What follows belongs to an exercise in optimizing a design on an open flow for small area; a production flow would make more cautious choices.
RTL that was checked went through simulation tests only; none was proved equivalent to the original.
Some runs may be left out. An edit can pass the tests and still lose a function that they never use.
The RTL of runs 3 to 8 was laid out without a check of its function.
Power and IR drop assume default switching activity.

==> flow/design.v <==
`timescale 1ns / 1ps
module top_FIFO(Read_Data, Write_Data, Full, Empty, Half_Empty, Clock, Reset, WE, RE, EN);
parameter M = 32;
parameter N = 16;
localparam A = $clog2(M);          
integer i;                         
output logic [N-1:0] Read_Data;    
output logic Full, Empty, Half_Empty;
input [N-1:0] Write_Data;          
input Clock, Reset, WE, RE, EN;    
logic [A:0] Write_Pointer, Read_Pointer;  
logic [A:0] Count;                        
logic [N-1:0] Memory [M-1:0];     
assign Count = Write_Pointer - Read_Pointer;
assign Full = ( (Count == M) ? 1 : 0 );
assign Empty = (Write_Pointer == Read_Pointer) ? 1 : 0;
assign Half_Empty = ( (Count <= (M/2)) ? 1 : 0 );
always @(posedge Clock)
begin
  if (EN == 0)
  begin
    if (Reset)
      begin
        for (i=0; i<=(M-1); i++)
        begin
            Memory[i] <= 0;
        end
        Read_Data <= 0; Write_Pointer <= 0; Read_Pointer <= 0;
      end
    else if (WE & !Full)
      begin
        Memory[Write_Pointer[A-1:0]] <= Write_Data;
        Write_Pointer <= Write_Pointer + 1;
      end
    else if (RE & !Empty)
      begin
        Read_Data <= Memory[Read_Pointer[A-1:0]];
        Read_Pointer <= Read_Pointer + 1;
      end
  end
  else
  begin
  end
end
endmodule
==> flow/run.sh <==
#!/bin/bash
# synth_recipe.tcl (not shown) runs the flow's synth.tcl, then flattens the netlist and writes it again
# the make line also repeats each setting of config.mk as NAME=value (left out here)
make -C /OpenROAD-flow-scripts/flow DESIGN_CONFIG=/design/flow/config.mk WORK_HOME=/design/flow/orfs CLKGATE_MAP_FILE= SYNTH_SCRIPT=/design/flow/synth_recipe.tcl finish
==> flow/config.mk <==
export PLATFORM = sky130hd
export DESIGN_NAME = top_FIFO
export DESIGN_NICKNAME = top_FIFO
export VERILOG_FILES = /design/flow/design.v
export SDC_FILE = /design/flow/constraint.sdc
export NUM_CORES = 4
export LEC_CHECK = 0
export CAP_MARGIN = 20
export CORE_MARGIN = 2
export CORE_UTILIZATION = 40
export SLEW_MARGIN = 20
==> flow/constraint.sdc <==
create_clock -name core_clock -period 6.0 [get_ports {Clock}]
set_input_delay 1.2000 -clock core_clock [delete_from_list [all_inputs] [get_ports {Clock}]]
set_output_delay 1.2000 -clock core_clock [all_outputs]
set_load 0.01 [all_outputs]
==> summary.txt, run 1 <==
STA
  • Hold slack: 0.653 ns
  • Period utilization: 83.4%
  • FMAX: 200 MHz
  • Relative slew margins: 23.0%

Synthesis
  • Most frequent cell after synthesis: nor2_1
  • Post-synthesis xor/xnor area fraction: less than 1%
  • Synth Instances: about 1,700
  • Ys async rst share: 0%
  • Flops & latches, synth: between 500 and 600

Global routing
  • Grt total ovfl: 0

Routing
  • Drt first pass iters: 7
  • Via density: ~5.9
  • DRC: 0
  • Max layer used: met4
  • WL met2: about 34,000 um

Critical path
  • CP Capture Type: output port
  • WP data required: 4.80 ns
  • CP Launch Type: flip-flop
  • Instance count on the critical path: 7

Power
  • Total chip power: approximately 8.6 mW
  • Peak supply drop: approximately 0.00025 V
  • Leak pwr: about 9 nW
  • Logic power comb: 768 uW
  • Switching pwr: about 2.1 mW

Outcome
  • Status: complete, no violations

Cells and area
  • #MultiIn Comb: just over 1,000
  • Post-route insts no fill: 2,558
  • Max reg flops: approximately 500

Clock network
  • Max Root-Sink Buffers: 3
  • Postcts setup bufs: 0

Die
  • Placeable Area: slightly below 60,000 um^2
Figure 1. The clock tree on the layout (run 1).
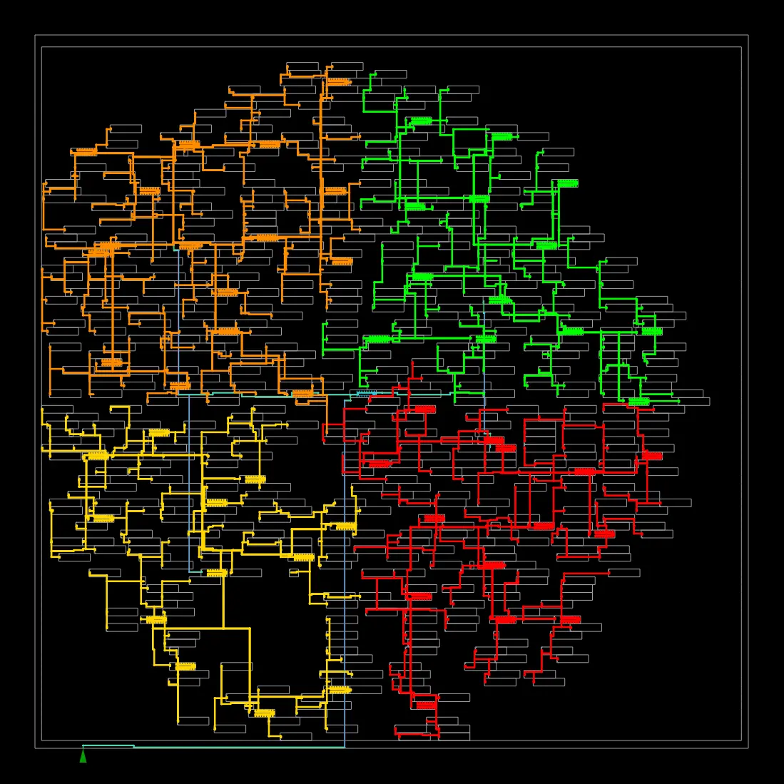
CTS root buffer: clkbuf_16
H-tree depth: 2
Clock Sinks: 540

Figure 2. Close-up of the layout (run 1).
The bar under the picture is 5 um long. Window x 52 to 72, y 177 to 197 um. Cells in grey, sequential cells in the stronger grey; small squares are vias.
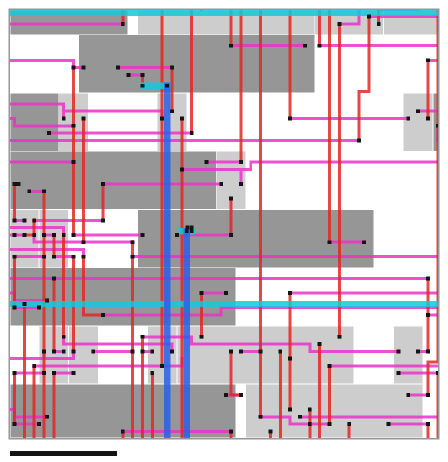
layer	colour
met4	blue
met2	red
met3	cyan
met1	magenta
netlist names of flops here include	Memory (5)
cells with their middle in the window	17
most frequent	nor2_1 (10), edfxtp_1 (5), mux4_2 (2)
sequential cells in the window	5

Figure 3. Register map, names as in the netlist (run 1).
The bar under the picture is 50 um long. Other sequential cells in the stronger grey, the rest of the logic in the fainter grey.
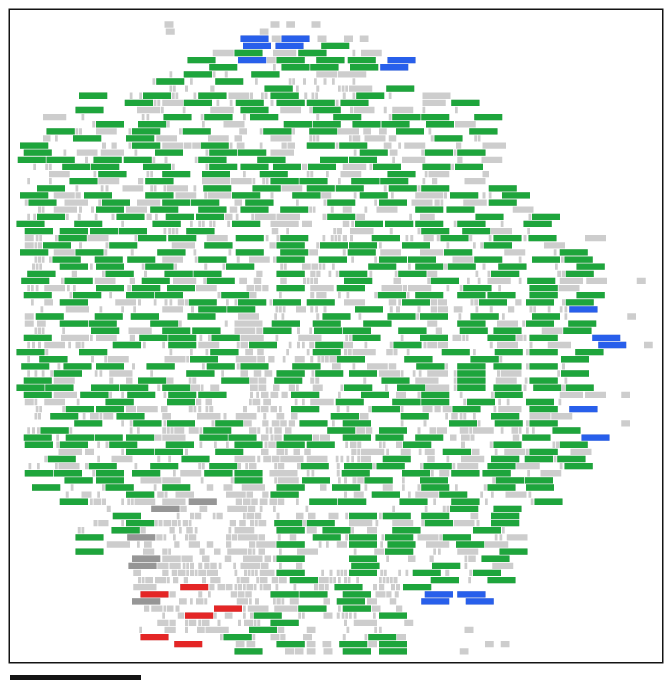
signal	colour	flops
Memory	green	512
Read_Data	blue	16
Write_Pointer	red	6
Seq/total area: 59.9%
sequential power: 4.30 mW

Figure 4. Sizing map (run 1).
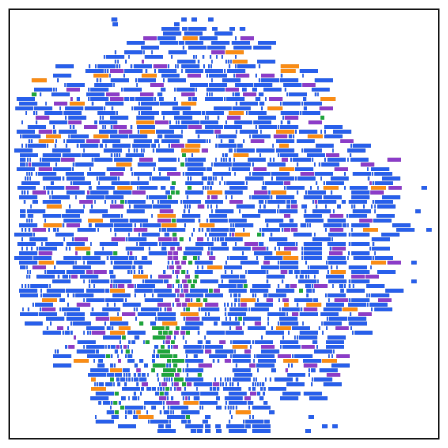

==> inputs of run 2 (changes only) <==
==> flow/design.v (replaced) <==
`timescale 1ns / 1ps
module top_FIFO(Read_Data, Write_Data, Full, Empty, Half_Empty, Clock, Reset, WE, RE, EN);
parameter M = 32;
parameter N = 16;
localparam A = $clog2(M);
output logic [N-1:0] Read_Data;
output logic Full, Empty, Half_Empty;
input [N-1:0] Write_Data;
input Clock, Reset, WE, RE, EN;
logic [A:0] Count;                
logic [N-1:0] Memory [M-1:0];     
logic [N-1:0] Next [M-1:0];
logic Write, Read, Keep;
logic [M-1:0] Sel;                
logic [N-1:0] Oldest;
assign Full = Count[A];
assign Empty = (Count == 0);
assign Half_Empty = (Count <= (M/2));
assign Write = !EN && !Reset && WE && !Full;
assign Read  = !EN && !Reset && !(WE && !Full) && RE && !Empty;
assign Keep  = !Write;
genvar g, b;
generate
  for (g = 0; g < M; g++)
  begin : row
    for (b = 0; b < N; b++)
    begin : col
      fifo_hold h (.q(Memory[g][b]), .k(Keep), .qp(g == 0 ? Write_Data[b] : Memory[g == 0 ? 0 : g-1][b]),
                   .s(Write), .d(Next[g][b]));
    end
  end
endgenerate
always @(posedge Clock)
  for (int i = 0; i < M; i++) Memory[i] <= Next[i];
always_comb
  for (int i = 0; i < M; i++) Sel[i] = (Count == i + 1);
logic [N-1:0] Part_n [10:0];
generate
  for (g = 0; g < 11; g++)
  begin : grp
    for (b = 0; b < N; b++)
    begin : col
      fifo_ao222_n a (.a1(Sel[3*g]), .b1(Memory[3*g][b]),
                      .a2(Sel[3*g+1]), .b2(Memory[3*g+1][b]),
                      .a3(g < 10 ? Sel[g < 10 ? 3*g+2 : 0] : 1'b0),
                      .b3(g < 10 ? Memory[g < 10 ? 3*g+2 : 0][b] : 1'b0),
                      .y_n(Part_n[g][b]));
    end
  end
endgenerate
always_comb
begin
  Oldest = '0;
  for (int j = 0; j < 11; j++) Oldest = Oldest | ~Part_n[j];
end
always @(posedge Clock)
begin
  if (!EN)
  begin
    if (Reset)
    begin
      Count <= 0;
      Read_Data <= 0;
    end
    else if (Write)
      Count <= Count + 1;
    else if (Read)
    begin
      Count <= Count - 1;
      Read_Data <= Oldest;
    end
  end
end
endmodule
module fifo_hold(input q, input k, input qp, input s, output d);
assign d = (q & k) | (qp & s);
endmodule
module fifo_ao222_n(input a1, input b1, input a2, input b2, input a3, input b3, output y_n);
assign y_n = !((a1 & b1) | (a2 & b2) | (a3 & b3));
endmodule
--- a/flow/config.mk
+++ b/flow/config.mk
@@ -9,3 +9,5 @@
 export CORE_MARGIN = 2
 export CORE_UTILIZATION = 40
 export SLEW_MARGIN = 20
+export SYNTH_HIERARCHICAL = 1
+export SYNTH_MINIMUM_KEEP_SIZE = 0
Figure 5. Sizing map (run 2).
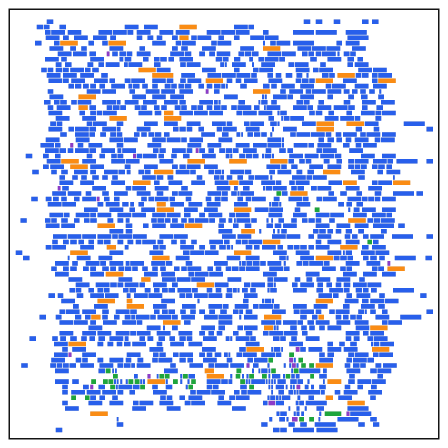
size	colour	cells
drive 6 and up	orange	71
drive 3 to 4	green	38
drive 1 or less	blue	1,453
drive 2	purple	19

==> run 2 against run 1 <==
Still clean. Routed wire length is 41% lower. Clock power is 12% lower. Worst setup slack gained 1.2 ns. Combinational power decreased by 49%. Synthesized cell count fell by 19%. Sequential power fell by 9.5%. Clock skew decreased by 0.014 ns. Global-route usage decreased by 5.5 points. Synthesized area decreased by 25%. Core utilization is 2.2 points higher. Cell count fell by 15%. Sequential share of layout area is 8.7 points lower. Critical path type is now in2reg. Largest power group unchanged. Highest routed layer unchanged.
==> summary.txt, run 2 <==
Outcome
  • Status: complete, no violations

Synthesis
  • Flops & latches, synth: 534 (-1.1%)
  • Post-synthesis xor/xnor area fraction: 0.0968% (-0.30 points)
  • Synth Instances: 1,386 (-19%)
  • Synth top area cells: dfxtp_1 (57%), a22o_1 (25%), a222oi_1 (9.7%)
  • Ys async rst share: 0% (unchanged)

Cells and area
  • #MultiIn Comb: 868 (-16%)
  • Filler Cell Count: roughly 4,000
  • Seq/total area: 51.2% (-8.7 points)
  • Post-route insts no fill: 2,173 (-15%)
  • Layout area overhead: 17.8%
  • Max reg flops: 512 (unchanged)
  • Finished Core Util: about 48%

Power
  • Clock share of power: a little over two fifths
  • Logic power comb: 392 uW (-49%)
  • Sequential power: 3.89 mW (-9.5%)
  • Total chip power: 7.41 mW (-14%)
  • Switching pwr: 1.66 mW (-20%)
  • Leak pwr: 7.84 nW (-10%)

Clock network
  • Postcts setup bufs: 0 (unchanged)
  • Hold_buf cts: 0
  • Clock Sinks: 534 (-1.1%)
  • H-tree depth: 2 (unchanged)

Global routing
  • Grt total ovfl: 0 (unchanged)

Routing
  • Max layer used: met4
  • DRC: 0 (unchanged)
  • Drt first pass iters: 9 (+2)
  • WL met2: 18,100 um (-47%)
  • WL/cell: 19.5 um
  • Via density: 6.06 (+2.6%)

Critical path
  • WP data required: 6.52 ns (+1.72 ns)
  • CP Launch Type: primary input
  • Instance count on the critical path: 7 (unchanged)
  • Reg2reg start: Count[5]$_SDFFCE_PP0P_

Worst hold path
  • Hold-critical path depth: 1

Placement
  • Port bufs: 39
  • Gpl congestion: approximately 0.77
  • Placed cells: around 2,100

Die
  • IO Pins: 40
  • Placeable Area: 44,400 um^2 (-25%)

STA
  • Period utilization: 62.7% (-21 points)
  • RSZ-0062 raised after global routing: false
  • FMAX: 266 MHz (+33%)
  • Relative slew margins: 19.4% (-3.6 points)
Figure 6. Port wiring (run 2).
The bar under the picture is 50 um long.
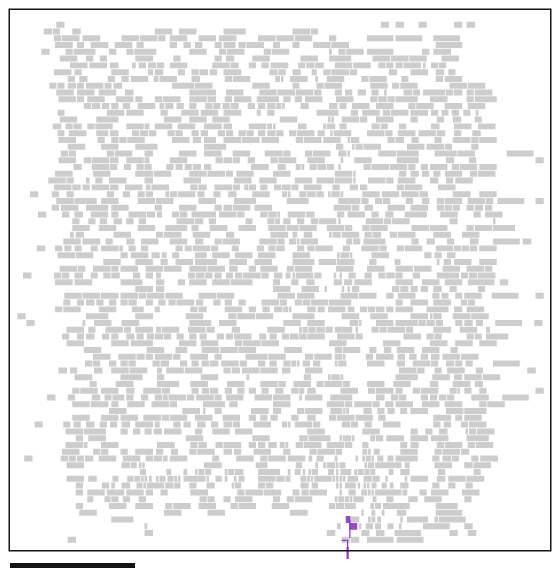
port	colour	bits	direction	edge	end cells	wire
RE	purple	1	input	south	2	13.0 um

Figure 7. Close-up of the layout (run 2).
The bar under the picture is 5 um long. Window x 44 to 64, y 153 to 173 um. Cells in grey, sequential cells in the stronger grey; small squares are vias.
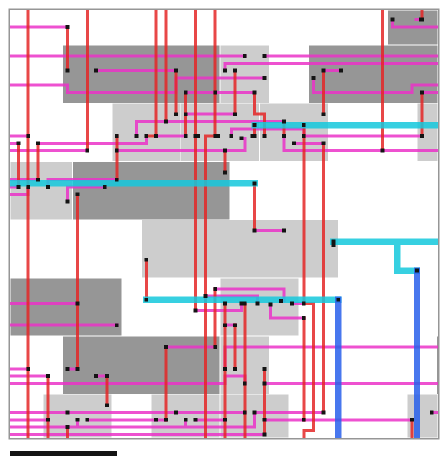

==> inputs of run 3 (changes only) <==
==> flow/design.v (replaced) <==
`timescale 1ns / 1ps
module top_FIFO(Read_Data, Write_Data, Full, Empty, Half_Empty, Clock, Reset, WE, RE, EN);
parameter M = 32;
parameter N = 16;
localparam A = $clog2(M);
output logic [N-1:0] Read_Data;
output logic Full, Empty, Half_Empty;
input [N-1:0] Write_Data;
input Clock, Reset, WE, RE, EN;
logic [A:0] Count;                
logic [N-1:0] Memory [M-1:0];     
logic [N-1:0] Next [M-1:0];
logic Write, Read, Keep, Hold;
logic [M-1:0] Sel;                
logic [N-1:0] Part_n [10:0];
logic [N-1:0] Or_Part [2:0];
logic [N-1:0] Read_Next;
assign Full = Count[A];
assign Empty = (Count == 0);
assign Half_Empty = (Count <= (M/2));
assign Write = !EN && !Reset && WE && !Full;
assign Read  = !EN && !Reset && !(WE && !Full) && RE && !Empty;
assign Keep  = !Write;
assign Hold  = EN || (!Reset && !Read);    
genvar g, b;
generate
  for (g = 0; g < M; g++)
  begin : row
    for (b = 0; b < N; b++)
    begin : col
      if (g == 0)
        fifo_hold h (.q(Memory[g][b]), .k(Keep), .qp(Write_Data[b]), .s(Write), .d(Next[g][b]));
      else
        fifo_hold h (.q(Memory[g][b]), .k(Keep), .qp(Memory[g-1][b]), .s(Write), .d(Next[g][b]));
    end
  end
endgenerate
always @(posedge Clock)
  for (int i = 0; i < M; i++) Memory[i] <= Next[i];
always_comb
  for (int i = 0; i < M; i++) Sel[i] = Read && (Count == i + 1);
generate
  for (b = 0; b < N; b++)
  begin : rd
    for (g = 0; g < 11; g++)
    begin : grp
      if (g < 10)
        fifo_ao222_n a (.a1(Sel[3*g]), .b1(Memory[3*g][b]),
                        .a2(Sel[3*g+1]), .b2(Memory[3*g+1][b]),
                        .a3(Sel[3*g+2]), .b3(Memory[3*g+2][b]), .y_n(Part_n[g][b]));
      else
        fifo_ao222_n a (.a1(Sel[30]), .b1(Memory[30][b]),
                        .a2(Sel[31]), .b2(Memory[31][b]),
                        .a3(Hold), .b3(Read_Data[b]), .y_n(Part_n[g][b]));
    end
    fifo_nand4 n0 (.a(Part_n[0][b]), .b(Part_n[1][b]), .c(Part_n[2][b]), .d(Part_n[3][b]), .y(Or_Part[0][b]));
    fifo_nand4 n1 (.a(Part_n[4][b]), .b(Part_n[5][b]), .c(Part_n[6][b]), .d(Part_n[7][b]), .y(Or_Part[1][b]));
    fifo_nand3 n2 (.a(Part_n[8][b]), .b(Part_n[9][b]), .c(Part_n[10][b]), .y(Or_Part[2][b]));
    fifo_or3 o (.a(Or_Part[0][b]), .b(Or_Part[1][b]), .c(Or_Part[2][b]), .y(Read_Next[b]));
  end
endgenerate
always @(posedge Clock)
  Read_Data <= Read_Next;
always @(posedge Clock)
begin
  if (!EN)
  begin
    if (Reset)
      Count <= 0;
    else if (Write)
      Count <= Count + 1;
    else if (Read)
      Count <= Count - 1;
  end
end
endmodule
module fifo_hold(input q, input k, input qp, input s, output d);
assign d = (q & k) | (qp & s);
endmodule
module fifo_ao222_n(input a1, input b1, input a2, input b2, input a3, input b3, output y_n);
assign y_n = !((a1 & b1) | (a2 & b2) | (a3 & b3));
endmodule
module fifo_nand4(input a, input b, input c, input d, output y);
assign y = !(a & b & c & d);
endmodule
module fifo_nand3(input a, input b, input c, output y);
assign y = !(a & b & c);
endmodule
module fifo_or3(input a, input b, input c, output y);
assign y = a | b | c;
endmodule
--- a/flow/config.mk
+++ b/flow/config.mk
@@ -8,6 +8,9 @@
 export CAP_MARGIN = 20
 export CORE_MARGIN = 2
 export CORE_UTILIZATION = 40
+export CTS_BUF_LIST = sky130_fd_sc_hd__clkbuf_4
+export CTS_CLUSTER_DIAMETER = 30
+export CTS_CLUSTER_SIZE = 10
 export SLEW_MARGIN = 20
 export SYNTH_HIERARCHICAL = 1
 export SYNTH_MINIMUM_KEEP_SIZE = 0
Figure 8. Close-up of the layout (run 3).
The bar under the picture is 5 um long. Window x 44 to 64, y 152 to 172 um. Cells in grey, sequential cells in the stronger grey; small squares are vias.
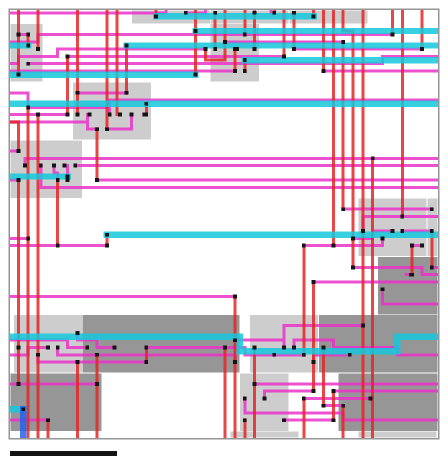
layer	colour
met2	red
met1	magenta
met3	cyan
met4	blue
most frequent	dfxtp_1 (4), a22o_1 (3)
netlist names of flops here include	Memory (4)
cells with their middle in the window	12
sequential cells in the window	4

==> run 3 against run 2 <==
Worst setup slack got worse by 0.54 ns. Register-to-register slack got worse by 0.47 ns. Global-route usage rose by 2.4 points. Largest cell class unchanged. Fmax fell by 13%. Sequential power barely moved. Clock-buffer cell count rose by 30. Sequential cell count did not move. Combinational power fell by about 20%. Final area fell by 1.6%. Power fell by 0.58%. Still clean on timing, DRC and antenna. Critical endpoint is now Half_Empty.
==> summary.txt, run 3 <==
Power
  • Switching pwr: 1.82 mW (+9.4%)
  • Logic power comb: 312 uW (-20%)
  • Leak pwr: 7.92 nW (+1.0%)
  • Clock share of power: 42.9% (+0.7 points)
  • Total chip power: 7.37 mW (-0.58%)

Global routing
  • Grt total ovfl: 0 (unchanged)

Clock network
  • Postcts setup bufs: 0 (unchanged)
  • Clock Sinks: 534 (unchanged)
  • H-tree depth: 3 (+1)
  • Hold_buf cts: 0 (unchanged)

Synthesis
  • Flops & latches, synth: 534 (unchanged)
  • Ys async rst share: 0% (unchanged)
  • Mux contribution to synthesized area: 0.355%
  • Synth Instances: 1,382 (-0.29%)

Cells and area
  • Layout area overhead: 16.6%
  • #MultiIn Comb: 838 (-3.5%)
  • Filler Cell Count: 4,105 (+4.2%)
  • Post-route insts no fill: 2,203 (+1.4%)

Critical path
  • WP data required: 4.80 ns (-1.72 ns)
  • Instance count on the critical path: 5 (-2)
  • Reg2reg start: Count[0]$_SDFFCE_PP0P_

Placement
  • Placed cells: 2,015 (-3.0%)
  • Port bufs: 39 (unchanged)
  • Gpl congestion: 0.782 (+2.1%)

STA
  • RSZ-0062 raised after global routing: false
  • Relative slew margins: 22.0% (+2.6 points)
  • Period utilization: 71.7% (+9.0 points)
  • FMAX: 233 MHz (-13%)

Routing
  • WL met2: 20,300 um (+12%)
  • DRC: 0 (unchanged)
  • Via density: 6.36 (+4.9%)
  • Max layer used: met4
  • Drt first pass iters: 9 (unchanged)
  • WL/cell: 21.9 um (+13%)

Worst hold path
  • Hold-critical path depth: 1 (unchanged)

Outcome
  • Status: complete, no violations

Die
  • IO Pins: 40 (unchanged)
Figure 9. Register map, names as in the netlist (run 3).
The bar under the picture is 50 um long. Other cells in grey.
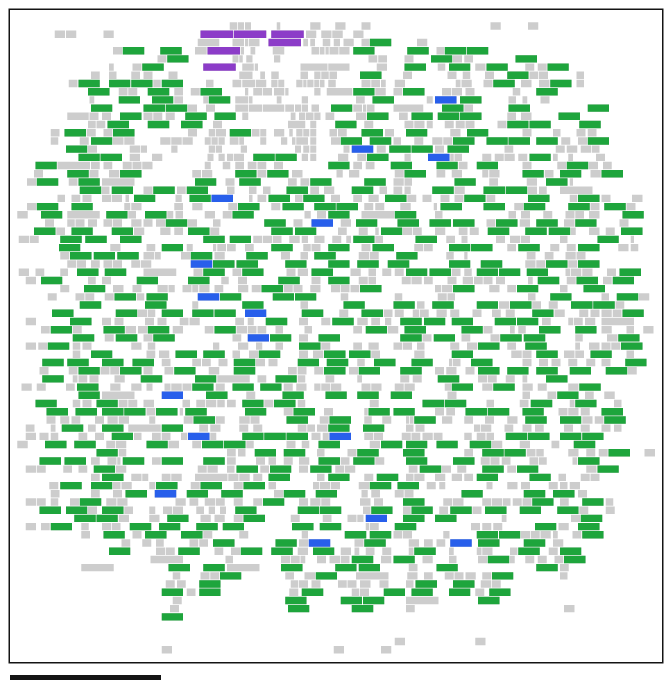
signal	colour	flops
Read_Data	blue	16
Memory	green	512
Count	purple	6
total area of sequential cells: 10,800 um^2
sequential power: 3.89 mW
Seq/total area: 51.2%
Finished Core Util: 47.4%

Figure 10. The clock tree on the layout (run 3).
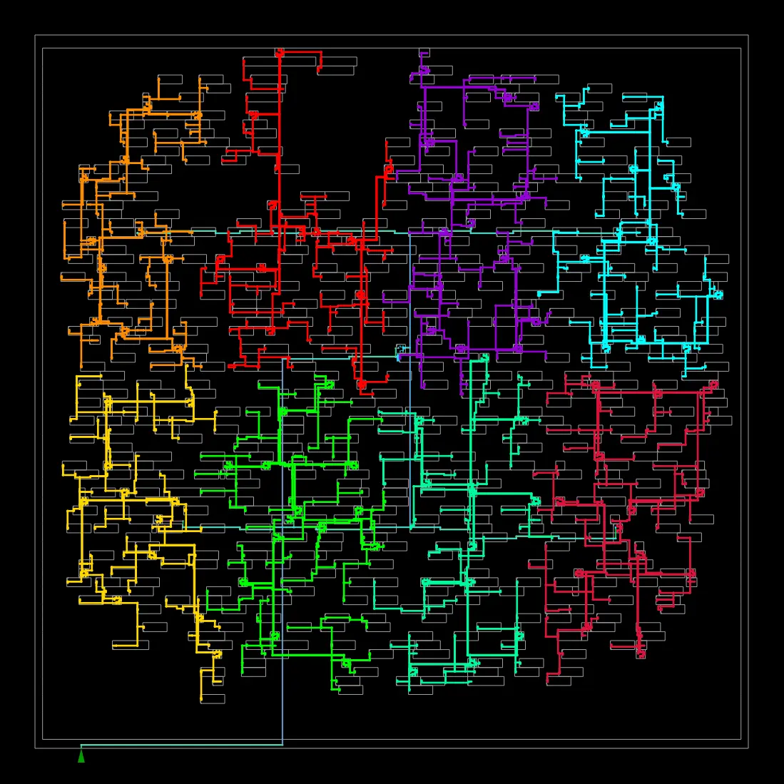

==> inputs of run 4 (changes only) <==
--- a/flow/config.mk
+++ b/flow/config.mk
@@ -8,9 +8,9 @@
 export CAP_MARGIN = 20
 export CORE_MARGIN = 2
 export CORE_UTILIZATION = 40
-export CTS_BUF_LIST = sky130_fd_sc_hd__clkbuf_4
-export CTS_CLUSTER_DIAMETER = 30
-export CTS_CLUSTER_SIZE = 10
+export CTS_BUF_LIST = sky130_fd_sc_hd__clkbuf_8
+export CTS_CLUSTER_DIAMETER = 40
+export CTS_CLUSTER_SIZE = 16
 export SLEW_MARGIN = 20
 export SYNTH_HIERARCHICAL = 1
 export SYNTH_MINIMUM_KEEP_SIZE = 0
Figure 11. The clock tree on the layout (run 4).
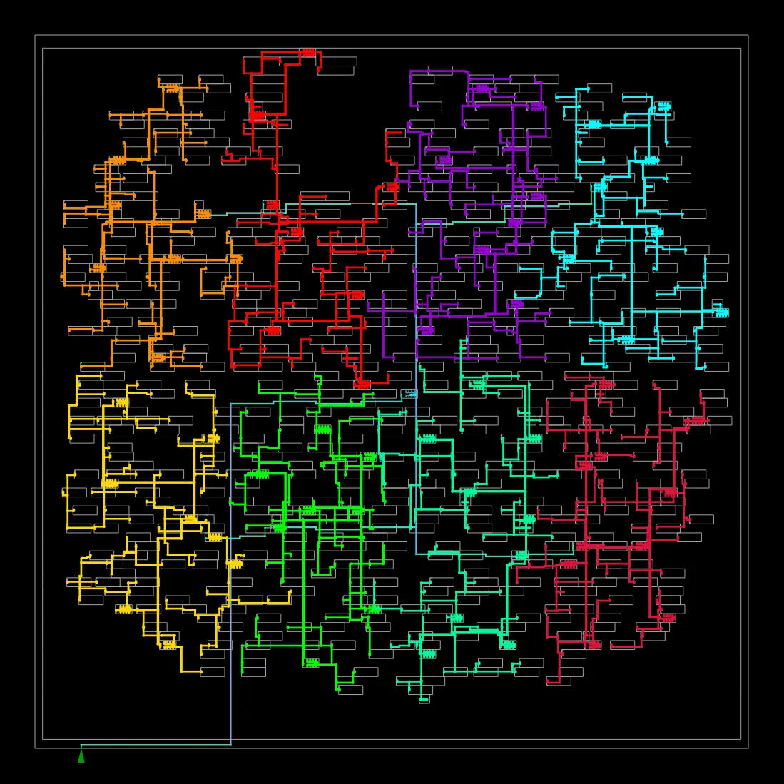
FFs & Latches: 534
Inserted Clock Buffers: 68
CTS root buffer: clkbuf_8

Figure 12. Close-up of the layout (run 4).
The bar under the picture is 5 um long. Window x 44 to 64, y 152 to 172 um. Cells in grey, sequential cells in the stronger grey; small squares are vias.
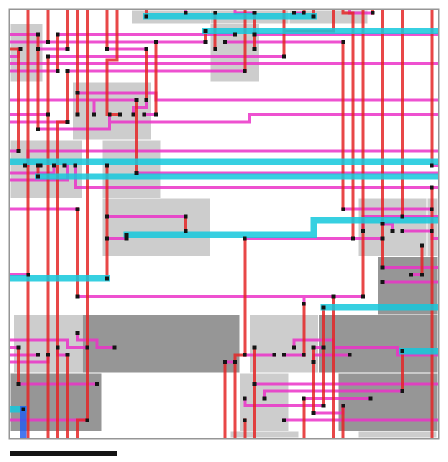
layer	colour
met1	magenta
met3	cyan
met2	red
met4	blue
netlist names of flops here include	Memory (4)
sequential cells in the window	4
most frequent	dfxtp_1 (4), a22o_1 (3)
cells with their middle in the window	14

==> run 4 against run 3 <==
Still clean. Clock-buffer cell count is 34 lower. Worst setup slack improved by 0.18 ns. Non-clock buffer count shrank 1. Clock power is 6% lower. Routed wire length down 0.27%. Fmax increased by 4.4%. Synthesized cell count unchanged. Power fell by 2.5%. Final area shrank 0.72%. Critical endpoint unchanged. Largest power group unchanged. Highest routed layer unchanged.
==> summary.txt, run 4 <==
Power
  • PD cells: between 300 and 400 nW/um^2
  • Clk power: 2.98 mW
  • Logic power comb: 312 uW (about the same)
  • Switching pwr: 1.83 mW (+0.67%)
  • Total chip power: 7.18 mW (-2.5%)
  • Leak pwr: 7.79 nW (-1.7%)
  • Clock share of power: 41.4% (-1.5 points)
  • Sequential power: 3.90 mW (about the same)

Cells and area
  • Seq/total area: 51.6% (+0.37 points)
  • Finished Core Util: 47.0% (-0.34 points)
  • Filler Cell Count: 4,070 (-0.85%)
  • Post-route insts no fill: 2,139 (-2.9%)
  • #MultiIn Comb: 838 (unchanged)
  • Fin nets: 1,519
  • Total area of sequential cells: 10,800 um^2 (unchanged)

Synthesis
  • Synth Warn #: 12
  • Mux contribution to synthesized area: 0.355% (unchanged)
  • Flops & latches, synth: 534 (unchanged)
  • Synth Instances: 1,382 (unchanged)
  • Ys async rst share: 0% (unchanged)

Routing
  • DRC: 0 (unchanged)
  • Via density: 6.43 (+1.2%)
  • Drt first pass iters: 9 (unchanged)
  • Max layer used: met4
  • WL met2: 19,900 um (-1.7%)
  • WL/cell: 22.5 um (+2.7%)

Global routing
  • Grt total ovfl: 0 (unchanged)
  • Largest net degree at the start of global routing: 233
  • GR Util met2: between 20 and 30%
  • First-pass GRT wire length: approximately 74,000 um

Critical path
  • CP max stage cell: or3b_2
  • Crit path to: Half_Empty
  • WP data required: 4.80 ns (about the same)
  • Reg2reg start: Count[0]$_SDFFCE_PP0P_
  • Instance count on the critical path: 5 (unchanged)

Clock network
  • H-tree depth: 3 (unchanged)
  • Hold_buf cts: 0 (unchanged)
  • Clock Sinks: 534 (unchanged)
  • Postcts setup bufs: 0 (unchanged)

Placement
  • Gpl congestion: 0.782 (unchanged)
  • Port bufs: 39 (unchanged)
  • Placed cells: 2,015 (unchanged)

STA
  • RSZ-0062 raised after global routing: false
  • Relative slew margins: 20.0% (-2.0 points)
  • FMAX: 243 MHz (+4.4%)
  • Period utilization: 68.7% (-3.0 points)

Outcome
  • Status: complete, no violations

Worst hold path
  • Hold-critical path depth: 1 (unchanged)
Figure 13. Sizing map (run 4).
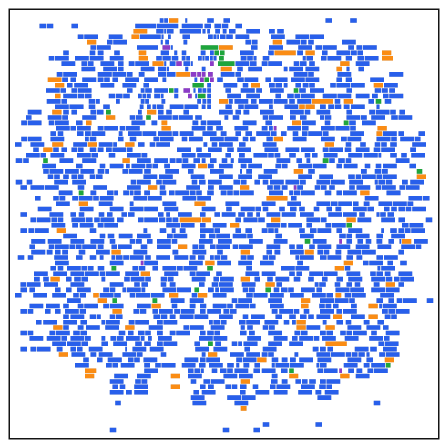

==> inputs of run 5 (changes only) <==
==> flow/flow/run.sh (new file) <==
#!/bin/bash
# Layout flow: the standard ORFS flow, with the port buffers and the
# clock tree built from smaller cells and no CTS dummy loads.
export BUFFER_PORTS_ARGS="-buffer_cell sky130_fd_sc_hd__buf_1"
export CTS_ARGS="-sink_clustering_enable -repair_clock_nets -sink_clustering_size 20 -sink_clustering_max_diameter 45 -buf_list sky130_fd_sc_hd__clkbuf_8 -dont_use_dummy_load"
bash standard.sh > standard.log 2>&1
==> flow/standard.sh (new file) <==
#!/bin/bash
# synth_recipe.tcl (not shown) runs the flow's synth.tcl, then flattens the netlist and writes it again
# the make line also repeats each setting of config.mk as NAME=value (left out here)
make -C /OpenROAD-flow-scripts/flow DESIGN_CONFIG=/design/flow/config.mk WORK_HOME=/design/flow/orfs CLKGATE_MAP_FILE= SYNTH_SCRIPT=/design/flow/synth_recipe.tcl "${@:-finish}"
removed: flow/run.sh
Figure 14. Sizing map (run 5).
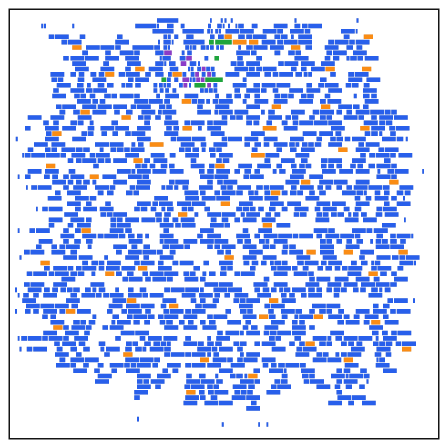
size	colour	cells	most used
drive 1 or less	blue	1,399	dfxtp_1
drive 6 and up	orange	57	clkbuf_8
drive 3 to 4	green	6	buf_4
drive 2	purple	11	nor2_2
Non-clock buffers: 46
post-route worst setup slack: 2.28 ns
design area: 19,700 um^2
Layout area overhead: 9.61%

==> run 5 against run 4 <==
Sequential power about the same. Critical path type unchanged. Still clean. Via count decreased by 2.5%. Non-clock buffer count decreased by 2. Largest cell class unchanged. Largest power group unchanged.
==> summary.txt, run 5 <==
Power
  • Logic power comb: 299 uW (-4%)
  • Switching pwr: 1.41 mW (-23%)
  • Total chip power: 6.09 mW (-15%)
  • Leak pwr: 7.29 nW (-6.4%)
  • Sequential power: 3.89 mW (about the same)
  • Clk power: 1.90 mW (-36%)
  • Clock share of power: 31.1% (-10 points)

Die
  • IO Pins: 40

Critical path
  • Reg2reg start: Count[0]$_SDFFCE_PP0P_
  • Crit path to: Half_Empty
  • WP data required: 4.80 ns (about the same)

Synthesis
  • Most frequent cell after synthesis: dfxtp_1
  • Synth Warn #: 12 (unchanged)
  • Flops & latches, synth: 534 (unchanged)
  • Synth Instances: 1,382 (unchanged)
  • Simple-gate share of the synthesized area: around 4.3%
  • Mux contribution to synthesized area: 0.355% (unchanged)
  • Ys async rst share: 0% (unchanged)

Clock network
  • CTS root buffer: clkbuf_8
  • H-tree depth: 2 (-1)
  • Inserted Clock Buffers: 52 (-24%)
  • Postcts setup bufs: 0 (unchanged)
  • Clock Sinks: 534 (unchanged)

Cells and area
  • Total area of sequential cells: 10,800 um^2 (unchanged)
  • Fin nets: 1,501 (-1.2%)
  • #MultiIn Comb: 838 (unchanged)
  • Finished Core Util: 44.5% (-2.5 points)
  • FFs & Latches: 534 (unchanged)
  • Seq/total area: 54.5% (+2.9 points)
  • Filler Cell Count: 4,117 (+1.2%)

Placement
  • Gpl congestion: 0.756 (-3.3%)
  • Placed cells: 2,013 (-0.099%)
  • Port bufs: 39 (unchanged)

Outcome
  • Status: complete, no violations

Worst hold path
  • Hold-critical path depth: 1 (unchanged)

STA
  • Period utilization: 62.0% (-6.7 points)
  • FMAX: 269 MHz (+11%)
  • RSZ-0062 raised after global routing: false
  • Slew @ Worst Pin: around 1.1 ns
  • Relative slew margins: 25.3% (+5.2 points)

Global routing
  • GR Util met2: 27.9% (+0.26 points)
  • Largest net degree at the start of global routing: 214 (-8.2%)
  • Grt total ovfl: 0 (unchanged)

Routing
  • WL met2: 19,700 um (-1.1%)
  • Via density: 6.49 (+0.90%)
  • WL/cell: 22.6 um (+0.34%)
  • Drt first pass iters: 7 (-2)
  • DRC: 0 (unchanged)
  • Antenna-violating nets left: 0
Figure 15. Port wiring (run 5).
The bar under the picture is 50 um long.
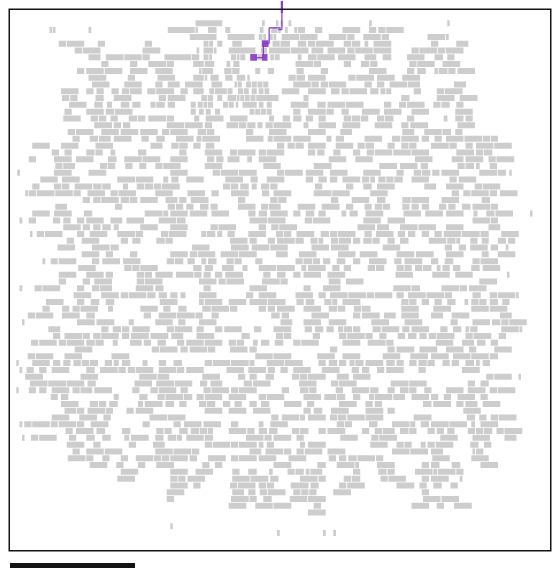
port	colour	bits	direction	edge	end cells	wire
RE	purple	1	input	north	3	31.0 um

Figure 16. The clock tree on the layout (run 5).
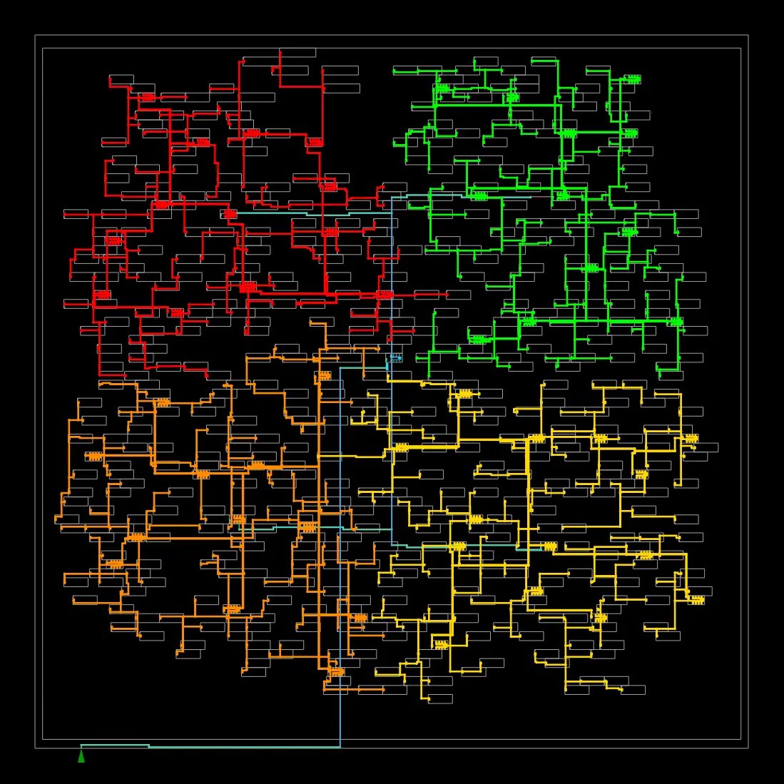

==> inputs of run 6 (changes only) <==
==> flow/flow/run.sh (replaced) <==
#!/bin/bash
# Layout flow: the standard ORFS flow, with the port buffers and the
# clock tree built from smaller cells and no CTS dummy loads.
export BUFFER_PORTS_ARGS="-buffer_cell sky130_fd_sc_hd__buf_1"
export CTS_ARGS="-sink_clustering_enable -repair_clock_nets -sink_clustering_size 30 -sink_clustering_max_diameter 60 -buf_list sky130_fd_sc_hd__clkbuf_16 -dont_use_dummy_load"
bash standard.sh > standard.log 2>&1
Figure 17. The clock tree on the layout (run 6).
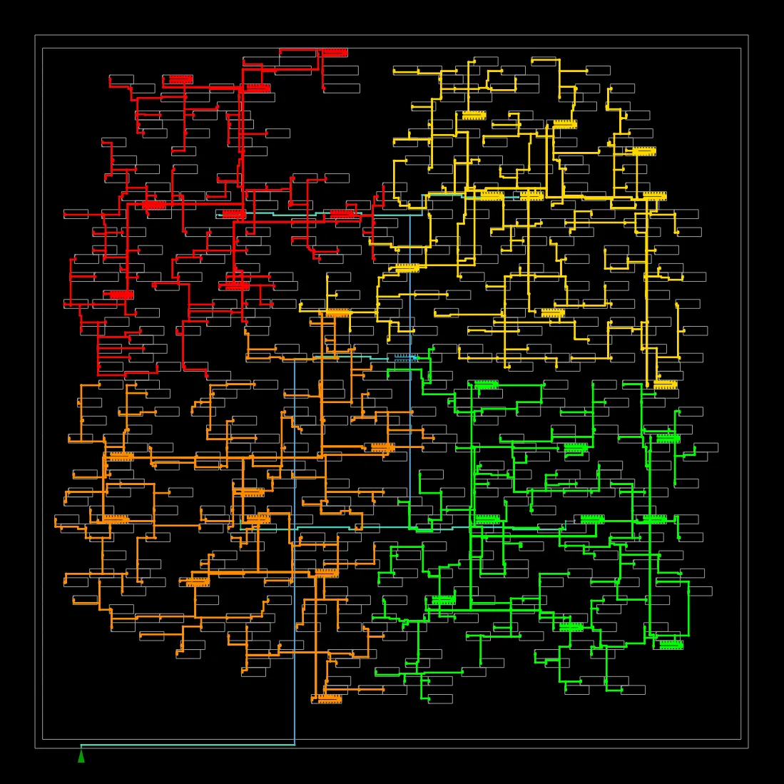
CTS root buffer: clkbuf_16
Inserted Clock Buffers: 36

==> run 6 against run 5 <==
Still clean. Hold slack gained 0.011 ns. Final area rose by 0.93%. Non-clock buffer count stayed put. Combinational power barely moved. Critical endpoint unchanged. Largest power group unchanged. Highest routed layer unchanged.
==> summary.txt, run 6 <==
Critical path
  • Crit path to: Half_Empty
  • WP data required: 4.80 ns (about the same)
  • Reg2reg start: Count[0]$_SDFFCE_PP0P_

Power
  • Sequential power: 3.89 mW (about the same)
  • Leak pwr: 7.36 nW (+0.96%)
  • Clk power: 2.22 mW (+17%)
  • Logic power comb: 299 uW (about the same)
  • Clock share of power: 34.7% (+3.6 points)
  • Total chip power: 6.41 mW (+5.3%)

Placement
  • Placed cells: 2,013 (unchanged)
  • Gpl congestion: 0.756 (unchanged)
  • Port bufs: 39 (unchanged)

Synthesis
  • Synth Warn #: 12 (unchanged)
  • Simple-gate share of the synthesized area: 4.33% (unchanged)
  • Synth Instances: 1,382 (unchanged)
  • Flops & latches, synth: 534 (unchanged)
  • Most frequent cell after synthesis: dfxtp_1
  • Mux contribution to synthesized area: 0.355% (unchanged)

Cells and area
  • Non-clock buffers: 46 (unchanged)
  • Total area of sequential cells: 10,800 um^2 (unchanged)
  • Fin nets: 1,485 (-1.1%)
  • Finished Core Util: 44.9% (+0.41 points)
  • FFs & Latches: 534 (unchanged)
  • #MultiIn Comb: 838 (unchanged)
  • Seq/total area: 54.0% (-0.50 points)

Routing
  • Antenna-violating nets left: 0 (unchanged)
  • Via density: 6.51 (+0.36%)
  • DRC: 0 (unchanged)
  • WL met2: 19,600 um (-0.51%)
  • Drt first pass iters: 8 (+1)
  • WL/cell: 22.8 um (+0.63%)

Worst hold path
  • Hold-critical path depth: 1 (unchanged)
  • Hold Path Sink: Memory[5][2]$_DFF_P_

Clock network
  • Clock Sinks: 534 (unchanged)

Outcome
  • Status: complete, no violations

Global routing
  • Grt total ovfl: 0 (unchanged)
  • Largest net degree at the start of global routing: 214 (unchanged)

STA
  • Slew @ Worst Pin: 1.31 ns (+0.194 ns)
  • FMAX: 278 MHz (+3.3%)
  • Relative slew margins: 12.4% (-13 points)
Figure 18. Sizing map (run 6).
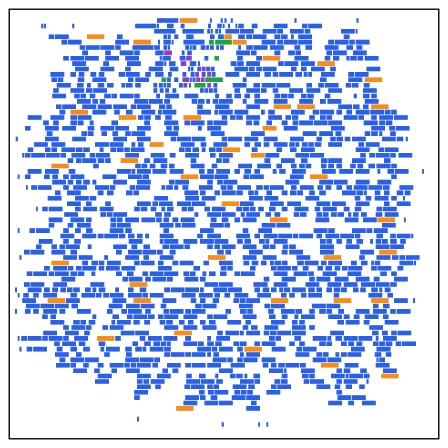
size	colour	cells	most used
drive 2	purple	11	nor2_2
drive 3 to 4	green	6	buf_4
drive 6 and up	orange	41	clkbuf_16
drive 1 or less	blue	1,399	dfxtp_1
Layout area overhead: 10.6%
design area: 19,900 um^2
post-route worst setup slack: 2.40 ns

Figure 19. Register map, names as in the netlist (run 6).
The bar under the picture is 50 um long. Other cells in grey.
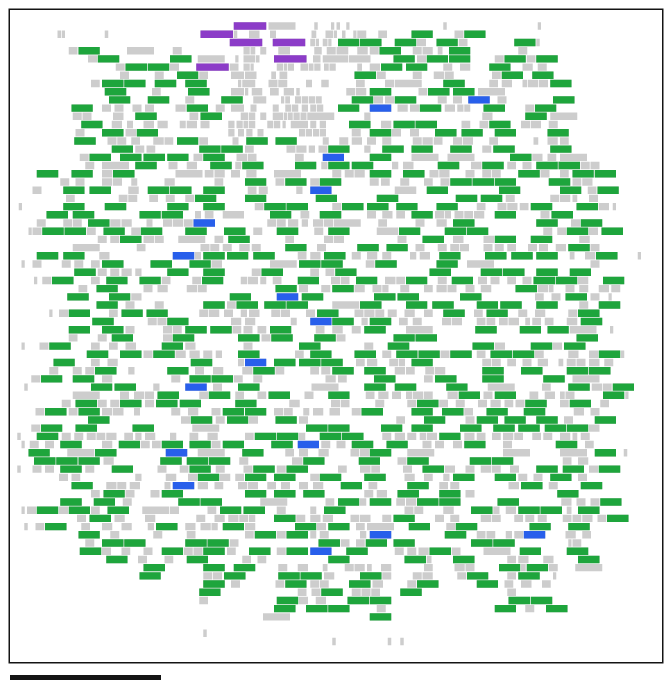

==> inputs of run 7 (changes only) <==
==> flow/flow/run.sh (replaced) <==
#!/bin/bash
# Layout flow: the standard ORFS flow, with the port buffers and the
# clock tree built from smaller cells and no CTS dummy loads.
export BUFFER_PORTS_ARGS="-buffer_cell sky130_fd_sc_hd__buf_1"
export CTS_ARGS="-sink_clustering_enable -repair_clock_nets -sink_clustering_size 12 -sink_clustering_max_diameter 25 -buf_list sky130_fd_sc_hd__clkbuf_4 -dont_use_dummy_load"
bash standard.sh > standard.log 2>&1
==> flow/config.mk (replaced) <==
export PLATFORM = sky130hd
export DESIGN_NAME = top_FIFO
export DESIGN_NICKNAME = top_FIFO
export VERILOG_FILES = /design/flow/design.v
export SDC_FILE = /design/flow/constraint.sdc
export NUM_CORES = 4
export LEC_CHECK = 0
export CAP_MARGIN = 20
export CORE_MARGIN = 2
export CORE_UTILIZATION = 60
export PLACE_DENSITY = 0.75
export SLEW_MARGIN = 20
export SYNTH_HIERARCHICAL = 1
export SYNTH_MINIMUM_KEEP_SIZE = 0
Figure 20. Register map, names as in the netlist (run 7).
The bar under the picture is 50 um long. Other cells in grey.
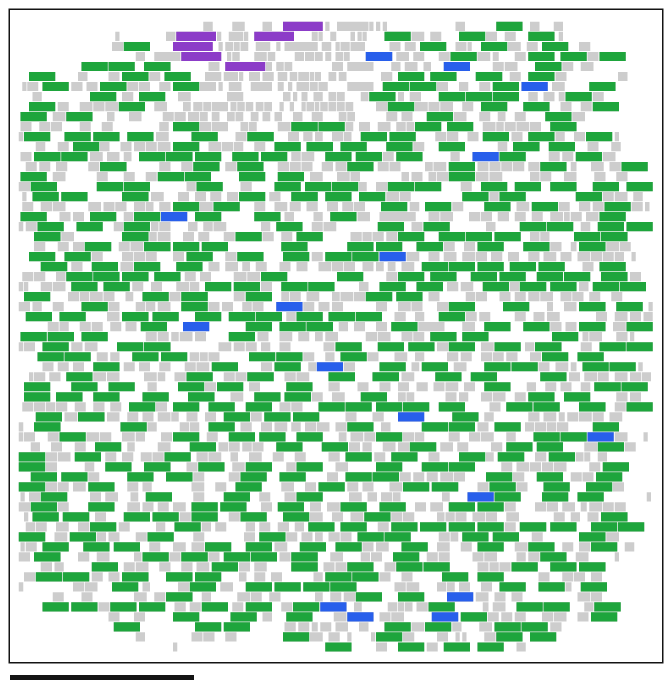
signal	colour	flops
Read_Data	blue	16
Count	purple	6
Memory	green	512

==> run 7 against run 6 <==
Synthesized area did not move. Worst setup slack lost 0.19 ns. Routed wire length decreased by 8.9%. Sequential power is essentially flat. Fmax fell by 4.9%. Final area decreased by 1.3%. Power is 3.4% lower. Register-to-register slack improved by 0.02 ns. Non-clock buffer count rose by 3. Global-route usage increased by 7.5 points. Sequential cell count is the same. Die area shrank 33%.
==> summary.txt, run 7 <==
Outcome
  • Status: complete, no violations

Routing
  • WL met2: 18,100 um (-7.4%)
  • Drt first pass iters: 6 (-2)
  • DRC: 0 (unchanged)
  • Via density: 7.09 (+8.8%)

Power
  • Clock share of power: 32.5% (-2.2 points)
  • Logic power comb: 300 uW (about the same)
  • Sequential power: 3.88 mW (about the same)
  • Total chip power: 6.19 mW (-3.4%)

Synthesis
  • Synth Instances: 1,382 (unchanged)
  • Synth Warn #: 12 (unchanged)
  • Flops & latches, synth: 534 (unchanged)
  • Most frequent cell after synthesis: dfxtp_1

Cells and area
  • Layout area overhead: 9.21%
  • Fin nets: 1,566 (+5.5%)
  • Seq/total area: 54.7% (+0.70 points)
  • Design area: 19,700 um^2 (-1.3%)
  • Non-clock buffers: 49 (+6.5%)

Clock network
  • CTS root buffer: clkbuf_4
  • Clock Sinks: 534 (unchanged)

Placement
  • Placed cells: 1,813 (-9.9%)
  • Gpl congestion: 0.782 (+3.5%)

STA
  • FMAX: 264 MHz (-4.9%)
  • Relative slew margins: 27.4% (+15 points)

Worst hold path
  • Hold-critical path depth: 1 (unchanged)

Critical path
  • Reg2reg start: Count[0]$_SDFFCE_PP0P_
  • WP data required: 4.80 ns (about the same)

Global routing
  • Grt total ovfl: 0 (unchanged)
Figure 21. Port wiring (run 7).
The bar under the picture is 50 um long.
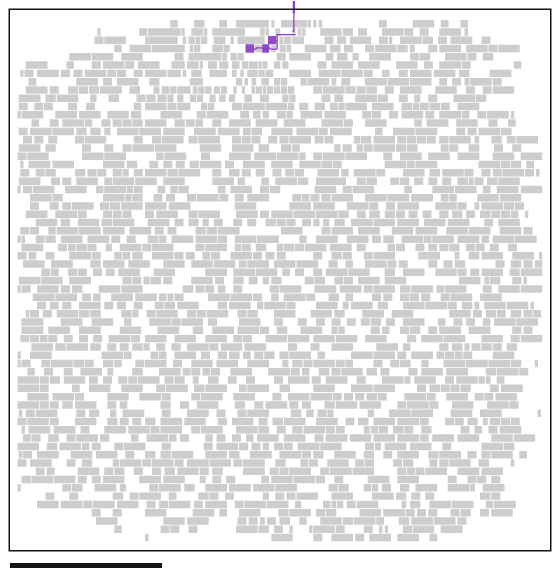
port	colour	bits	direction	edge	end cells	wire
RE	purple	1	input	north	3	28.1 um
IO Pins: 40
port bufs: 39

Figure 22. Sizing map (run 7).
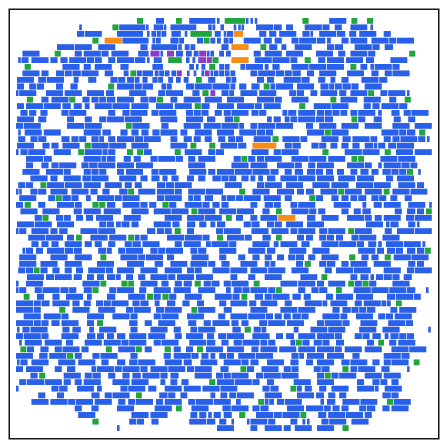

==> inputs of run 8 (changes only) <==
==> flow/flow/run.sh (replaced) <==
#!/bin/bash
# Layout flow: the standard ORFS flow, with the port buffers and the
# clock tree built from smaller cells and no CTS dummy loads.
export BUFFER_PORTS_ARGS="-buffer_cell sky130_fd_sc_hd__buf_1"
export CTS_ARGS="-sink_clustering_enable -repair_clock_nets -sink_clustering_size 24 -sink_clustering_max_diameter 40 -buf_list sky130_fd_sc_hd__clkbuf_8 -dont_use_dummy_load"
bash standard.sh > standard.log 2>&1
Figure 23. Sizing map (run 8).
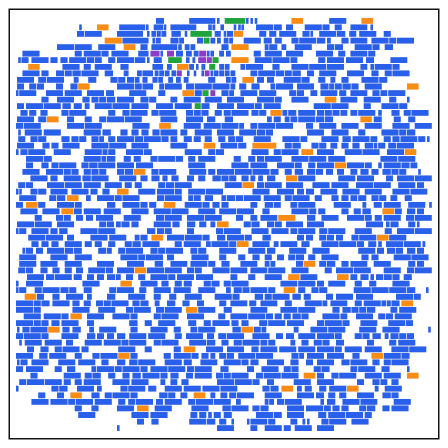
size	colour	cells	most used
drive 3 to 4	green	8	buf_4
drive 6 and up	orange	60	clkbuf_8
drive 1 or less	blue	1,402	dfxtp_1
drive 2	purple	8	nor2_2
design area: 19,500 um^2
Layout area overhead: 8.56%
Non-clock buffers: 49

==> run 8 against run 7 <==
First-iteration DRC count is 2.0% higher. Sequential power hardly changed. Synthesized cell count stayed put. Combinational power hardly changed. Routed wire length is 0.61% lower. Worst setup slack better by 0.11 ns. Power is 1.8% lower. Fmax is 2.9% higher. Hold slack better by 0.028 ns. Largest cell class unchanged. Largest power group unchanged.
==> summary.txt, run 8 <==
Cells and area
  • FFs & Latches: approximately 530
  • Share of layout cells above drive strength 1: 5.14%
  • Reg with most FFs: Memory
  • Diodes inserted: 1
  • Fin nets: 1,506 (-3.8%)
  • Clock-cell share of area: under 10%
  • Commonest non-fill, non-tap cell in the layout: dfxtp_1
  • Top Registers: Memory (512), Read_Data (16), Count (6)

STA
  • Hold slack: about 0.47 ns
  • Finish-stage setup viols: 0
  • Clk_skew: a little over 0.05 ns
  • FMAX: 272 MHz (+2.9%)
  • Setup TNS: 0 ns
  • Relative slew margins: 30.2% (+2.8 points)

Die
  • Die width: 177 um
  • Chip height: approximately 180 um
  • IO Pins: 40 (unchanged)
  • TAP cells: roughly 400
  • Placeable Area: around 30,000 um^2

Routing
  • Drt first pass iters: 9 (+3)
  • 1st-iter DRT viols: between 1,500 and 2,000
  • WL final: 42,200 um
  • Via density: 7.16 (+1.0%)
  • Max layer used: met4
  • DRC: 0 (unchanged)
  • WL met2: 18,000 um (-0.68%)

Critical path
  • Reg2reg start: Count[0]$_SDFFCE_PP0P_
  • Worst-path maximum fanout: 8
  • WP data required: 4.80 ns (about the same)
  • Sequence of cells on the critical path: inv_1 -> ha_1 -> or3b_2 -> a21oi_1 -> buf_1

Placement
  • Placement Setup Slack: just under 2 ns
  • Port bufs: 39 (unchanged)
  • Gpl congestion: 0.782 (unchanged)
  • Placed cells: 1,813 (unchanged)

Clock network
  • CTS root buffer: clkbuf_8
  • Clk Latency, worst-skew pair: roughly 0.62 ns
  • Worst-path clk slew: 0.09 ns
  • Cts repair resizes: 0
  • Clock Sinks: 534 (unchanged)

Power
  • Logic power comb: 300 uW (about the same)
  • Switching portion of total power: 22.7%
  • Peak supply drop: 0.000225 V
  • Clock share of power: 31.3% (-1.2 points)
  • Clk power: roughly 1.9 mW
  • Total chip power: 6.08 mW (-1.8%)

Job
  • Max-cap violation count: 0

Synthesis
  • Most frequent cell after synthesis: dfxtp_1
  • Synth Instances: 1,382 (unchanged)
  • Flops & latches, synth: 534 (unchanged)
  • Top post-synthesis cells by count: dfxtp_1 (528), a22o_1 (512), a222oi_1 (176)
  • Distinct cells, synth: 34
  • Post-synthesis adder-cell area fraction: less than 1%
  • Synth Warn #: 12 (unchanged)

Global routing
  • Grt total ovfl: 0 (unchanged)
  • GRT Total Usage: 26.3%

Outcome
  • Status: complete, no violations

Worst hold path
  • Hold-critical path depth: 1 (unchanged)
Figure 24. Register map, names as in the netlist (run 8).
The bar under the picture is 50 um long. Other cells in grey.
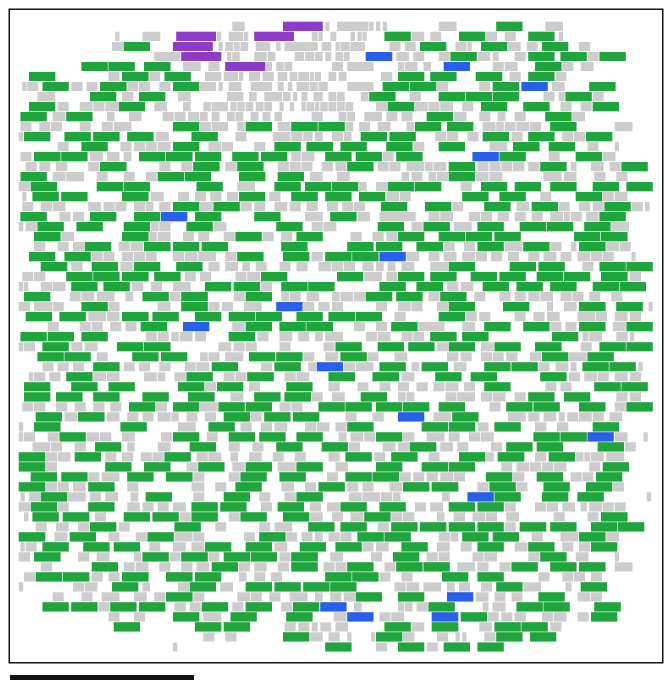
signal	colour	flops
Count	purple	6
Read_Data	blue	16
Memory	green	512
sequential power: 3.88 mW
Finished Core Util: 66.1%
Seq/total area: 55.0%

Figure 25. The clock tree on the layout (run 8).
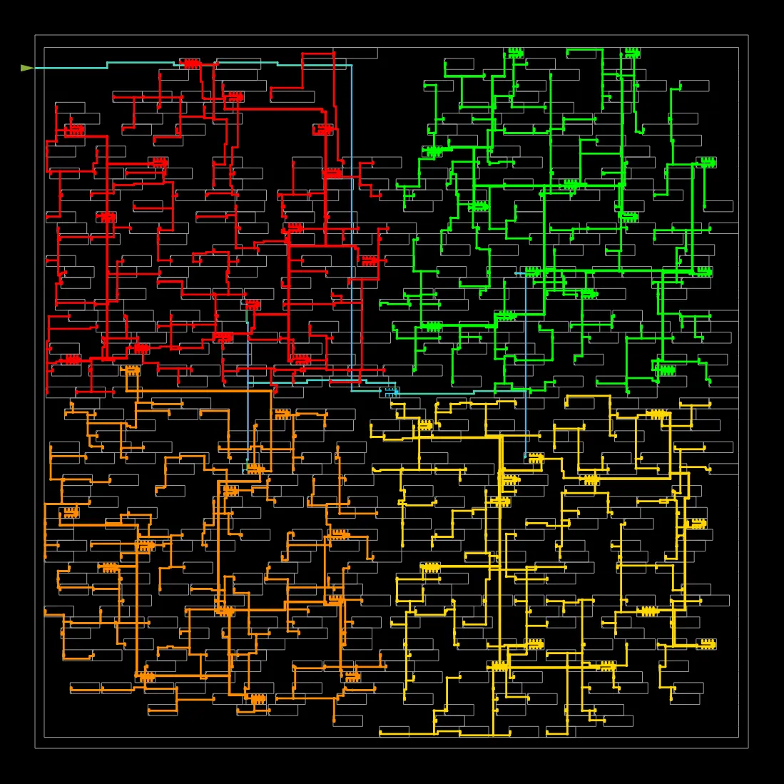

==> inputs of run 9 (changes only) <==
--- a/flow/design.v
+++ b/flow/design.v
@@ -37,8 +37,7 @@
 endgenerate
 always @(posedge Clock)
   for (int i = 0; i < M; i++) Memory[i] <= Next[i];
-always_comb
-  for (int i = 0; i < M; i++) Sel[i] = Read && (Count == i + 1);
+fifo_decode dec (.rd(Read), .count(Count), .sel(Sel));
 generate
   for (b = 0; b < N; b++)
   begin : rd
@@ -89,3 +88,23 @@
 module fifo_or3(input a, input b, input c, output y);
 assign y = a | b | c;
 endmodule
+module fifo_decode(input rd, input [5:0] count, output logic [31:0] sel);
+logic [3:0] lo_n;    
+logic [7:0] hi_n;    
+always_comb
+begin
+  for (int j = 0; j < 4; j++) lo_n[j] = (count[1:0] != j);
+  for (int k = 0; k < 8; k++) hi_n[k] = !(rd && count[4:2] == k);
+end
+genvar v;
+generate
+  for (v = 1; v < 32; v++)
+  begin : line
+    fifo_nor2 n (.a(hi_n[v / 4]), .b(lo_n[v % 4]), .y(sel[v-1]));
+  end
+endgenerate
+assign sel[31] = rd && count[5];
+endmodule
+module fifo_nor2(input a, input b, output y);
+assign y = !(a | b);
+endmodule
==> flow/flow/run.sh (replaced) <==
#!/bin/bash
# Layout flow: the standard ORFS flow, with the port buffers and the
# clock tree built from smaller cells and no CTS dummy loads.
export BUFFER_PORTS_ARGS="-buffer_cell sky130_fd_sc_hd__buf_1"
export CTS_ARGS="-sink_clustering_enable -repair_clock_nets -sink_clustering_size 18 -sink_clustering_max_diameter 70 -buf_list sky130_fd_sc_hd__clkbuf_8 -dont_use_dummy_load"
bash standard.sh > standard.log 2>&1
--- a/flow/config.mk
+++ b/flow/config.mk
@@ -7,8 +7,10 @@
 export LEC_CHECK = 0
 export CAP_MARGIN = 20
 export CORE_MARGIN = 2
-export CORE_UTILIZATION = 60
-export PLACE_DENSITY = 0.75
+export CORE_UTILIZATION = 40
+export CTS_BUF_LIST = sky130_fd_sc_hd__clkbuf_8
+export CTS_CLUSTER_DIAMETER = 40
+export CTS_CLUSTER_SIZE = 16
 export SLEW_MARGIN = 20
 export SYNTH_HIERARCHICAL = 1
 export SYNTH_MINIMUM_KEEP_SIZE = 0
Figure 26. The clock tree on the layout (run 9).
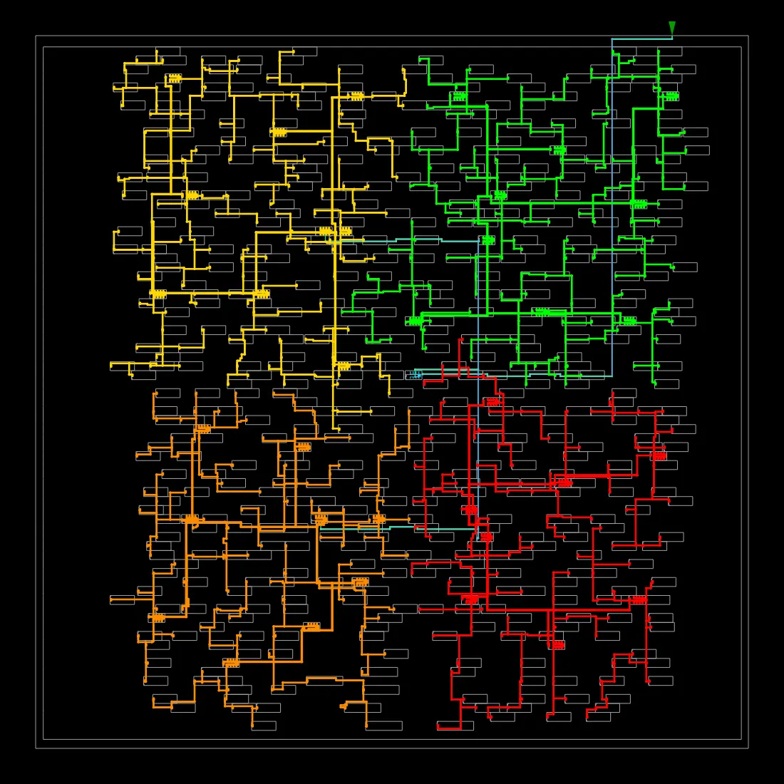
Clock Sinks: 534
CTS root buffer: clkbuf_8

Figure 27. Port wiring (run 9).
The bar under the picture is 50 um long.
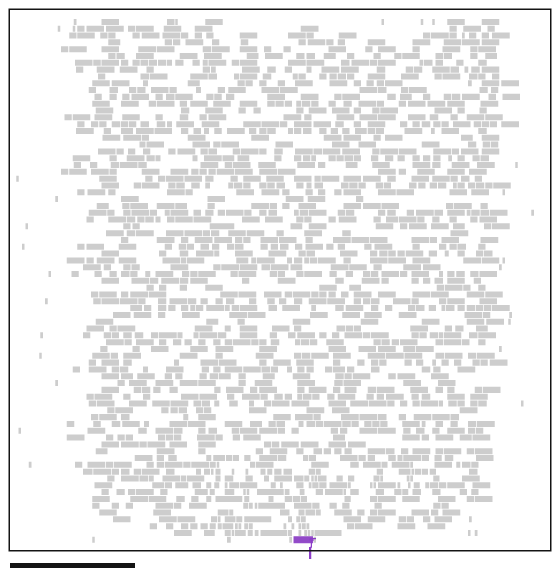
port	colour	bits	direction	edge	end cells	wire
RE	purple	1	input	south	1	7.90 um

==> run 9 against run 8 <==
Still clean on timing, DRC and antenna. Critical path depth is 4 higher. Via count is 0.49% lower. Final area is 0.57% higher. Synthesized cell count is 0.51% lower.
==> summary.txt, run 9 <==
Routing
  • Max layer used: met4
  • Via density: 6.43 (-10%)
  • 1st-iter DRT viols: 1,803 (-4.4%)
  • WL final: 43,500 um (+3.1%)
  • WL met2: 18,300 um (+1.7%)
  • Drt first pass iters: 9 (unchanged)
  • DRC: 0 (unchanged)

Cells and area
  • Top Registers: Memory (512), Read_Data (16), Count (6)
  • Finished Core Util: 44.4% (-22 points)
  • Diodes inserted: 1 (unchanged)
  • Clock-cell share of area: 2.52% (-1.3 points)
  • Seq/total area: 54.7% (-0.31 points)
  • Layout area overhead: 9.76%
  • Commonest non-fill, non-tap cell in the layout: dfxtp_1
  • Non-clock buffers: 69 (+41%)
  • Reg with most FFs: Memory
  • Share of layout cells above drive strength 1: 6.02% (+0.88 points)
  • Fin nets: 1,507 (+0.066%)

STA
  • Setup TNS: 0 ns (unchanged)
  • Clk_skew: 0.0319 ns (-0.0190 ns)
  • Hold slack: 0.473 ns (+0.00360 ns)
  • Final Max Tran Viols: 0
  • FMAX: 292 MHz (+7.3%)
  • Relative slew margins: 25.9% (-4.3 points)

Power
  • Peak supply drop: 0.000126 V (-44%)
  • Total chip power: 5.88 mW (-3.2%)
  • Switching portion of total power: 23.7% (+0.96 points)
  • Logic power comb: 353 uW (+18%)
  • Sequential power: 3.93 mW (+1%)

Placement
  • Gpl congestion: 0.740 (-5.4%)
  • Placement Setup Slack: 2.02 ns (+0.0941 ns)
  • Port bufs: 39 (unchanged)

Die
  • Die width: 216 um (+22%)
  • Placeable Area: 44,200 um^2 (+50%)
  • IO Pins: 40 (unchanged)
  • TAP cells: 592 (+52%)
  • Chip height: 216 um (+22%)

Global routing
  • Number of global-route vias before repair: 11,800
  • GRT Total Usage: 17.9% (-8.4 points)
  • Grt total ovfl: 0 (unchanged)
  • GR Util met2: 26.0%

Clock network
  • Max Root-Sink Buffers: 3
  • Worst-path clk slew: 0.10 ns (about the same)
  • Clk Latency, worst-skew pair: 0.59 ns (-0.03 ns)

Synthesis
  • Top post-synthesis cells by count: dfxtp_1 (528), a22o_1 (512), a222oi_1 (176)
  • Synth Instances: 1,375 (-0.51%)
  • Post-synthesis adder-cell area fraction: 0.391% (+0.044 points)
  • Distinct cells, synth: 33 (-2.9%)
  • Flops & latches, synth: 534 (unchanged)
  • Most frequent cell after synthesis: dfxtp_1

Critical path
  • WP data required: 6.31 ns (+1.51 ns)
  • Worst-path maximum fanout: 149 (+141)
  • Sequence of cells on the critical path: buf_1 -> nor2_4 -> nand2_8 -> inv_8 -> fa_1 -> nor2b_1 -> o21ai_1 -> a21boi_0 -> nor3_1
  • CP Capture Type: flip-flop
  • Worst Path Buf+Inv: 2
  • Crit path largest cell delay: roughly 0.62 ns

Outcome
  • Status: complete, no violations

Worst hold path
  • Hold-critical path depth: 1 (unchanged)
Figure 28. Close-up of the layout (run 9).
The bar under the picture is 5 um long. Window x 44 to 64, y 152 to 172 um. Cells in grey, sequential cells in the stronger grey; small squares are vias.
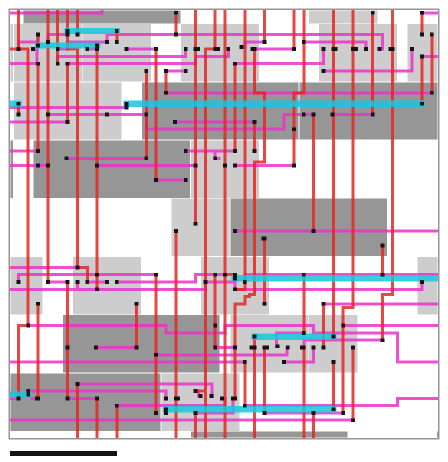

==> inputs of run 10 (changes only) <==
==> flow/flow/run.sh (replaced) <==
#!/bin/bash
# Layout flow: the standard ORFS flow, with the port buffers and the
# clock tree built from smaller cells and no CTS dummy loads.
export BUFFER_PORTS_ARGS="-buffer_cell sky130_fd_sc_hd__buf_1"
export CTS_ARGS="-sink_clustering_enable -repair_clock_nets -sink_clustering_size 20 -sink_clustering_max_diameter 55 -buf_list sky130_fd_sc_hd__clkbuf_8 -dont_use_dummy_load"
bash standard.sh > standard.log 2>&1
Figure 29. Close-up of the layout (run 10).
The bar under the picture is 5 um long. Window x 44 to 64, y 152 to 172 um. Cells in grey, sequential cells in the stronger grey; small squares are vias.
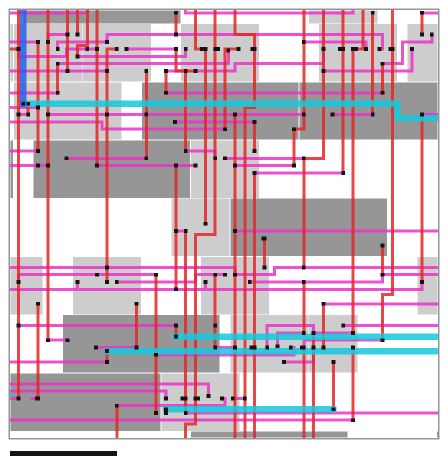
layer	colour
met4	blue
met2	red
met3	cyan
met1	magenta
netlist names of flops here include	Memory (6)
cells with their middle in the window	19
sequential cells in the window	6
most frequent	dfxtp_1 (6), a22o_1 (5), a222oi_1 (4)

Figure 30. Sizing map (run 10).
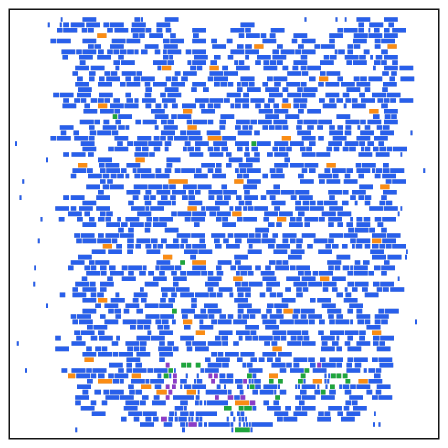
size	colour	cells	most used
drive 3 to 4	green	27	buf_4
drive 2	purple	18	nor2_2
drive 6 and up	orange	45	clkbuf_8
drive 1 or less	blue	1,390	dfxtp_1

==> run 10 against run 9 <==
Global-route usage hardly changed. Via count hardly changed. Routed wire length is 0.13% lower. Largest cell class unchanged. Largest power group unchanged.
==> summary.txt, run 10 <==
Global routing
  • GRT Total Usage: 18.0% (+0.046 points)
  • Number of global-route vias before repair: 11,800 (-0.27%)
  • GR Util met2: 26.1% (+0.075 points)
  • Grt total ovfl: 0 (unchanged)

STA
  • Hold slack: 0.449 ns (-0.0233 ns)
  • Final Max Tran Viols: 0 (unchanged)
  • Setup TNS: 0 ns (unchanged)
  • Clk_skew: 0.0536 ns (+0.0216 ns)
  • Relative slew margins: 24.7% (-1.2 points)
  • FMAX: 291 MHz (-0.34%)

Outcome
  • Status: complete, no violations

Routing
  • Via density: 6.42 (about the same)
  • WL final: 43,500 um (-0.13%)
  • WL met2: 18,200 um (-0.56%)
  • Max layer used: met4
  • Vias: 13,300
  • DRC: 0 (unchanged)
  • Drt first pass iters: 9 (unchanged)

Placement
  • Port bufs: 39 (unchanged)
  • Placement Setup Slack: 2.02 ns (unchanged)
  • Gpl congestion: 0.740 (unchanged)

Power
  • Logic power comb: 353 uW (about the same)
  • Switching portion of total power: 23.6% (-0.080 points)
  • Sequential power: 3.93 mW (about the same)
  • Pwr top: registers
  • Total chip power: 5.90 mW (+0.21%)

Cells and area
  • Total area of sequential cells: 10,800 um^2
  • Max reg flops: approximately 510
  • Clock-cell share of area: 2.59% (+0.069 points)
  • Reg with most FFs: Memory
  • Seq/total area: 54.7% (about the same)
  • Fin nets: 1,508 (+0.066%)
  • Finished Core Util: 44.5% (about the same)
  • Commonest non-fill, non-tap cell in the layout: dfxtp_1
  • Top Registers: Memory (512), Read_Data (16), Count (6)
  • Share of layout cells above drive strength 1: 6.08% (+0.064 points)

Critical path
  • CP Capture Type: flip-flop
  • WP data required: 6.29 ns (-0.02 ns)
  • Worst Path Buf+Inv: 2 (unchanged)

Clock network
  • Clk Latency, worst-skew pair: 0.61 ns (+0.02 ns)
  • Max Root-Sink Buffers: 3 (unchanged)
  • Worst-path clk slew: 0.11 ns (about the same)
  • Clock Sinks: 534 (unchanged)
  • CTS root buffer: clkbuf_8

Die
  • IO Pins: 40 (unchanged)
  • Chip height: 216 um (unchanged)
  • Placeable Area: 44,200 um^2 (unchanged)
  • TAP cells: 592 (unchanged)

Synthesis
  • Flops & latches, synth: 534 (unchanged)
  • Mux contribution to synthesized area: 0%
  • Distinct cells, synth: 33 (unchanged)
  • Synth Instances: 1,375 (unchanged)
  • Top post-synthesis cells by count: dfxtp_1 (528), a22o_1 (512), a222oi_1 (176)

Worst hold path
  • Hold-critical path depth: 1 (unchanged)
Figure 31. Register map, names as in the netlist (run 10).
The bar under the picture is 50 um long. Other cells in grey.
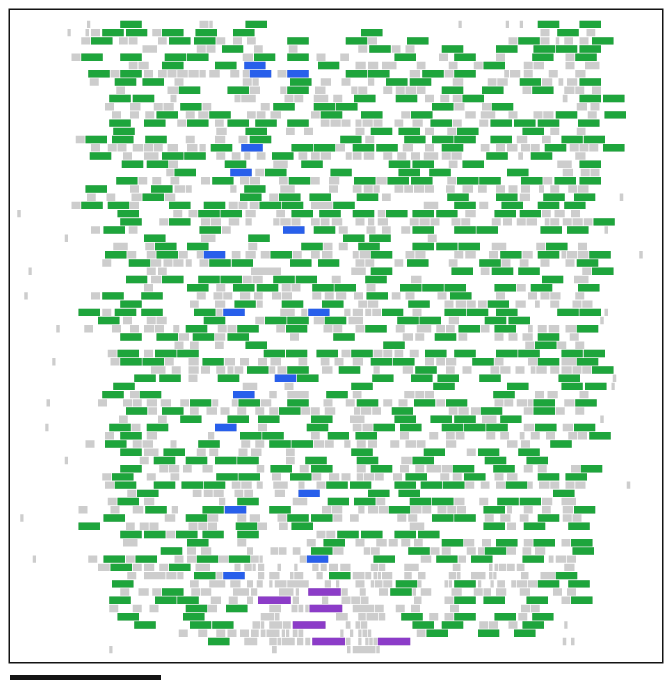

==> inputs of run 11 (changes only) <==
==> flow/flow/run.sh (replaced) <==
#!/bin/bash
# Layout flow: the standard ORFS flow (standard.sh, unchanged synthesis),
# with small port buffers, a clock tree of clkbuf_8 leaf buffers driving up to
# 18 flip-flops each, and no CTS dummy loads. make's output goes to standard.log;
# each ORFS step's own log is under orfs/logs/.
export BUFFER_PORTS_ARGS="-buffer_cell sky130_fd_sc_hd__buf_1"
export CTS_ARGS="-sink_clustering_enable -repair_clock_nets -sink_clustering_size 18 -sink_clustering_max_diameter 70 -buf_list sky130_fd_sc_hd__clkbuf_8 -dont_use_dummy_load"
bash standard.sh > standard.log 2>&1
--- a/flow/config.mk
+++ b/flow/config.mk
@@ -8,9 +8,6 @@
 export CAP_MARGIN = 20
 export CORE_MARGIN = 2
 export CORE_UTILIZATION = 40
-export CTS_BUF_LIST = sky130_fd_sc_hd__clkbuf_8
-export CTS_CLUSTER_DIAMETER = 40
-export CTS_CLUSTER_SIZE = 16
 export SLEW_MARGIN = 20
 export SYNTH_HIERARCHICAL = 1
 export SYNTH_MINIMUM_KEEP_SIZE = 0
Figure 32. Register map, names as in the netlist (run 11).
The bar under the picture is 50 um long. Other cells in grey.
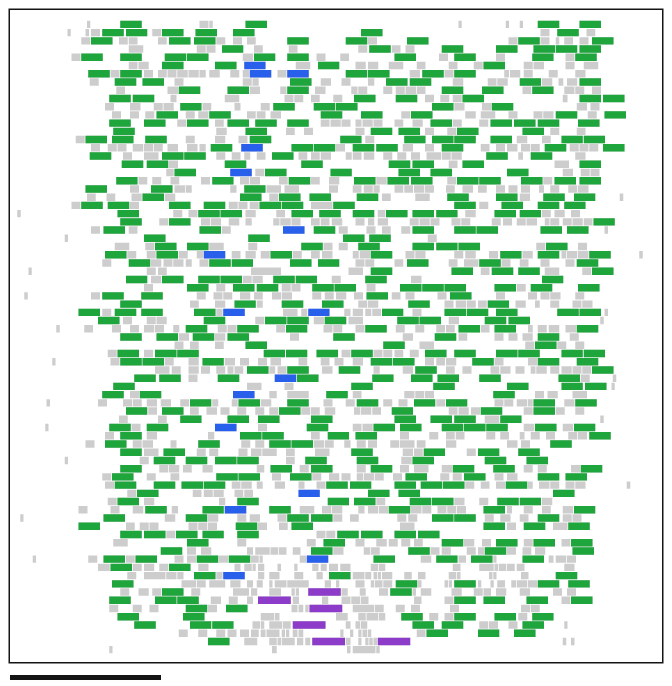
signal	colour	flops
Count	purple	6
Memory	green	512
Read_Data	blue	16

Figure 33. Sizing map (run 11).
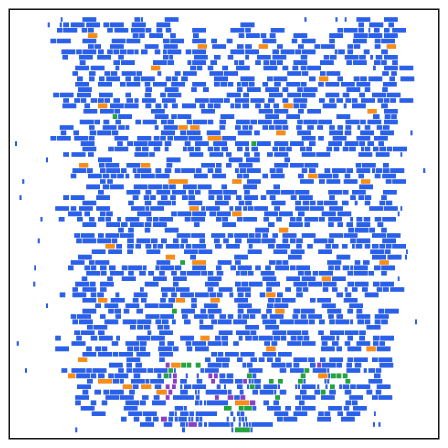
size	colour	cells	most used
drive 1 or less	blue	1,390	dfxtp_1
drive 2	purple	18	nor2_2
drive 3 to 4	green	27	buf_4
drive 6 and up	orange	44	clkbuf_8

==> run 11 against run 10 <==
Synthesized area unchanged. Power shrank 0.21%. Clock-buffer cell count down 1. Critical path type unchanged. First-iteration DRC count down 3.6%. Cell count unchanged. Still clean. Die area is the same. Via count hardly changed. Core utilization about the same. Routed wire length increased by 0.13%.
==> summary.txt, run 11 <==
STA
  • FMAX: 292 MHz (+0.34%)
  • Final Max Tran Viols: 0 (unchanged)
  • Hold slack: 0.473 ns (+0.0233 ns)
  • Setup TNS: 0 ns (unchanged)

Cells and area
  • Top Registers: Memory (512), Read_Data (16), Count (6)
  • Commonest non-fill, non-tap cell in the layout: dfxtp_1
  • Finished Core Util: 44.4% (about the same)
  • Clock-cell share of area: 2.52% (-0.069 points)
  • Max reg flops: 512 (unchanged)
  • Seq/total area: 54.7% (about the same)
  • Total area of sequential cells: 10,800 um^2 (unchanged)

Routing
  • Drt first pass iters: 9 (unchanged)
  • WL final: 43,500 um (+0.13%)
  • Via density: 6.43 (about the same)
  • Max layer used: met4
  • Vias: 13,300 (+0.060%)
  • WL met2: 18,300 um (+0.56%)

Power
  • Total chip power: 5.88 mW (-0.21%)
  • Sequential power: 3.93 mW (about the same)
  • Logic power comb: 353 uW (about the same)

Global routing
  • GR Util met2: 26.0% (-0.075 points)
  • Number of global-route vias before repair: 11,800 (+0.27%)

Clock network
  • Worst-path clk slew: 0.10 ns (about the same)
  • CTS root buffer: clkbuf_8
  • Inserted Clock Buffers: 36
  • Clk Latency, worst-skew pair: 0.59 ns (-0.02 ns)
  • Max Root-Sink Buffers: 3 (unchanged)
  • Clock Sinks: 534 (unchanged)

Synthesis
  • Mux contribution to synthesized area: 0% (unchanged)
  • Synth Instances: 1,375 (unchanged)
  • Synth Warn #: 13
  • Distinct cells, synth: 33 (unchanged)
  • Flops & latches, synth: 534 (unchanged)
  • Top-area cell type share of the netlist area: between 50% and 60%
  • Top post-synthesis cells by count: dfxtp_1 (528), a22o_1 (512), a222oi_1 (176)

Die
  • IO Pins: 40 (unchanged)
  • Chip height: 216 um (unchanged)
  • Placeable Area: 44,200 um^2 (unchanged)
  • TAP cells: 592 (unchanged)

Critical path
  • WP data required: 6.31 ns (+0.02 ns)
  • Sequence of cells on the critical path: buf_1 -> nor2_4 -> nand2_8 -> inv_8 -> fa_1 -> nor2b_1 -> o21ai_1 -> a21boi_0 -> nor3_1
  • Worst Path Buf+Inv: 2 (unchanged)
  • CP Capture Type: flip-flop

Placement
  • Gpl congestion: 0.740 (unchanged)
  • Port bufs: 39 (unchanged)
  • Placement Setup Slack: 2.02 ns (unchanged)

Outcome
  • Status: complete, no violations

Worst hold path
  • Hold-critical path depth: 1 (unchanged)
==> inputs of run 12 (changes only) <==
--- a/flow/design.v
+++ b/flow/design.v
@@ -89,22 +89,22 @@
 assign y = a | b | c;
 endmodule
 module fifo_decode(input rd, input [5:0] count, output logic [31:0] sel);
-logic [3:0] lo_n;    
-logic [7:0] hi_n;    
+logic [3:0] lo;      
+logic [7:0] hi;      
 always_comb
 begin
-  for (int j = 0; j < 4; j++) lo_n[j] = (count[1:0] != j);
-  for (int k = 0; k < 8; k++) hi_n[k] = !(rd && count[4:2] == k);
+  for (int j = 0; j < 4; j++) lo[j] = (count[1:0] == j);
+  for (int k = 0; k < 8; k++) hi[k] = rd && count[4:2] == k;
 end
 genvar v;
 generate
   for (v = 1; v < 32; v++)
   begin : line
-    fifo_nor2 n (.a(hi_n[v / 4]), .b(lo_n[v % 4]), .y(sel[v-1]));
+    fifo_and2 n (.a(hi[v / 4]), .b(lo[v % 4]), .y(sel[v-1]));
   end
 endgenerate
 assign sel[31] = rd && count[5];
 endmodule
-module fifo_nor2(input a, input b, output y);
-assign y = !(a | b);
+module fifo_and2(input a, input b, output y);
+assign y = a & b;
 endmodule
Figure 34. Port wiring (run 12).
The bar under the picture is 50 um long.
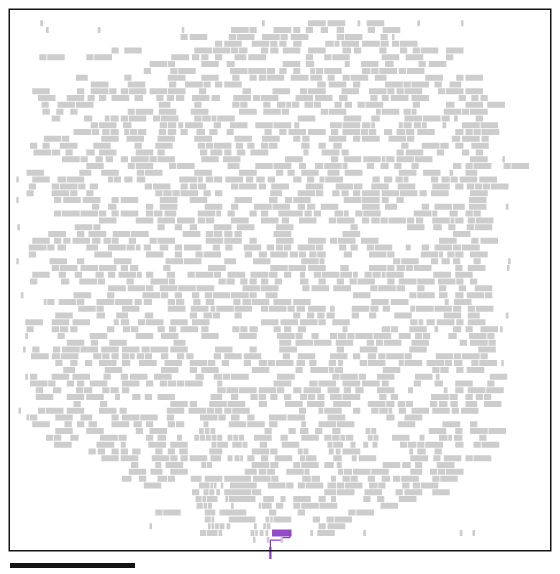
port	colour	bits	direction	edge	end cells	wire
RE	purple	1	input	south	1	12.5 um

==> run 12 against run 11 <==
First-iteration DRC count is 9.5% higher. Worst setup slack got worse by 0.31 ns. Clock-buffer cell count did not move. Power shrank 0.27%. Core utilization fell by 0.35 points. Via count fell by 1.5%. Clock power about the same. Die area up 0.53%. Final area down 0.57%. Sequential power barely moved. Clock skew is 0.018 ns higher. Critical path type is now reg2reg.
==> summary.txt, run 12 <==
Cells and area
  • Clock-cell share of area: 2.54% (+0.014 points)
  • Seq/total area: 55.0% (+0.31 points)
  • Diodes inserted: 1
  • Top Registers: Memory (512), Read_Data (16), Count (6)
  • Max reg flops: 512 (unchanged)
  • Fin nets: between 1,000 and 1,500
  • Finished Core Util: 44.1% (-0.35 points)
  • Filler Cell Count: between 4,000 and 5,000
  • Total area of sequential cells: 10,800 um^2 (unchanged)
  • Commonest non-fill, non-tap cell in the layout: dfxtp_1

Synthesis
  • Synth area leader: dfxtp_1
  • Mux contribution to synthesized area: 0% (unchanged)
  • Synth Warn #: 13 (unchanged)
  • Top-area cell type share of the netlist area: 58.7% (-0.32 points)
  • Synth Instances: 1,375 (unchanged)
  • Distinct cells, synth: 33 (unchanged)
  • Top post-synthesis cells by count: dfxtp_1 (528), a22o_1 (512), a222oi_1 (176)

Die
  • Placeable Area: 44,300 um^2 (+0.22%)
  • TAP cells: 592 (unchanged)
  • IO Pins: 40 (unchanged)
  • Chip height: 216 um (+0.26%)

Placement
  • Gpl congestion: 0.726 (-1.9%)
  • Port bufs: 39 (unchanged)
  • Placement Setup Slack: 1.80 ns (-0.220 ns)

Power
  • Total chip power: 5.87 mW (-0.27%)
  • Logic power comb: 346 uW (-2%)
  • Sequential power: 3.92 mW (about the same)

Critical path
  • WP data required: 6.45 ns (+0.14 ns)
  • Worst Path Buf+Inv: 0 (-2)
  • Crit path from: Count[3]$_SDFFCE_PP0P_
  • Sequence of cells on the critical path: or4_4 -> o31ai_4 -> nor4_2 -> nor4b_2 -> and2_1 -> a222oi_1 -> nand4_1 -> or3_1

Clock network
  • Clock Sinks: 534 (unchanged)
  • Inserted Clock Buffers: 36 (unchanged)
  • Worst-path clk slew: 0.11 ns (about the same)
  • CTS root buffer: clkbuf_8
  • Clk Latency, worst-skew pair: 0.60 ns (about the same)
  • Max Root-Sink Buffers: 3 (unchanged)

STA
  • Setup TNS: 0 ns (unchanged)
  • FMAX: 267 MHz (-8.3%)
  • Final Max Tran Viols: 0 (unchanged)
  • Hold slack: 0.471 ns (-0.00137 ns)

Global routing
  • Initial antenna violation count: 4
  • GR Util met2: 27.4% (+1.3 points)
  • Number of global-route vias before repair: 12,100 (+2.9%)

Routing
  • Drt first pass iters: 8 (-1)
  • Vias: 13,100 (-1.5%)
  • Via density: 6.40 (-0.36%)
  • WL final: 43,900 um (+0.84%)
  • Max layer used: met4

Outcome
  • Status: complete, no violations
Figure 35. Register map, names as in the netlist (run 12).
The bar under the picture is 50 um long. Other cells in grey.
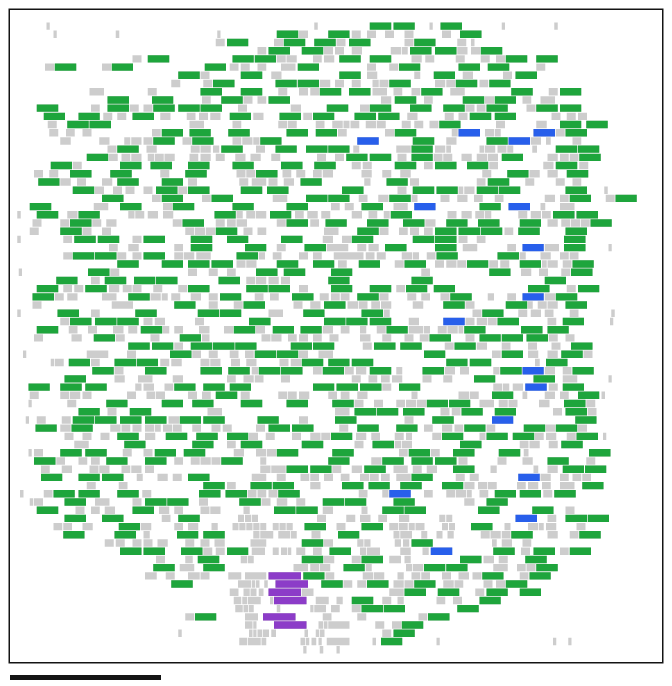
signal	colour	flops
Memory	green	512
Read_Data	blue	16
Count	purple	6

Figure 36. Close-up of the layout (run 12).
The bar under the picture is 5 um long. Window x 44 to 64, y 152 to 172 um. Cells in grey, sequential cells in the stronger grey; small squares are vias.
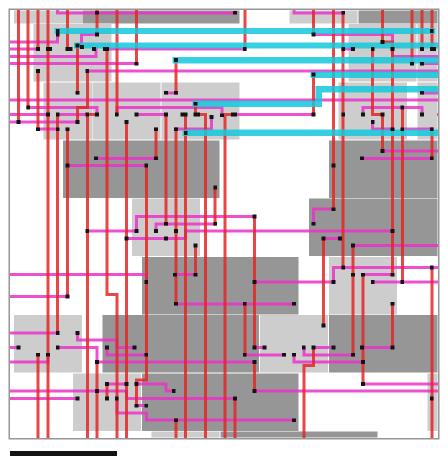

==> inputs of run 13 (changes only) <==
--- a/flow/config.mk
+++ b/flow/config.mk
@@ -5,9 +5,9 @@
 export SDC_FILE = /design/flow/constraint.sdc
 export NUM_CORES = 4
 export LEC_CHECK = 0
-export CAP_MARGIN = 20
+export CAP_MARGIN = 0
 export CORE_MARGIN = 2
 export CORE_UTILIZATION = 40
-export SLEW_MARGIN = 20
+export SLEW_MARGIN = 0
 export SYNTH_HIERARCHICAL = 1
 export SYNTH_MINIMUM_KEEP_SIZE = 0
Figure 37. Close-up of the layout (run 13).
The bar under the picture is 5 um long. Window x 44 to 64, y 152 to 172 um. Cells in grey, sequential cells in the stronger grey; small squares are vias.
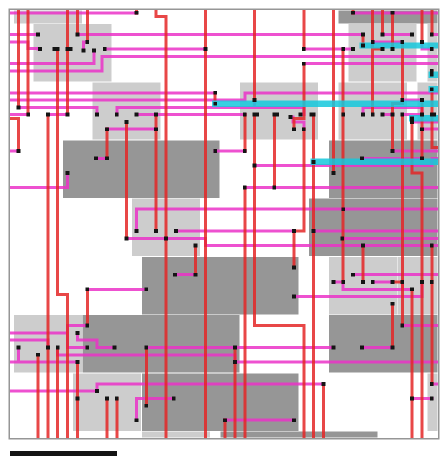
layer	colour
met2	red
met3	cyan
met1	magenta
most frequent	a22o_1 (8), dfxtp_1 (7), a222oi_1 (2)
netlist names of flops here include	Memory (7)
sequential cells in the window	7
cells with their middle in the window	17

==> run 13 against run 12 <==
Register-to-register slack got worse by 0.12 ns. Fmax fell by 5.6%. Clock-buffer cell count rose by 1. Critical path type is now in2reg. Critical endpoint is now Read_Data[14]$_DFF_P_.
==> summary.txt, run 13 <==
Cells and area
  • Clock-cell share of area: 2.61% (+0.074 points)
  • Diodes inserted: 1 (unchanged)
  • Max reg flops: 512 (unchanged)
  • Commonest non-fill, non-tap cell in the layout: dfxtp_1
  • Filler Cell Count: 4,149 (+0.53%)

Placement
  • Port bufs: 39 (unchanged)
  • Gpl congestion: 0.726 (unchanged)
  • Placement Setup Slack: 1.46 ns (-0.340 ns)

Critical path
  • Crit path from: WE
  • WP data required: 6.55 ns (+0.10 ns)

Synthesis
  • Synth area leader: dfxtp_1
  • Top post-synthesis cells by count: dfxtp_1 (528), a22o_1 (512), a222oi_1 (176)
  • Distinct cells, synth: 33 (unchanged)
  • Mux contribution to synthesized area: 0% (unchanged)
  • Synth Instances: 1,375 (unchanged)
  • Synth Warn #: 13 (unchanged)

Clock network
  • Inserted Clock Buffers: 37 (+2.8%)
  • Clk Latency, worst-skew pair: 0.61 ns (about the same)

STA
  • FMAX: 252 MHz (-5.6%)
  • Final Max Tran Viols: 0 (unchanged)
  • Setup TNS: 0 ns (unchanged)

Outcome
  • Status: complete, no violations

Die
  • TAP cells: 592 (unchanged)
  • Chip height: 216 um (unchanged)

Global routing
  • Initial antenna violation count: 3 (-1)
  • Number of global-route vias before repair: 12,100 (-0.082%)

Routing
  • Drt first pass iters: 7 (-1)

Power
  • Logic power comb: 344 uW (about the same)
Figure 38. Port wiring (run 13).
The bar under the picture is 50 um long.
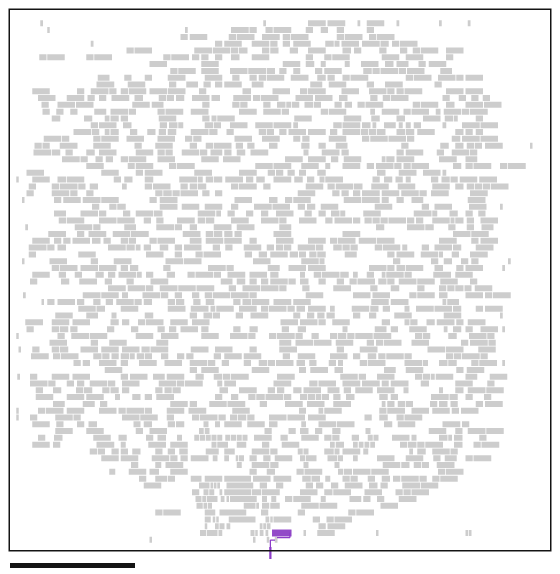
port	colour	bits	direction	edge	end cells	wire
RE	purple	1	input	south	1	12.5 um

Figure 39. Register map, names as in the netlist (run 13).
The bar under the picture is 50 um long. Other cells in grey.
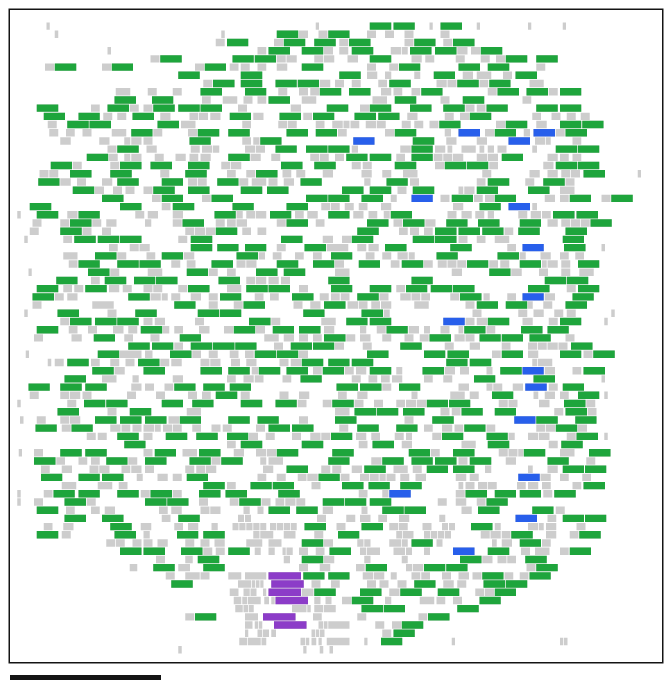

==> inputs of run 14 (changes only) <==
==> flow/flow/run.sh (replaced) <==
#!/bin/bash
# Layout flow: the standard ORFS flow (standard.sh, unchanged synthesis),
# with small port buffers, a clock tree of clkbuf_8 leaf buffers driving up to
# 18 flip-flops each, and no CTS dummy loads. make's output goes to standard.log;
# each ORFS step's own log is under orfs/logs/.
export BUFFER_PORTS_ARGS="-buffer_cell sky130_fd_sc_hd__buf_1"
export CTS_ARGS="-sink_clustering_enable -repair_clock_nets -sink_clustering_size 28 -sink_clustering_max_diameter 100 -buf_list sky130_fd_sc_hd__clkbuf_16 -dont_use_dummy_load"
bash standard.sh > standard.log 2>&1
Figure 40. Register map, names as in the netlist (run 14).
The bar under the picture is 50 um long. Other cells in grey.
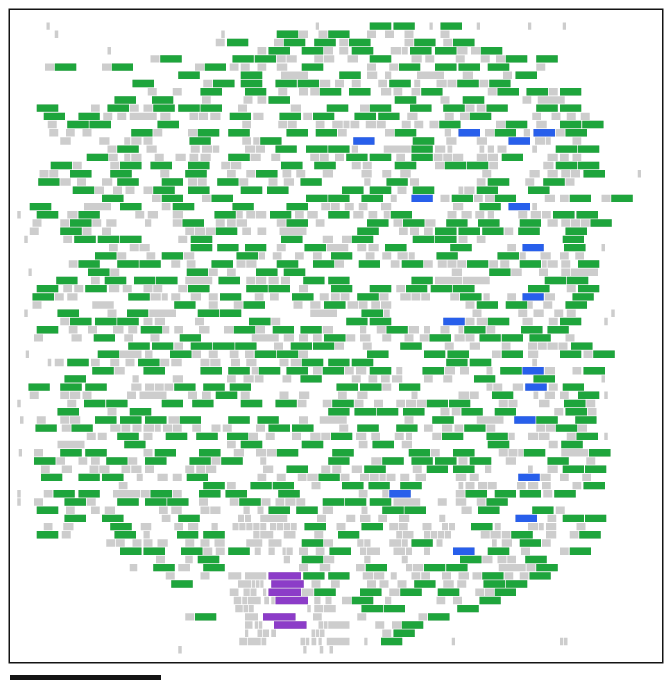
signal	colour	flops
Read_Data	blue	16
Count	purple	6
Memory	green	512

Figure 41. Port wiring (run 14).
The bar under the picture is 50 um long.
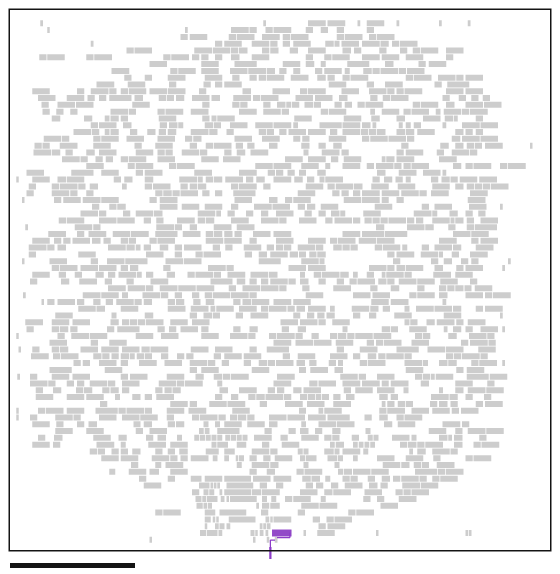
port	colour	bits	direction	edge	end cells	wire
RE	purple	1	input	south	1	12.5 um

==> run 14 against run 13 <==
First-iteration DRC count rose by 0.78%. Routed wire length shrank 0.74%. Clock-buffer cell count is 14 lower. Critical path depth did not move. Power grew 2.0%. Sequential power about the same. Core utilization grew 0.14 points. Sequential cell count stayed put. Die area unchanged. Sequential share of layout area decreased by 0.18 points. Non-clock buffer count is the same. Critical path type unchanged. Critical endpoint unchanged. Largest cell class unchanged. Largest power group unchanged. Highest routed layer unchanged.
==> summary.txt, run 14 <==
Cells and area
  • Clock-cell share of area: 2.94% (+0.33 points)
  • Commonest non-fill, non-tap cell in the layout: dfxtp_1
  • FFs & Latches: around 530
  • #MultiIn Comb: 835
  • Filler Cell Count: 4,136 (-0.31%)
  • Diodes inserted: 0 (-1)
  • Max reg flops: 512 (unchanged)
  • Layout area overhead: 8.77%
  • Clkbuf count: 23

Outcome
  • Status: complete, no violations

Routing
  • Vias: between 10,000 and 15,000
  • Drt first pass iters: 8 (+1)
  • 1st-iter DRT viols: 1,937
  • DRC: 0

Placement
  • Placement Setup Slack: 1.46 ns (unchanged)
  • Gpl congestion: 0.726 (unchanged)
  • Detailed placer's ending HPWL: about 26,000 um
  • Port bufs: 39 (unchanged)

STA
  • Setup TNS: 0 ns (unchanged)
  • FMAX: 251 MHz (-0.69%)
  • Final Max Tran Viols: 0 (unchanged)

Power
  • Clk power: around 1.8 mW
  • Internal power: roughly 4.6 mW
  • Leak pwr: 7.13 nW
  • PD cells: roughly 310 nW/um^2
  • Logic power comb: 345 uW (about the same)
  • Sequential power: approximately 3.9 mW

Clock network
  • Postcts setup bufs: 0
  • Inserted Clock Buffers: 23 (-38%)
  • H-tree depth: 1
  • Clk Latency, worst-skew pair: 0.56 ns (-0.05 ns)

Critical path
  • Delay-heaviest family, CP: simple AND/OR/NAND/NOR gates
  • Crit path from: WE
  • CP Capture Type: flip-flop
  • Crit path to: Read_Data[14]$_DFF_P_
  • WP data required: 6.51 ns (-0.04 ns)
  • Worst path arrival time: about 4.5 ns
  • Reg2reg start: Count[5]$_SDFFCE_PP0P_

Global routing
  • Number of global-route vias before repair: 12,000 (-1.3%)
  • Initial antenna violation count: 3 (unchanged)

Synthesis
  • Synth area leader: dfxtp_1
  • Top post-synthesis cells by count: dfxtp_1 (528), a22o_1 (512), a222oi_1 (176)
  • Synth Warn #: 13 (unchanged)
  • Top-area cell type share of the netlist area: roughly three fifths
  • Mux contribution to synthesized area: 0% (unchanged)
  • Synth Instances: 1,375 (unchanged)
  • Distinct cells, synth: 33 (unchanged)
  • Synth top area cells: dfxtp_1 (59%), a22o_1 (25%), a222oi_1 (9.8%)
  • Simple-gate share of the synthesized area: roughly 4.5%
  • Ys async rst share: 0%
  • Post-synthesis adder-cell area fraction: less than 1%

Die
  • TAP cells: 592 (unchanged)
  • Chip height: 216 um (unchanged)

Worst hold path
  • Hold Path Sink: Memory[3][15]$_DFF_P_
Figure 42. Close-up of the layout (run 14).
The bar under the picture is 5 um long. Window x 44 to 64, y 152 to 172 um. Cells in grey, sequential cells in the stronger grey; small squares are vias.
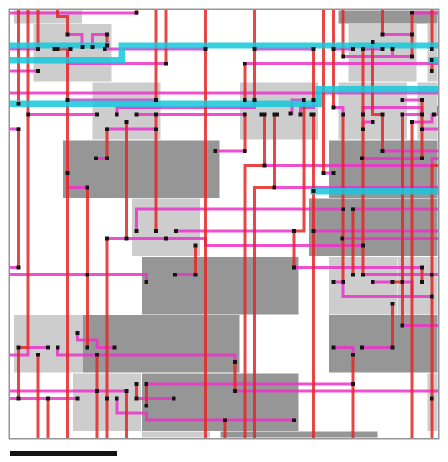

==> inputs of run 15 (changes only) <==
==> flow/flow/run.sh (replaced) <==
#!/bin/bash
# Layout flow: the standard ORFS flow (standard.sh, unchanged synthesis),
# with small port buffers, a clock tree of clkbuf_8 leaf buffers driving up to
# 18 flip-flops each, and no CTS dummy loads. make's output goes to standard.log;
# each ORFS step's own log is under orfs/logs/.
export BUFFER_PORTS_ARGS="-buffer_cell sky130_fd_sc_hd__buf_1"
export CTS_ARGS="-sink_clustering_enable -repair_clock_nets -sink_clustering_size 10 -sink_clustering_max_diameter 45 -buf_list sky130_fd_sc_hd__clkbuf_4 -dont_use_dummy_load"
bash standard.sh > standard.log 2>&1
--- a/flow/config.mk
+++ b/flow/config.mk
@@ -5,9 +5,9 @@
 export SDC_FILE = /design/flow/constraint.sdc
 export NUM_CORES = 4
 export LEC_CHECK = 0
-export CAP_MARGIN = 0
+export CAP_MARGIN = 20
 export CORE_MARGIN = 2
 export CORE_UTILIZATION = 40
-export SLEW_MARGIN = 0
+export SLEW_MARGIN = 20
 export SYNTH_HIERARCHICAL = 1
 export SYNTH_MINIMUM_KEEP_SIZE = 0
Figure 43. Close-up of the layout (run 15).
The bar under the picture is 5 um long. Window x 44 to 64, y 152 to 172 um. Cells in grey, sequential cells in the stronger grey; small squares are vias.
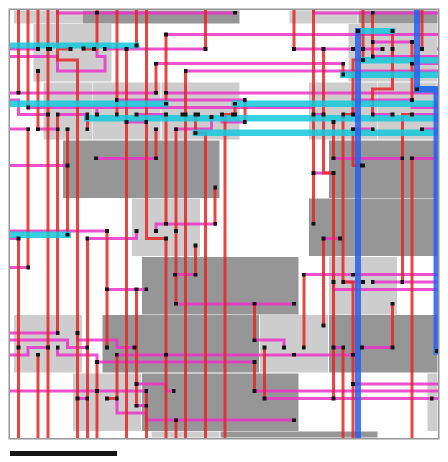
layer	colour
met1	magenta
met3	cyan
met2	red
met4	blue
most frequent	a22o_1 (8), dfxtp_1 (7), a222oi_1 (2)
sequential cells in the window	7
cells with their middle in the window	19
netlist names of flops here include	Memory (7)

==> run 15 against run 14 <==
First-iteration DRC count grew 3.4%. Power shrank 1.9%. Clock-buffer cell count grew 44. Clock power shrank 7%. Worst setup slack gained 0.26 ns.
==> summary.txt, run 15 <==
Power
  • Leak pwr: 7.17 nW (+0.56%)
  • Internal power: 4.46 mW (-3.7%)

Critical path
  • WP data required: 6.64 ns (+0.13 ns)
  • CP Capture Type: flip-flop
  • Delay-heaviest family, CP: simple AND/OR/NAND/NOR gates

Die
  • Chip height: 216 um (unchanged)
  • TAP cells: 592 (unchanged)

Cells and area
  • Max reg flops: 512 (unchanged)
  • Clkbuf count: 67 (+190%)
  • #MultiIn Comb: 835 (unchanged)
  • Diodes inserted: 3 (+3)
  • FFs & Latches: 534 (unchanged)
  • Filler Cell Count: 4,179 (+1.0%)
  • Layout area overhead: 8.62%

Clock network
  • Clk Latency, worst-skew pair: 0.75 ns (+0.19 ns)
  • Postcts setup bufs: 0 (unchanged)

STA
  • Setup TNS: 0 ns (unchanged)
  • Final Max Tran Viols: 0 (unchanged)

Synthesis
  • Mux contribution to synthesized area: 0% (unchanged)
  • Top post-synthesis cells by count: dfxtp_1 (528), a22o_1 (512), a222oi_1 (176)
  • Top-area cell type share of the netlist area: 58.7% (unchanged)
  • Simple-gate share of the synthesized area: 4.46% (unchanged)
  • Distinct cells, synth: 33 (unchanged)

Placement
  • Gpl congestion: 0.726 (unchanged)
  • Detailed placer's ending HPWL: 25,800 um (about the same)

Routing
  • Vias: 13,300 (+2.2%)
  • DRC: 0 (unchanged)
  • 1st-iter DRT viols: 2,003 (+3.4%)
  • Drt first pass iters: 7 (-1)

Outcome
  • Status: complete, no violations

Worst hold path
  • Hold Path Sink: Memory[5][5]$_DFF_P_

Global routing
  • Number of global-route vias before repair: 12,400 (+3.5%)
  • Initial antenna violation count: 5 (+2)
Figure 44. Register map, names as in the netlist (run 15).
The bar under the picture is 50 um long. Other cells in grey.
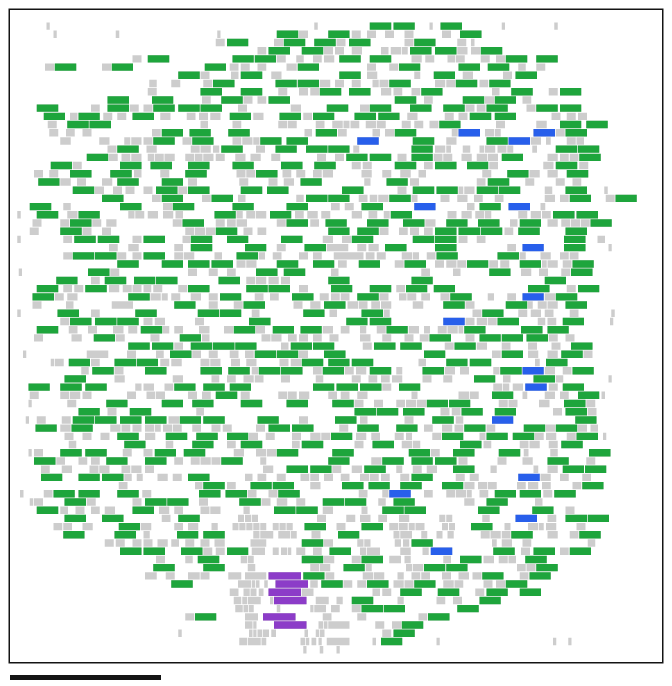
signal	colour	flops
Count	purple	6
Read_Data	blue	16
Memory	green	512
sequential power: 3.92 mW
Seq/total area: 55.0%
Finished Core Util: 44.1%

Figure 45. Port wiring (run 15).
The bar under the picture is 50 um long.
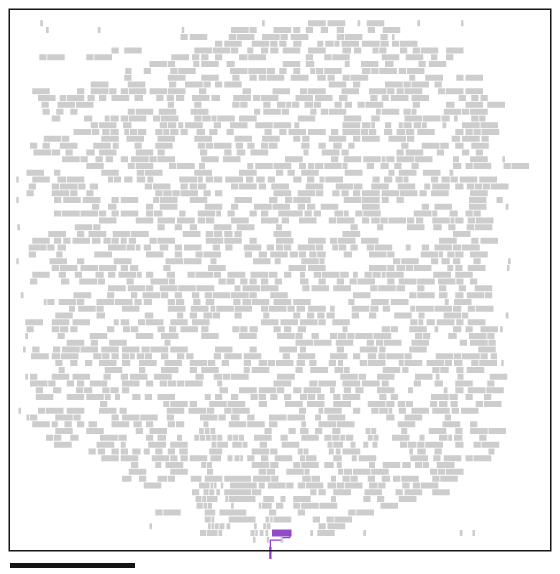

==> inputs of run 16 (changes only) <==
--- a/flow/design.v
+++ b/flow/design.v
@@ -10,7 +10,8 @@
 logic [A:0] Count;                
 logic [N-1:0] Memory [M-1:0];     
 logic [N-1:0] Next [M-1:0];
-logic Write, Read, Keep, Hold;
+logic Write, Read, Keep, Hold, Up, Count_En;
+logic [A:0] Count_Next;
 logic [M-1:0] Sel;                
 logic [N-1:0] Part_n [10:0];
 logic [N-1:0] Or_Part [2:0];
@@ -60,18 +61,11 @@
 endgenerate
 always @(posedge Clock)
   Read_Data <= Read_Next;
+assign Up = WE && !Full;
+assign Count_En = !EN && (Reset || Up || (RE && !Empty));
+fifo_count_next cn (.count(Count), .up(Up), .clear(Reset), .next(Count_Next));
 always @(posedge Clock)
-begin
-  if (!EN)
-  begin
-    if (Reset)
-      Count <= 0;
-    else if (Write)
-      Count <= Count + 1;
-    else if (Read)
-      Count <= Count - 1;
-  end
-end
+  if (Count_En) Count <= Count_Next;
 endmodule
 module fifo_hold(input q, input k, input qp, input s, output d);
 assign d = (q & k) | (qp & s);
@@ -108,3 +102,29 @@
 module fifo_and2(input a, input b, output y);
 assign y = a & b;
 endmodule
+module fifo_count_next(input [5:0] count, input up, input clear, output [5:0] next);
+wire [4:0] same;      
+wire [5:0] toggle;
+wire [5:1] kept;      
+genvar i;
+assign toggle[0] = 1'b1;
+fifo_nor2 n0 (.a(clear), .b(count[0]), .y(next[0]));
+generate
+  for (i = 0; i < 5; i++)
+  begin : slice
+    fifo_xnor2 s (.a(count[i]), .b(up), .y(same[i]));
+    if (i == 0)
+      assign toggle[1] = same[0];
+    else
+      fifo_and2 t (.a(toggle[i]), .b(same[i]), .y(toggle[i+1]));
+    fifo_xnor2 k (.a(count[i+1]), .b(toggle[i+1]), .y(kept[i+1]));
+    fifo_nor2 n (.a(clear), .b(kept[i+1]), .y(next[i+1]));
+  end
+endgenerate
+endmodule
+module fifo_xnor2(input a, input b, output y);
+assign y = !(a ^ b);
+endmodule
+module fifo_nor2(input a, input b, output y);
+assign y = !(a | b);
+endmodule
==> flow/flow/run.sh (replaced) <==
#!/bin/bash
# Layout flow: the standard ORFS flow (standard.sh, unchanged synthesis),
# with small port buffers, a clock tree of clkbuf_8 leaf buffers driving up to
# 18 flip-flops each, and no CTS dummy loads. make's output goes to standard.log;
# each ORFS step's own log is under orfs/logs/.
export BUFFER_PORTS_ARGS="-buffer_cell sky130_fd_sc_hd__buf_1"
export CTS_ARGS="-sink_clustering_enable -repair_clock_nets -sink_clustering_size 19 -sink_clustering_max_diameter 60 -buf_list sky130_fd_sc_hd__clkbuf_8 -dont_use_dummy_load"
bash standard.sh > standard.log 2>&1
--- a/flow/config.mk
+++ b/flow/config.mk
@@ -5,9 +5,9 @@
 export SDC_FILE = /design/flow/constraint.sdc
 export NUM_CORES = 4
 export LEC_CHECK = 0
-export CAP_MARGIN = 20
+export CAP_MARGIN = 0
 export CORE_MARGIN = 2
 export CORE_UTILIZATION = 40
-export SLEW_MARGIN = 20
+export SLEW_MARGIN = 0
 export SYNTH_HIERARCHICAL = 1
 export SYNTH_MINIMUM_KEEP_SIZE = 0
Figure 46. Port wiring (run 16).
The bar under the picture is 50 um long.
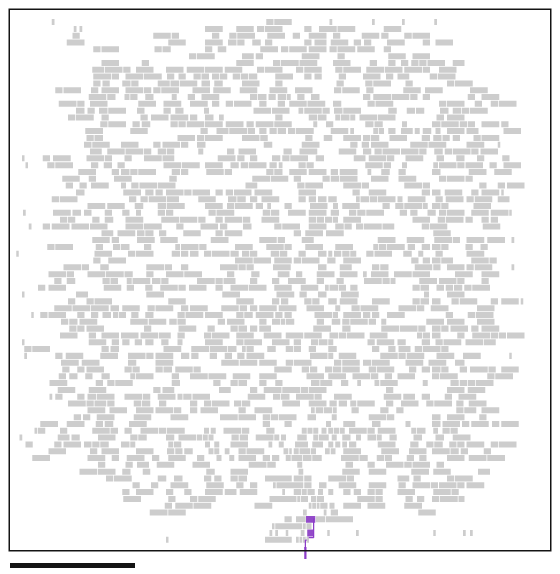
port	colour	bits	direction	edge	end cells	wire
RE	purple	1	input	south	2	13.8 um

Figure 47. The clock tree on the layout (run 16).
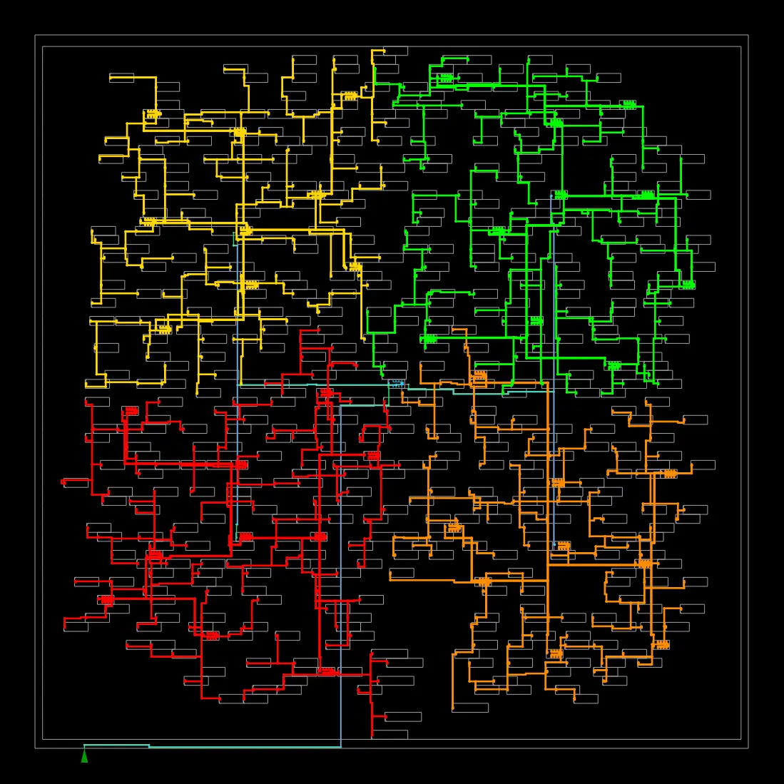
Inserted Clock Buffers: 39

==> run 16 against run 15 <==
Still clean on timing, DRC and antenna. Die area shrank 0.46%. Cell count down 1.9%. Non-clock buffer count increased by 2. Power barely moved. Synthesized cell count down 0.87%. Combinational power shrank 7.8%. Critical path depth did not move. Worst setup slack worse by 0.16 ns. Register-to-register slack got worse by 0.16 ns. Clock-buffer cell count is 28 lower. Routed wire length grew 10%. Sequential power about the same. Critical path type unchanged. Largest cell class unchanged.
==> summary.txt, run 16 <==
Die
  • TAP cells: 592 (unchanged)
  • Initial core utilization: around 40%

Synthesis
  • Sequential area share after synthesis: approximately three fifths
  • Top post-synthesis cells by count: dfxtp_1 (528), a22o_1 (512), a222oi_1 (176)
  • Mux contribution to synthesized area: 0% (unchanged)
  • Top-area cell type share of the netlist area: 59.0% (+0.27 points)
  • Distinct cells, synth: 24 (-27%)
  • Simple-gate share of the synthesized area: 4.39% (-0.070 points)

Power
  • Leak pwr: 7.09 nW (-1.0%)
  • Combinational share of power: roughly 5.4%
  • Internal power: 4.50 mW (+0.94%)
  • Peak supply drop: between 0.0001 and 0.00015 V
  • Sequential power: 3.89 mW (about the same)

Global routing
  • Initial antenna violation count: 1 (-4)
  • Number of global-route vias before repair: 12,000 (-2.9%)

Routing
  • Max layer used: met4
  • Drt first pass iters: 9 (+2)
  • 1st-iter DRT viols: 2,310 (+15%)
  • DRC: 0 (unchanged)

Critical path
  • Reg2reg start: Count[3]$_DFFE_PP_
  • WP data required: 6.51 ns (-0.13 ns)
  • Delay-heaviest family, CP: simple AND/OR/NAND/NOR gates
  • Sequence of cells on the critical path: or4_4 -> o31ai_1 -> nor4_1 -> and4bb_2 -> and2_1 -> a222oi_1 -> nand4_1 -> or3_1
  • Worst-path maximum fanout: 16
  • CP Capture Type: flip-flop
  • CP max stage cell: or4_4

Cells and area
  • Filler Cell Count: 4,026 (-3.7%)
  • Max reg flops: 512 (unchanged)
  • FFs & Latches: 534 (unchanged)
  • Seq/total area: 55.2% (+0.19 points)
  • Finished Core Util: 44.1% (-0.060 points)
  • Buffer share of cell area: under 10%
  • Clkbuf count: 39 (-42%)
  • Layout area overhead: 8.74%
  • #MultiIn Comb: 827 (-0.96%)

Placement
  • Placement Setup Slack: 1.72 ns
  • Detailed placer's ending HPWL: 29,100 um (+13%)

Outcome
  • Status: complete, no violations

Worst hold path
  • Hold Path Sink: Memory[4][10]$_DFF_P_

Clock network
  • Postcts setup bufs: 0 (unchanged)

STA
  • Final Max Tran Viols: 0 (unchanged)
  • Setup TNS: 0 ns (unchanged)
  • RSZ-0062 raised after global routing: false
Figure 48. Close-up of the layout (run 16).
The bar under the picture is 5 um long. Window x 44 to 64, y 152 to 172 um. Cells in grey, sequential cells in the stronger grey; small squares are vias.
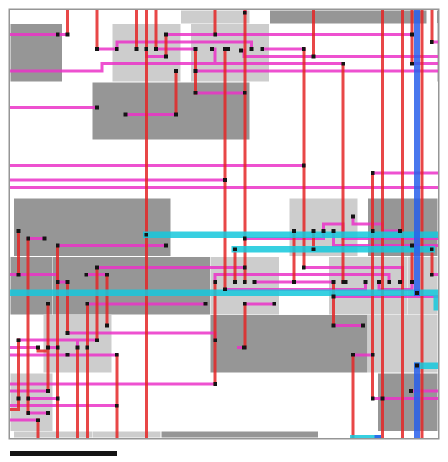

==> inputs of run 17 (changes only) <==
==> flow/flow/run.sh (replaced) <==
#!/bin/bash
# Layout flow: the standard ORFS flow (standard.sh, unchanged synthesis),
# with small port buffers, a clock tree of clkbuf_8 leaf buffers driving up to
# 18 flip-flops each, and no CTS dummy loads. make's output goes to standard.log;
# each ORFS step's own log is under orfs/logs/.
export BUFFER_PORTS_ARGS="-buffer_cell sky130_fd_sc_hd__buf_1"
export CTS_ARGS="-sink_clustering_enable -repair_clock_nets -sink_clustering_size 18 -sink_clustering_max_diameter 70 -buf_list sky130_fd_sc_hd__clkbuf_8 -dont_use_dummy_load"
bash standard.sh > standard.log 2>&1
--- a/flow/config.mk
+++ b/flow/config.mk
@@ -8,6 +8,7 @@
 export CAP_MARGIN = 0
 export CORE_MARGIN = 2
 export CORE_UTILIZATION = 40
+export GPL_TIMING_DRIVEN = 0
 export SLEW_MARGIN = 0
 export SYNTH_HIERARCHICAL = 1
 export SYNTH_MINIMUM_KEEP_SIZE = 0
Figure 49. Close-up of the layout (run 17).
The bar under the picture is 5 um long. Window x 44 to 64, y 152 to 172 um. Cells in grey, sequential cells in the stronger grey; small squares are vias.
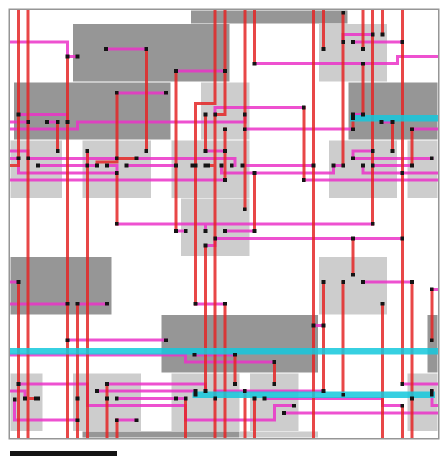
layer	colour
met2	red
met1	magenta
met3	cyan
sequential cells in the window	5
most frequent	a22o_1 (8), dfxtp_1 (5), nand4_1 (2)
netlist names of flops here include	Memory (5)
cells with their middle in the window	16

Figure 50. The clock tree on the layout (run 17).
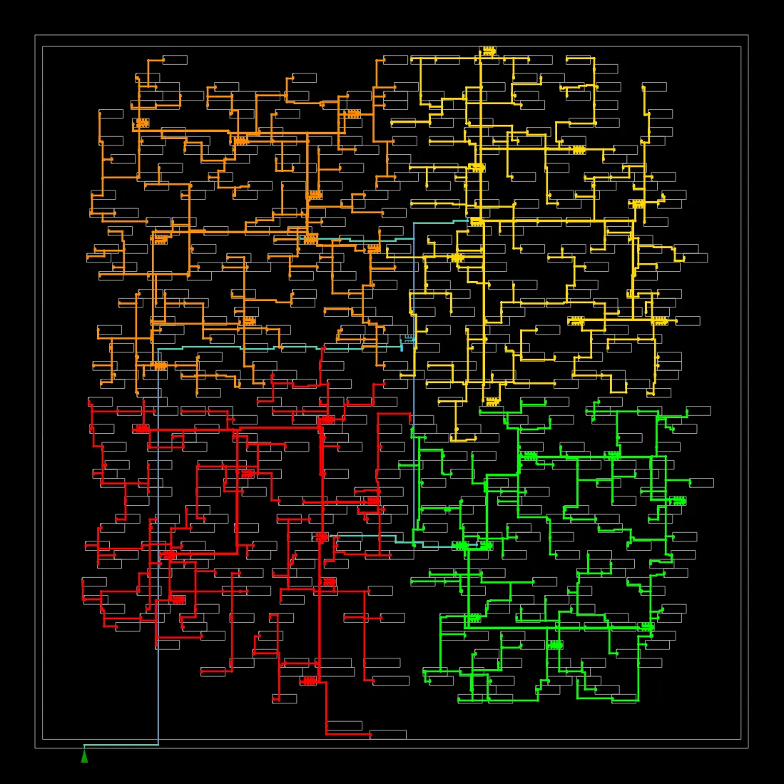
Inserted Clock Buffers: 36

==> run 17 against run 16 <==
Synthesized cell count unchanged. Critical path depth unchanged. Largest power group unchanged. Cell count down 0.20%. Sequential share of layout area down 0.067 points. Non-clock buffer count down 2. Die area unchanged. Largest cell class unchanged. Clock power down 5%. Clock skew down 0.0098 ns. Clock-buffer cell count down 3. Sequential cell count unchanged.
==> summary.txt, run 17 <==
Cells and area
  • Layout area overhead: 8.88%
  • Clkbuf count: 36 (-7.7%)
  • FFs & Latches: 534 (unchanged)
  • Finished Core Util: 44.1% (+0.054 points)
  • #MultiIn Comb: 827 (unchanged)

Critical path
  • Worst-path maximum fanout: 177 (+161)
  • CP Capture Type: flip-flop
  • CP max stage cell: or3_4

Routing
  • 1st-iter DRT viols: 1,831 (-21%)
  • Drt first pass iters: 9 (unchanged)
  • DRC: 0 (unchanged)

Outcome
  • Status: complete, no violations

Synthesis
  • Distinct cells, synth: 24 (unchanged)
  • Top post-synthesis cells by count: dfxtp_1 (528), a22o_1 (512), a222oi_1 (176)

Global routing
  • Initial antenna violation count: 2 (+1)
  • Number of global-route vias before repair: 11,600 (-3.5%)

Power
  • Internal power: 4.47 mW (-0.87%)
  • Combinational share of power: 5.5% (about the same)
  • Sequential power: 3.88 mW (about the same)
  • Leak pwr: 7.10 nW (about the same)

Clock network
  • Postcts setup bufs: 0 (unchanged)

Placement
  • Placement Setup Slack: 1.07 ns (-0.645 ns)
  • Detailed placer's ending HPWL: 24,900 um (-14%)

Die
  • Initial core utilization: 40.5% (unchanged)
  • TAP cells: 592 (unchanged)

STA
  • Setup TNS: 0 ns (unchanged)
  • RSZ-0062 raised after global routing: false

Worst hold path
  • Hold Path Sink: Memory[17][15]$_DFF_P_

==> screenshots <==
Close-up of the layout.
shot_01.png
The bar under the picture is 5 um long. Window x 44 to 64, y 152 to 172 um. Cells in grey, sequential cells in the stronger grey; small squares are vias.
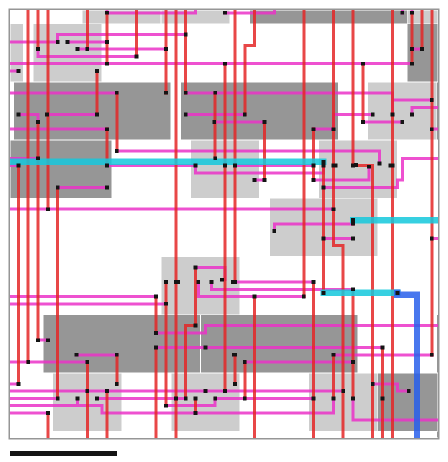
shot_02.png
The bar under the picture is 5 um long. Window x 34 to 54, y 123 to 143 um. Cells in grey, sequential cells in the stronger grey; small squares are vias.
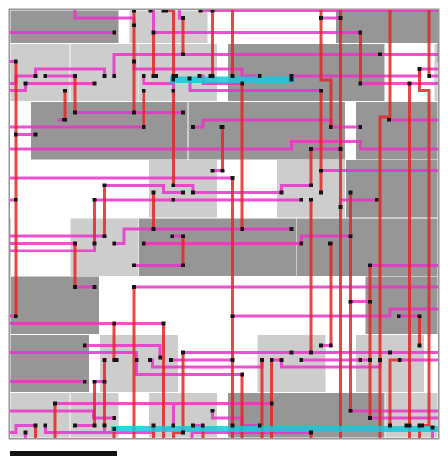
run 8 -> shot_02.png
run 5 -> shot_01.png
- largest die: shot_01.png

Key to shot_01.png:
layer	colour
met3	cyan
met4	blue
met2	red
met1	magenta
cells with their middle in the window	14
most frequent	a22o_1 (6), dfxtp_1 (5), a222oi_1 (2)
netlist names of flops here include	Memory (5)
sequential cells in the window	5


==> layout pictures side by side <==
Sizing map.
image #1
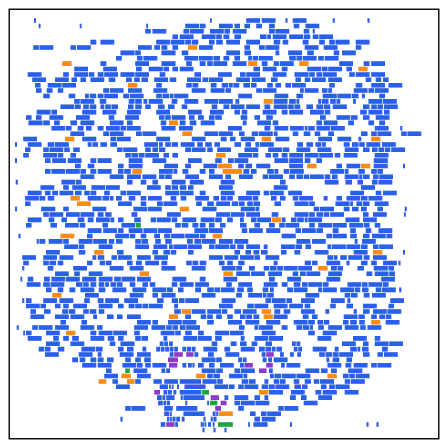
image #2
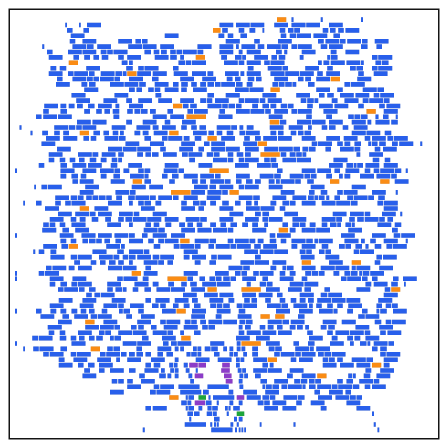
image #3
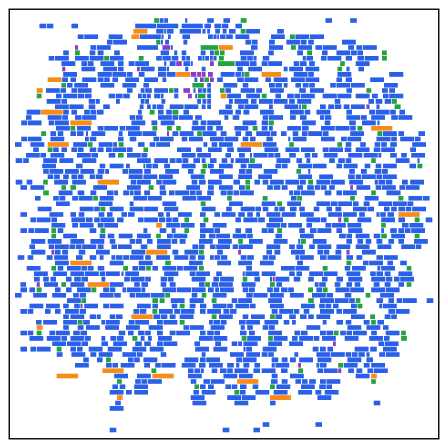
Run 12 is image #1.
Run 17 is image #2.
Run 3 is image #3.

Key to image #2:
size	colour	cells
drive 3 to 4	green	2
drive 6 and up	orange	44
drive 2	purple	9
drive 1 or less	blue	1,390

[afterwards: timing with drivers on the ports]
The flow's constraints put no driver on any port. The routed layouts listed below were extracted and timed again, unchanged, in two steps.
Step 1 sets driving cells, clkbuf_16 on the clock port and buf_2 on the other inputs (assumed; they add their load-dependent delay and slew).
Step 2 adds t to the input delays and takes it off the output delays; t is the mean of the earliest and latest rising clock arrival at the registers after step 1. Input paths then give back, and output paths get back, about the clock's delay inside the block.
Slacks: no drivers / after step 1 / after step 2; pairs: no drivers / after step 1.
run	t, ns	setup slack, ns	latest minus earliest clock arrival (ns)	pins driven straight from the clock port
run 1	0.667	0.998 / 0.944 / 1.611	0.031 / 0.031	1
run 2	0.635	2.240 / 2.269 / 1.634	0.017 / 0.018	1
run 3	0.856	1.700 / 1.649 / 1.510	0.058 / 0.058	1
run 4	0.682	1.881 / 1.830 / 1.520	0.040 / 0.040	1
run 5	0.674	2.280 / 2.233 / 1.883	0.080 / 0.080	1
run 6	0.592	2.399 / 2.345 / 1.929	0.080 / 0.079	1
run 7	0.758	2.214 / 2.168 / 1.827	0.071 / 0.072	1
run 8	0.637	2.320 / 2.274 / 1.770	0.051 / 0.051	1
run 9	0.623	2.571 / 2.597 / 1.974	0.035 / 0.035	1
run 10	0.629	2.559 / 2.589 / 1.959	0.059 / 0.059	1
run 11	0.623	2.571 / 2.597 / 1.974	0.035 / 0.035	1
run 12	0.624	2.260 / 2.260 / 1.733	0.052 / 0.052	1
run 13	0.645	2.038 / 2.069 / 1.424	0.062 / 0.062	1
run 14	0.592	2.010 / 2.044 / 1.453	0.061 / 0.061	1
run 15	0.770	2.272 / 2.272 / 1.767	0.072 / 0.072	1
run 16	0.647	2.112 / 2.111 / 1.636	0.073 / 0.073	1
run 17	0.620	1.399 / 1.428 / 0.808	0.046 / 0.046	1
After both steps every run listed still meets setup and hold. For run 13, which loses most, drivers alone change the setup slack by +0.031 ns; drivers and shift together by -0.614 ns.
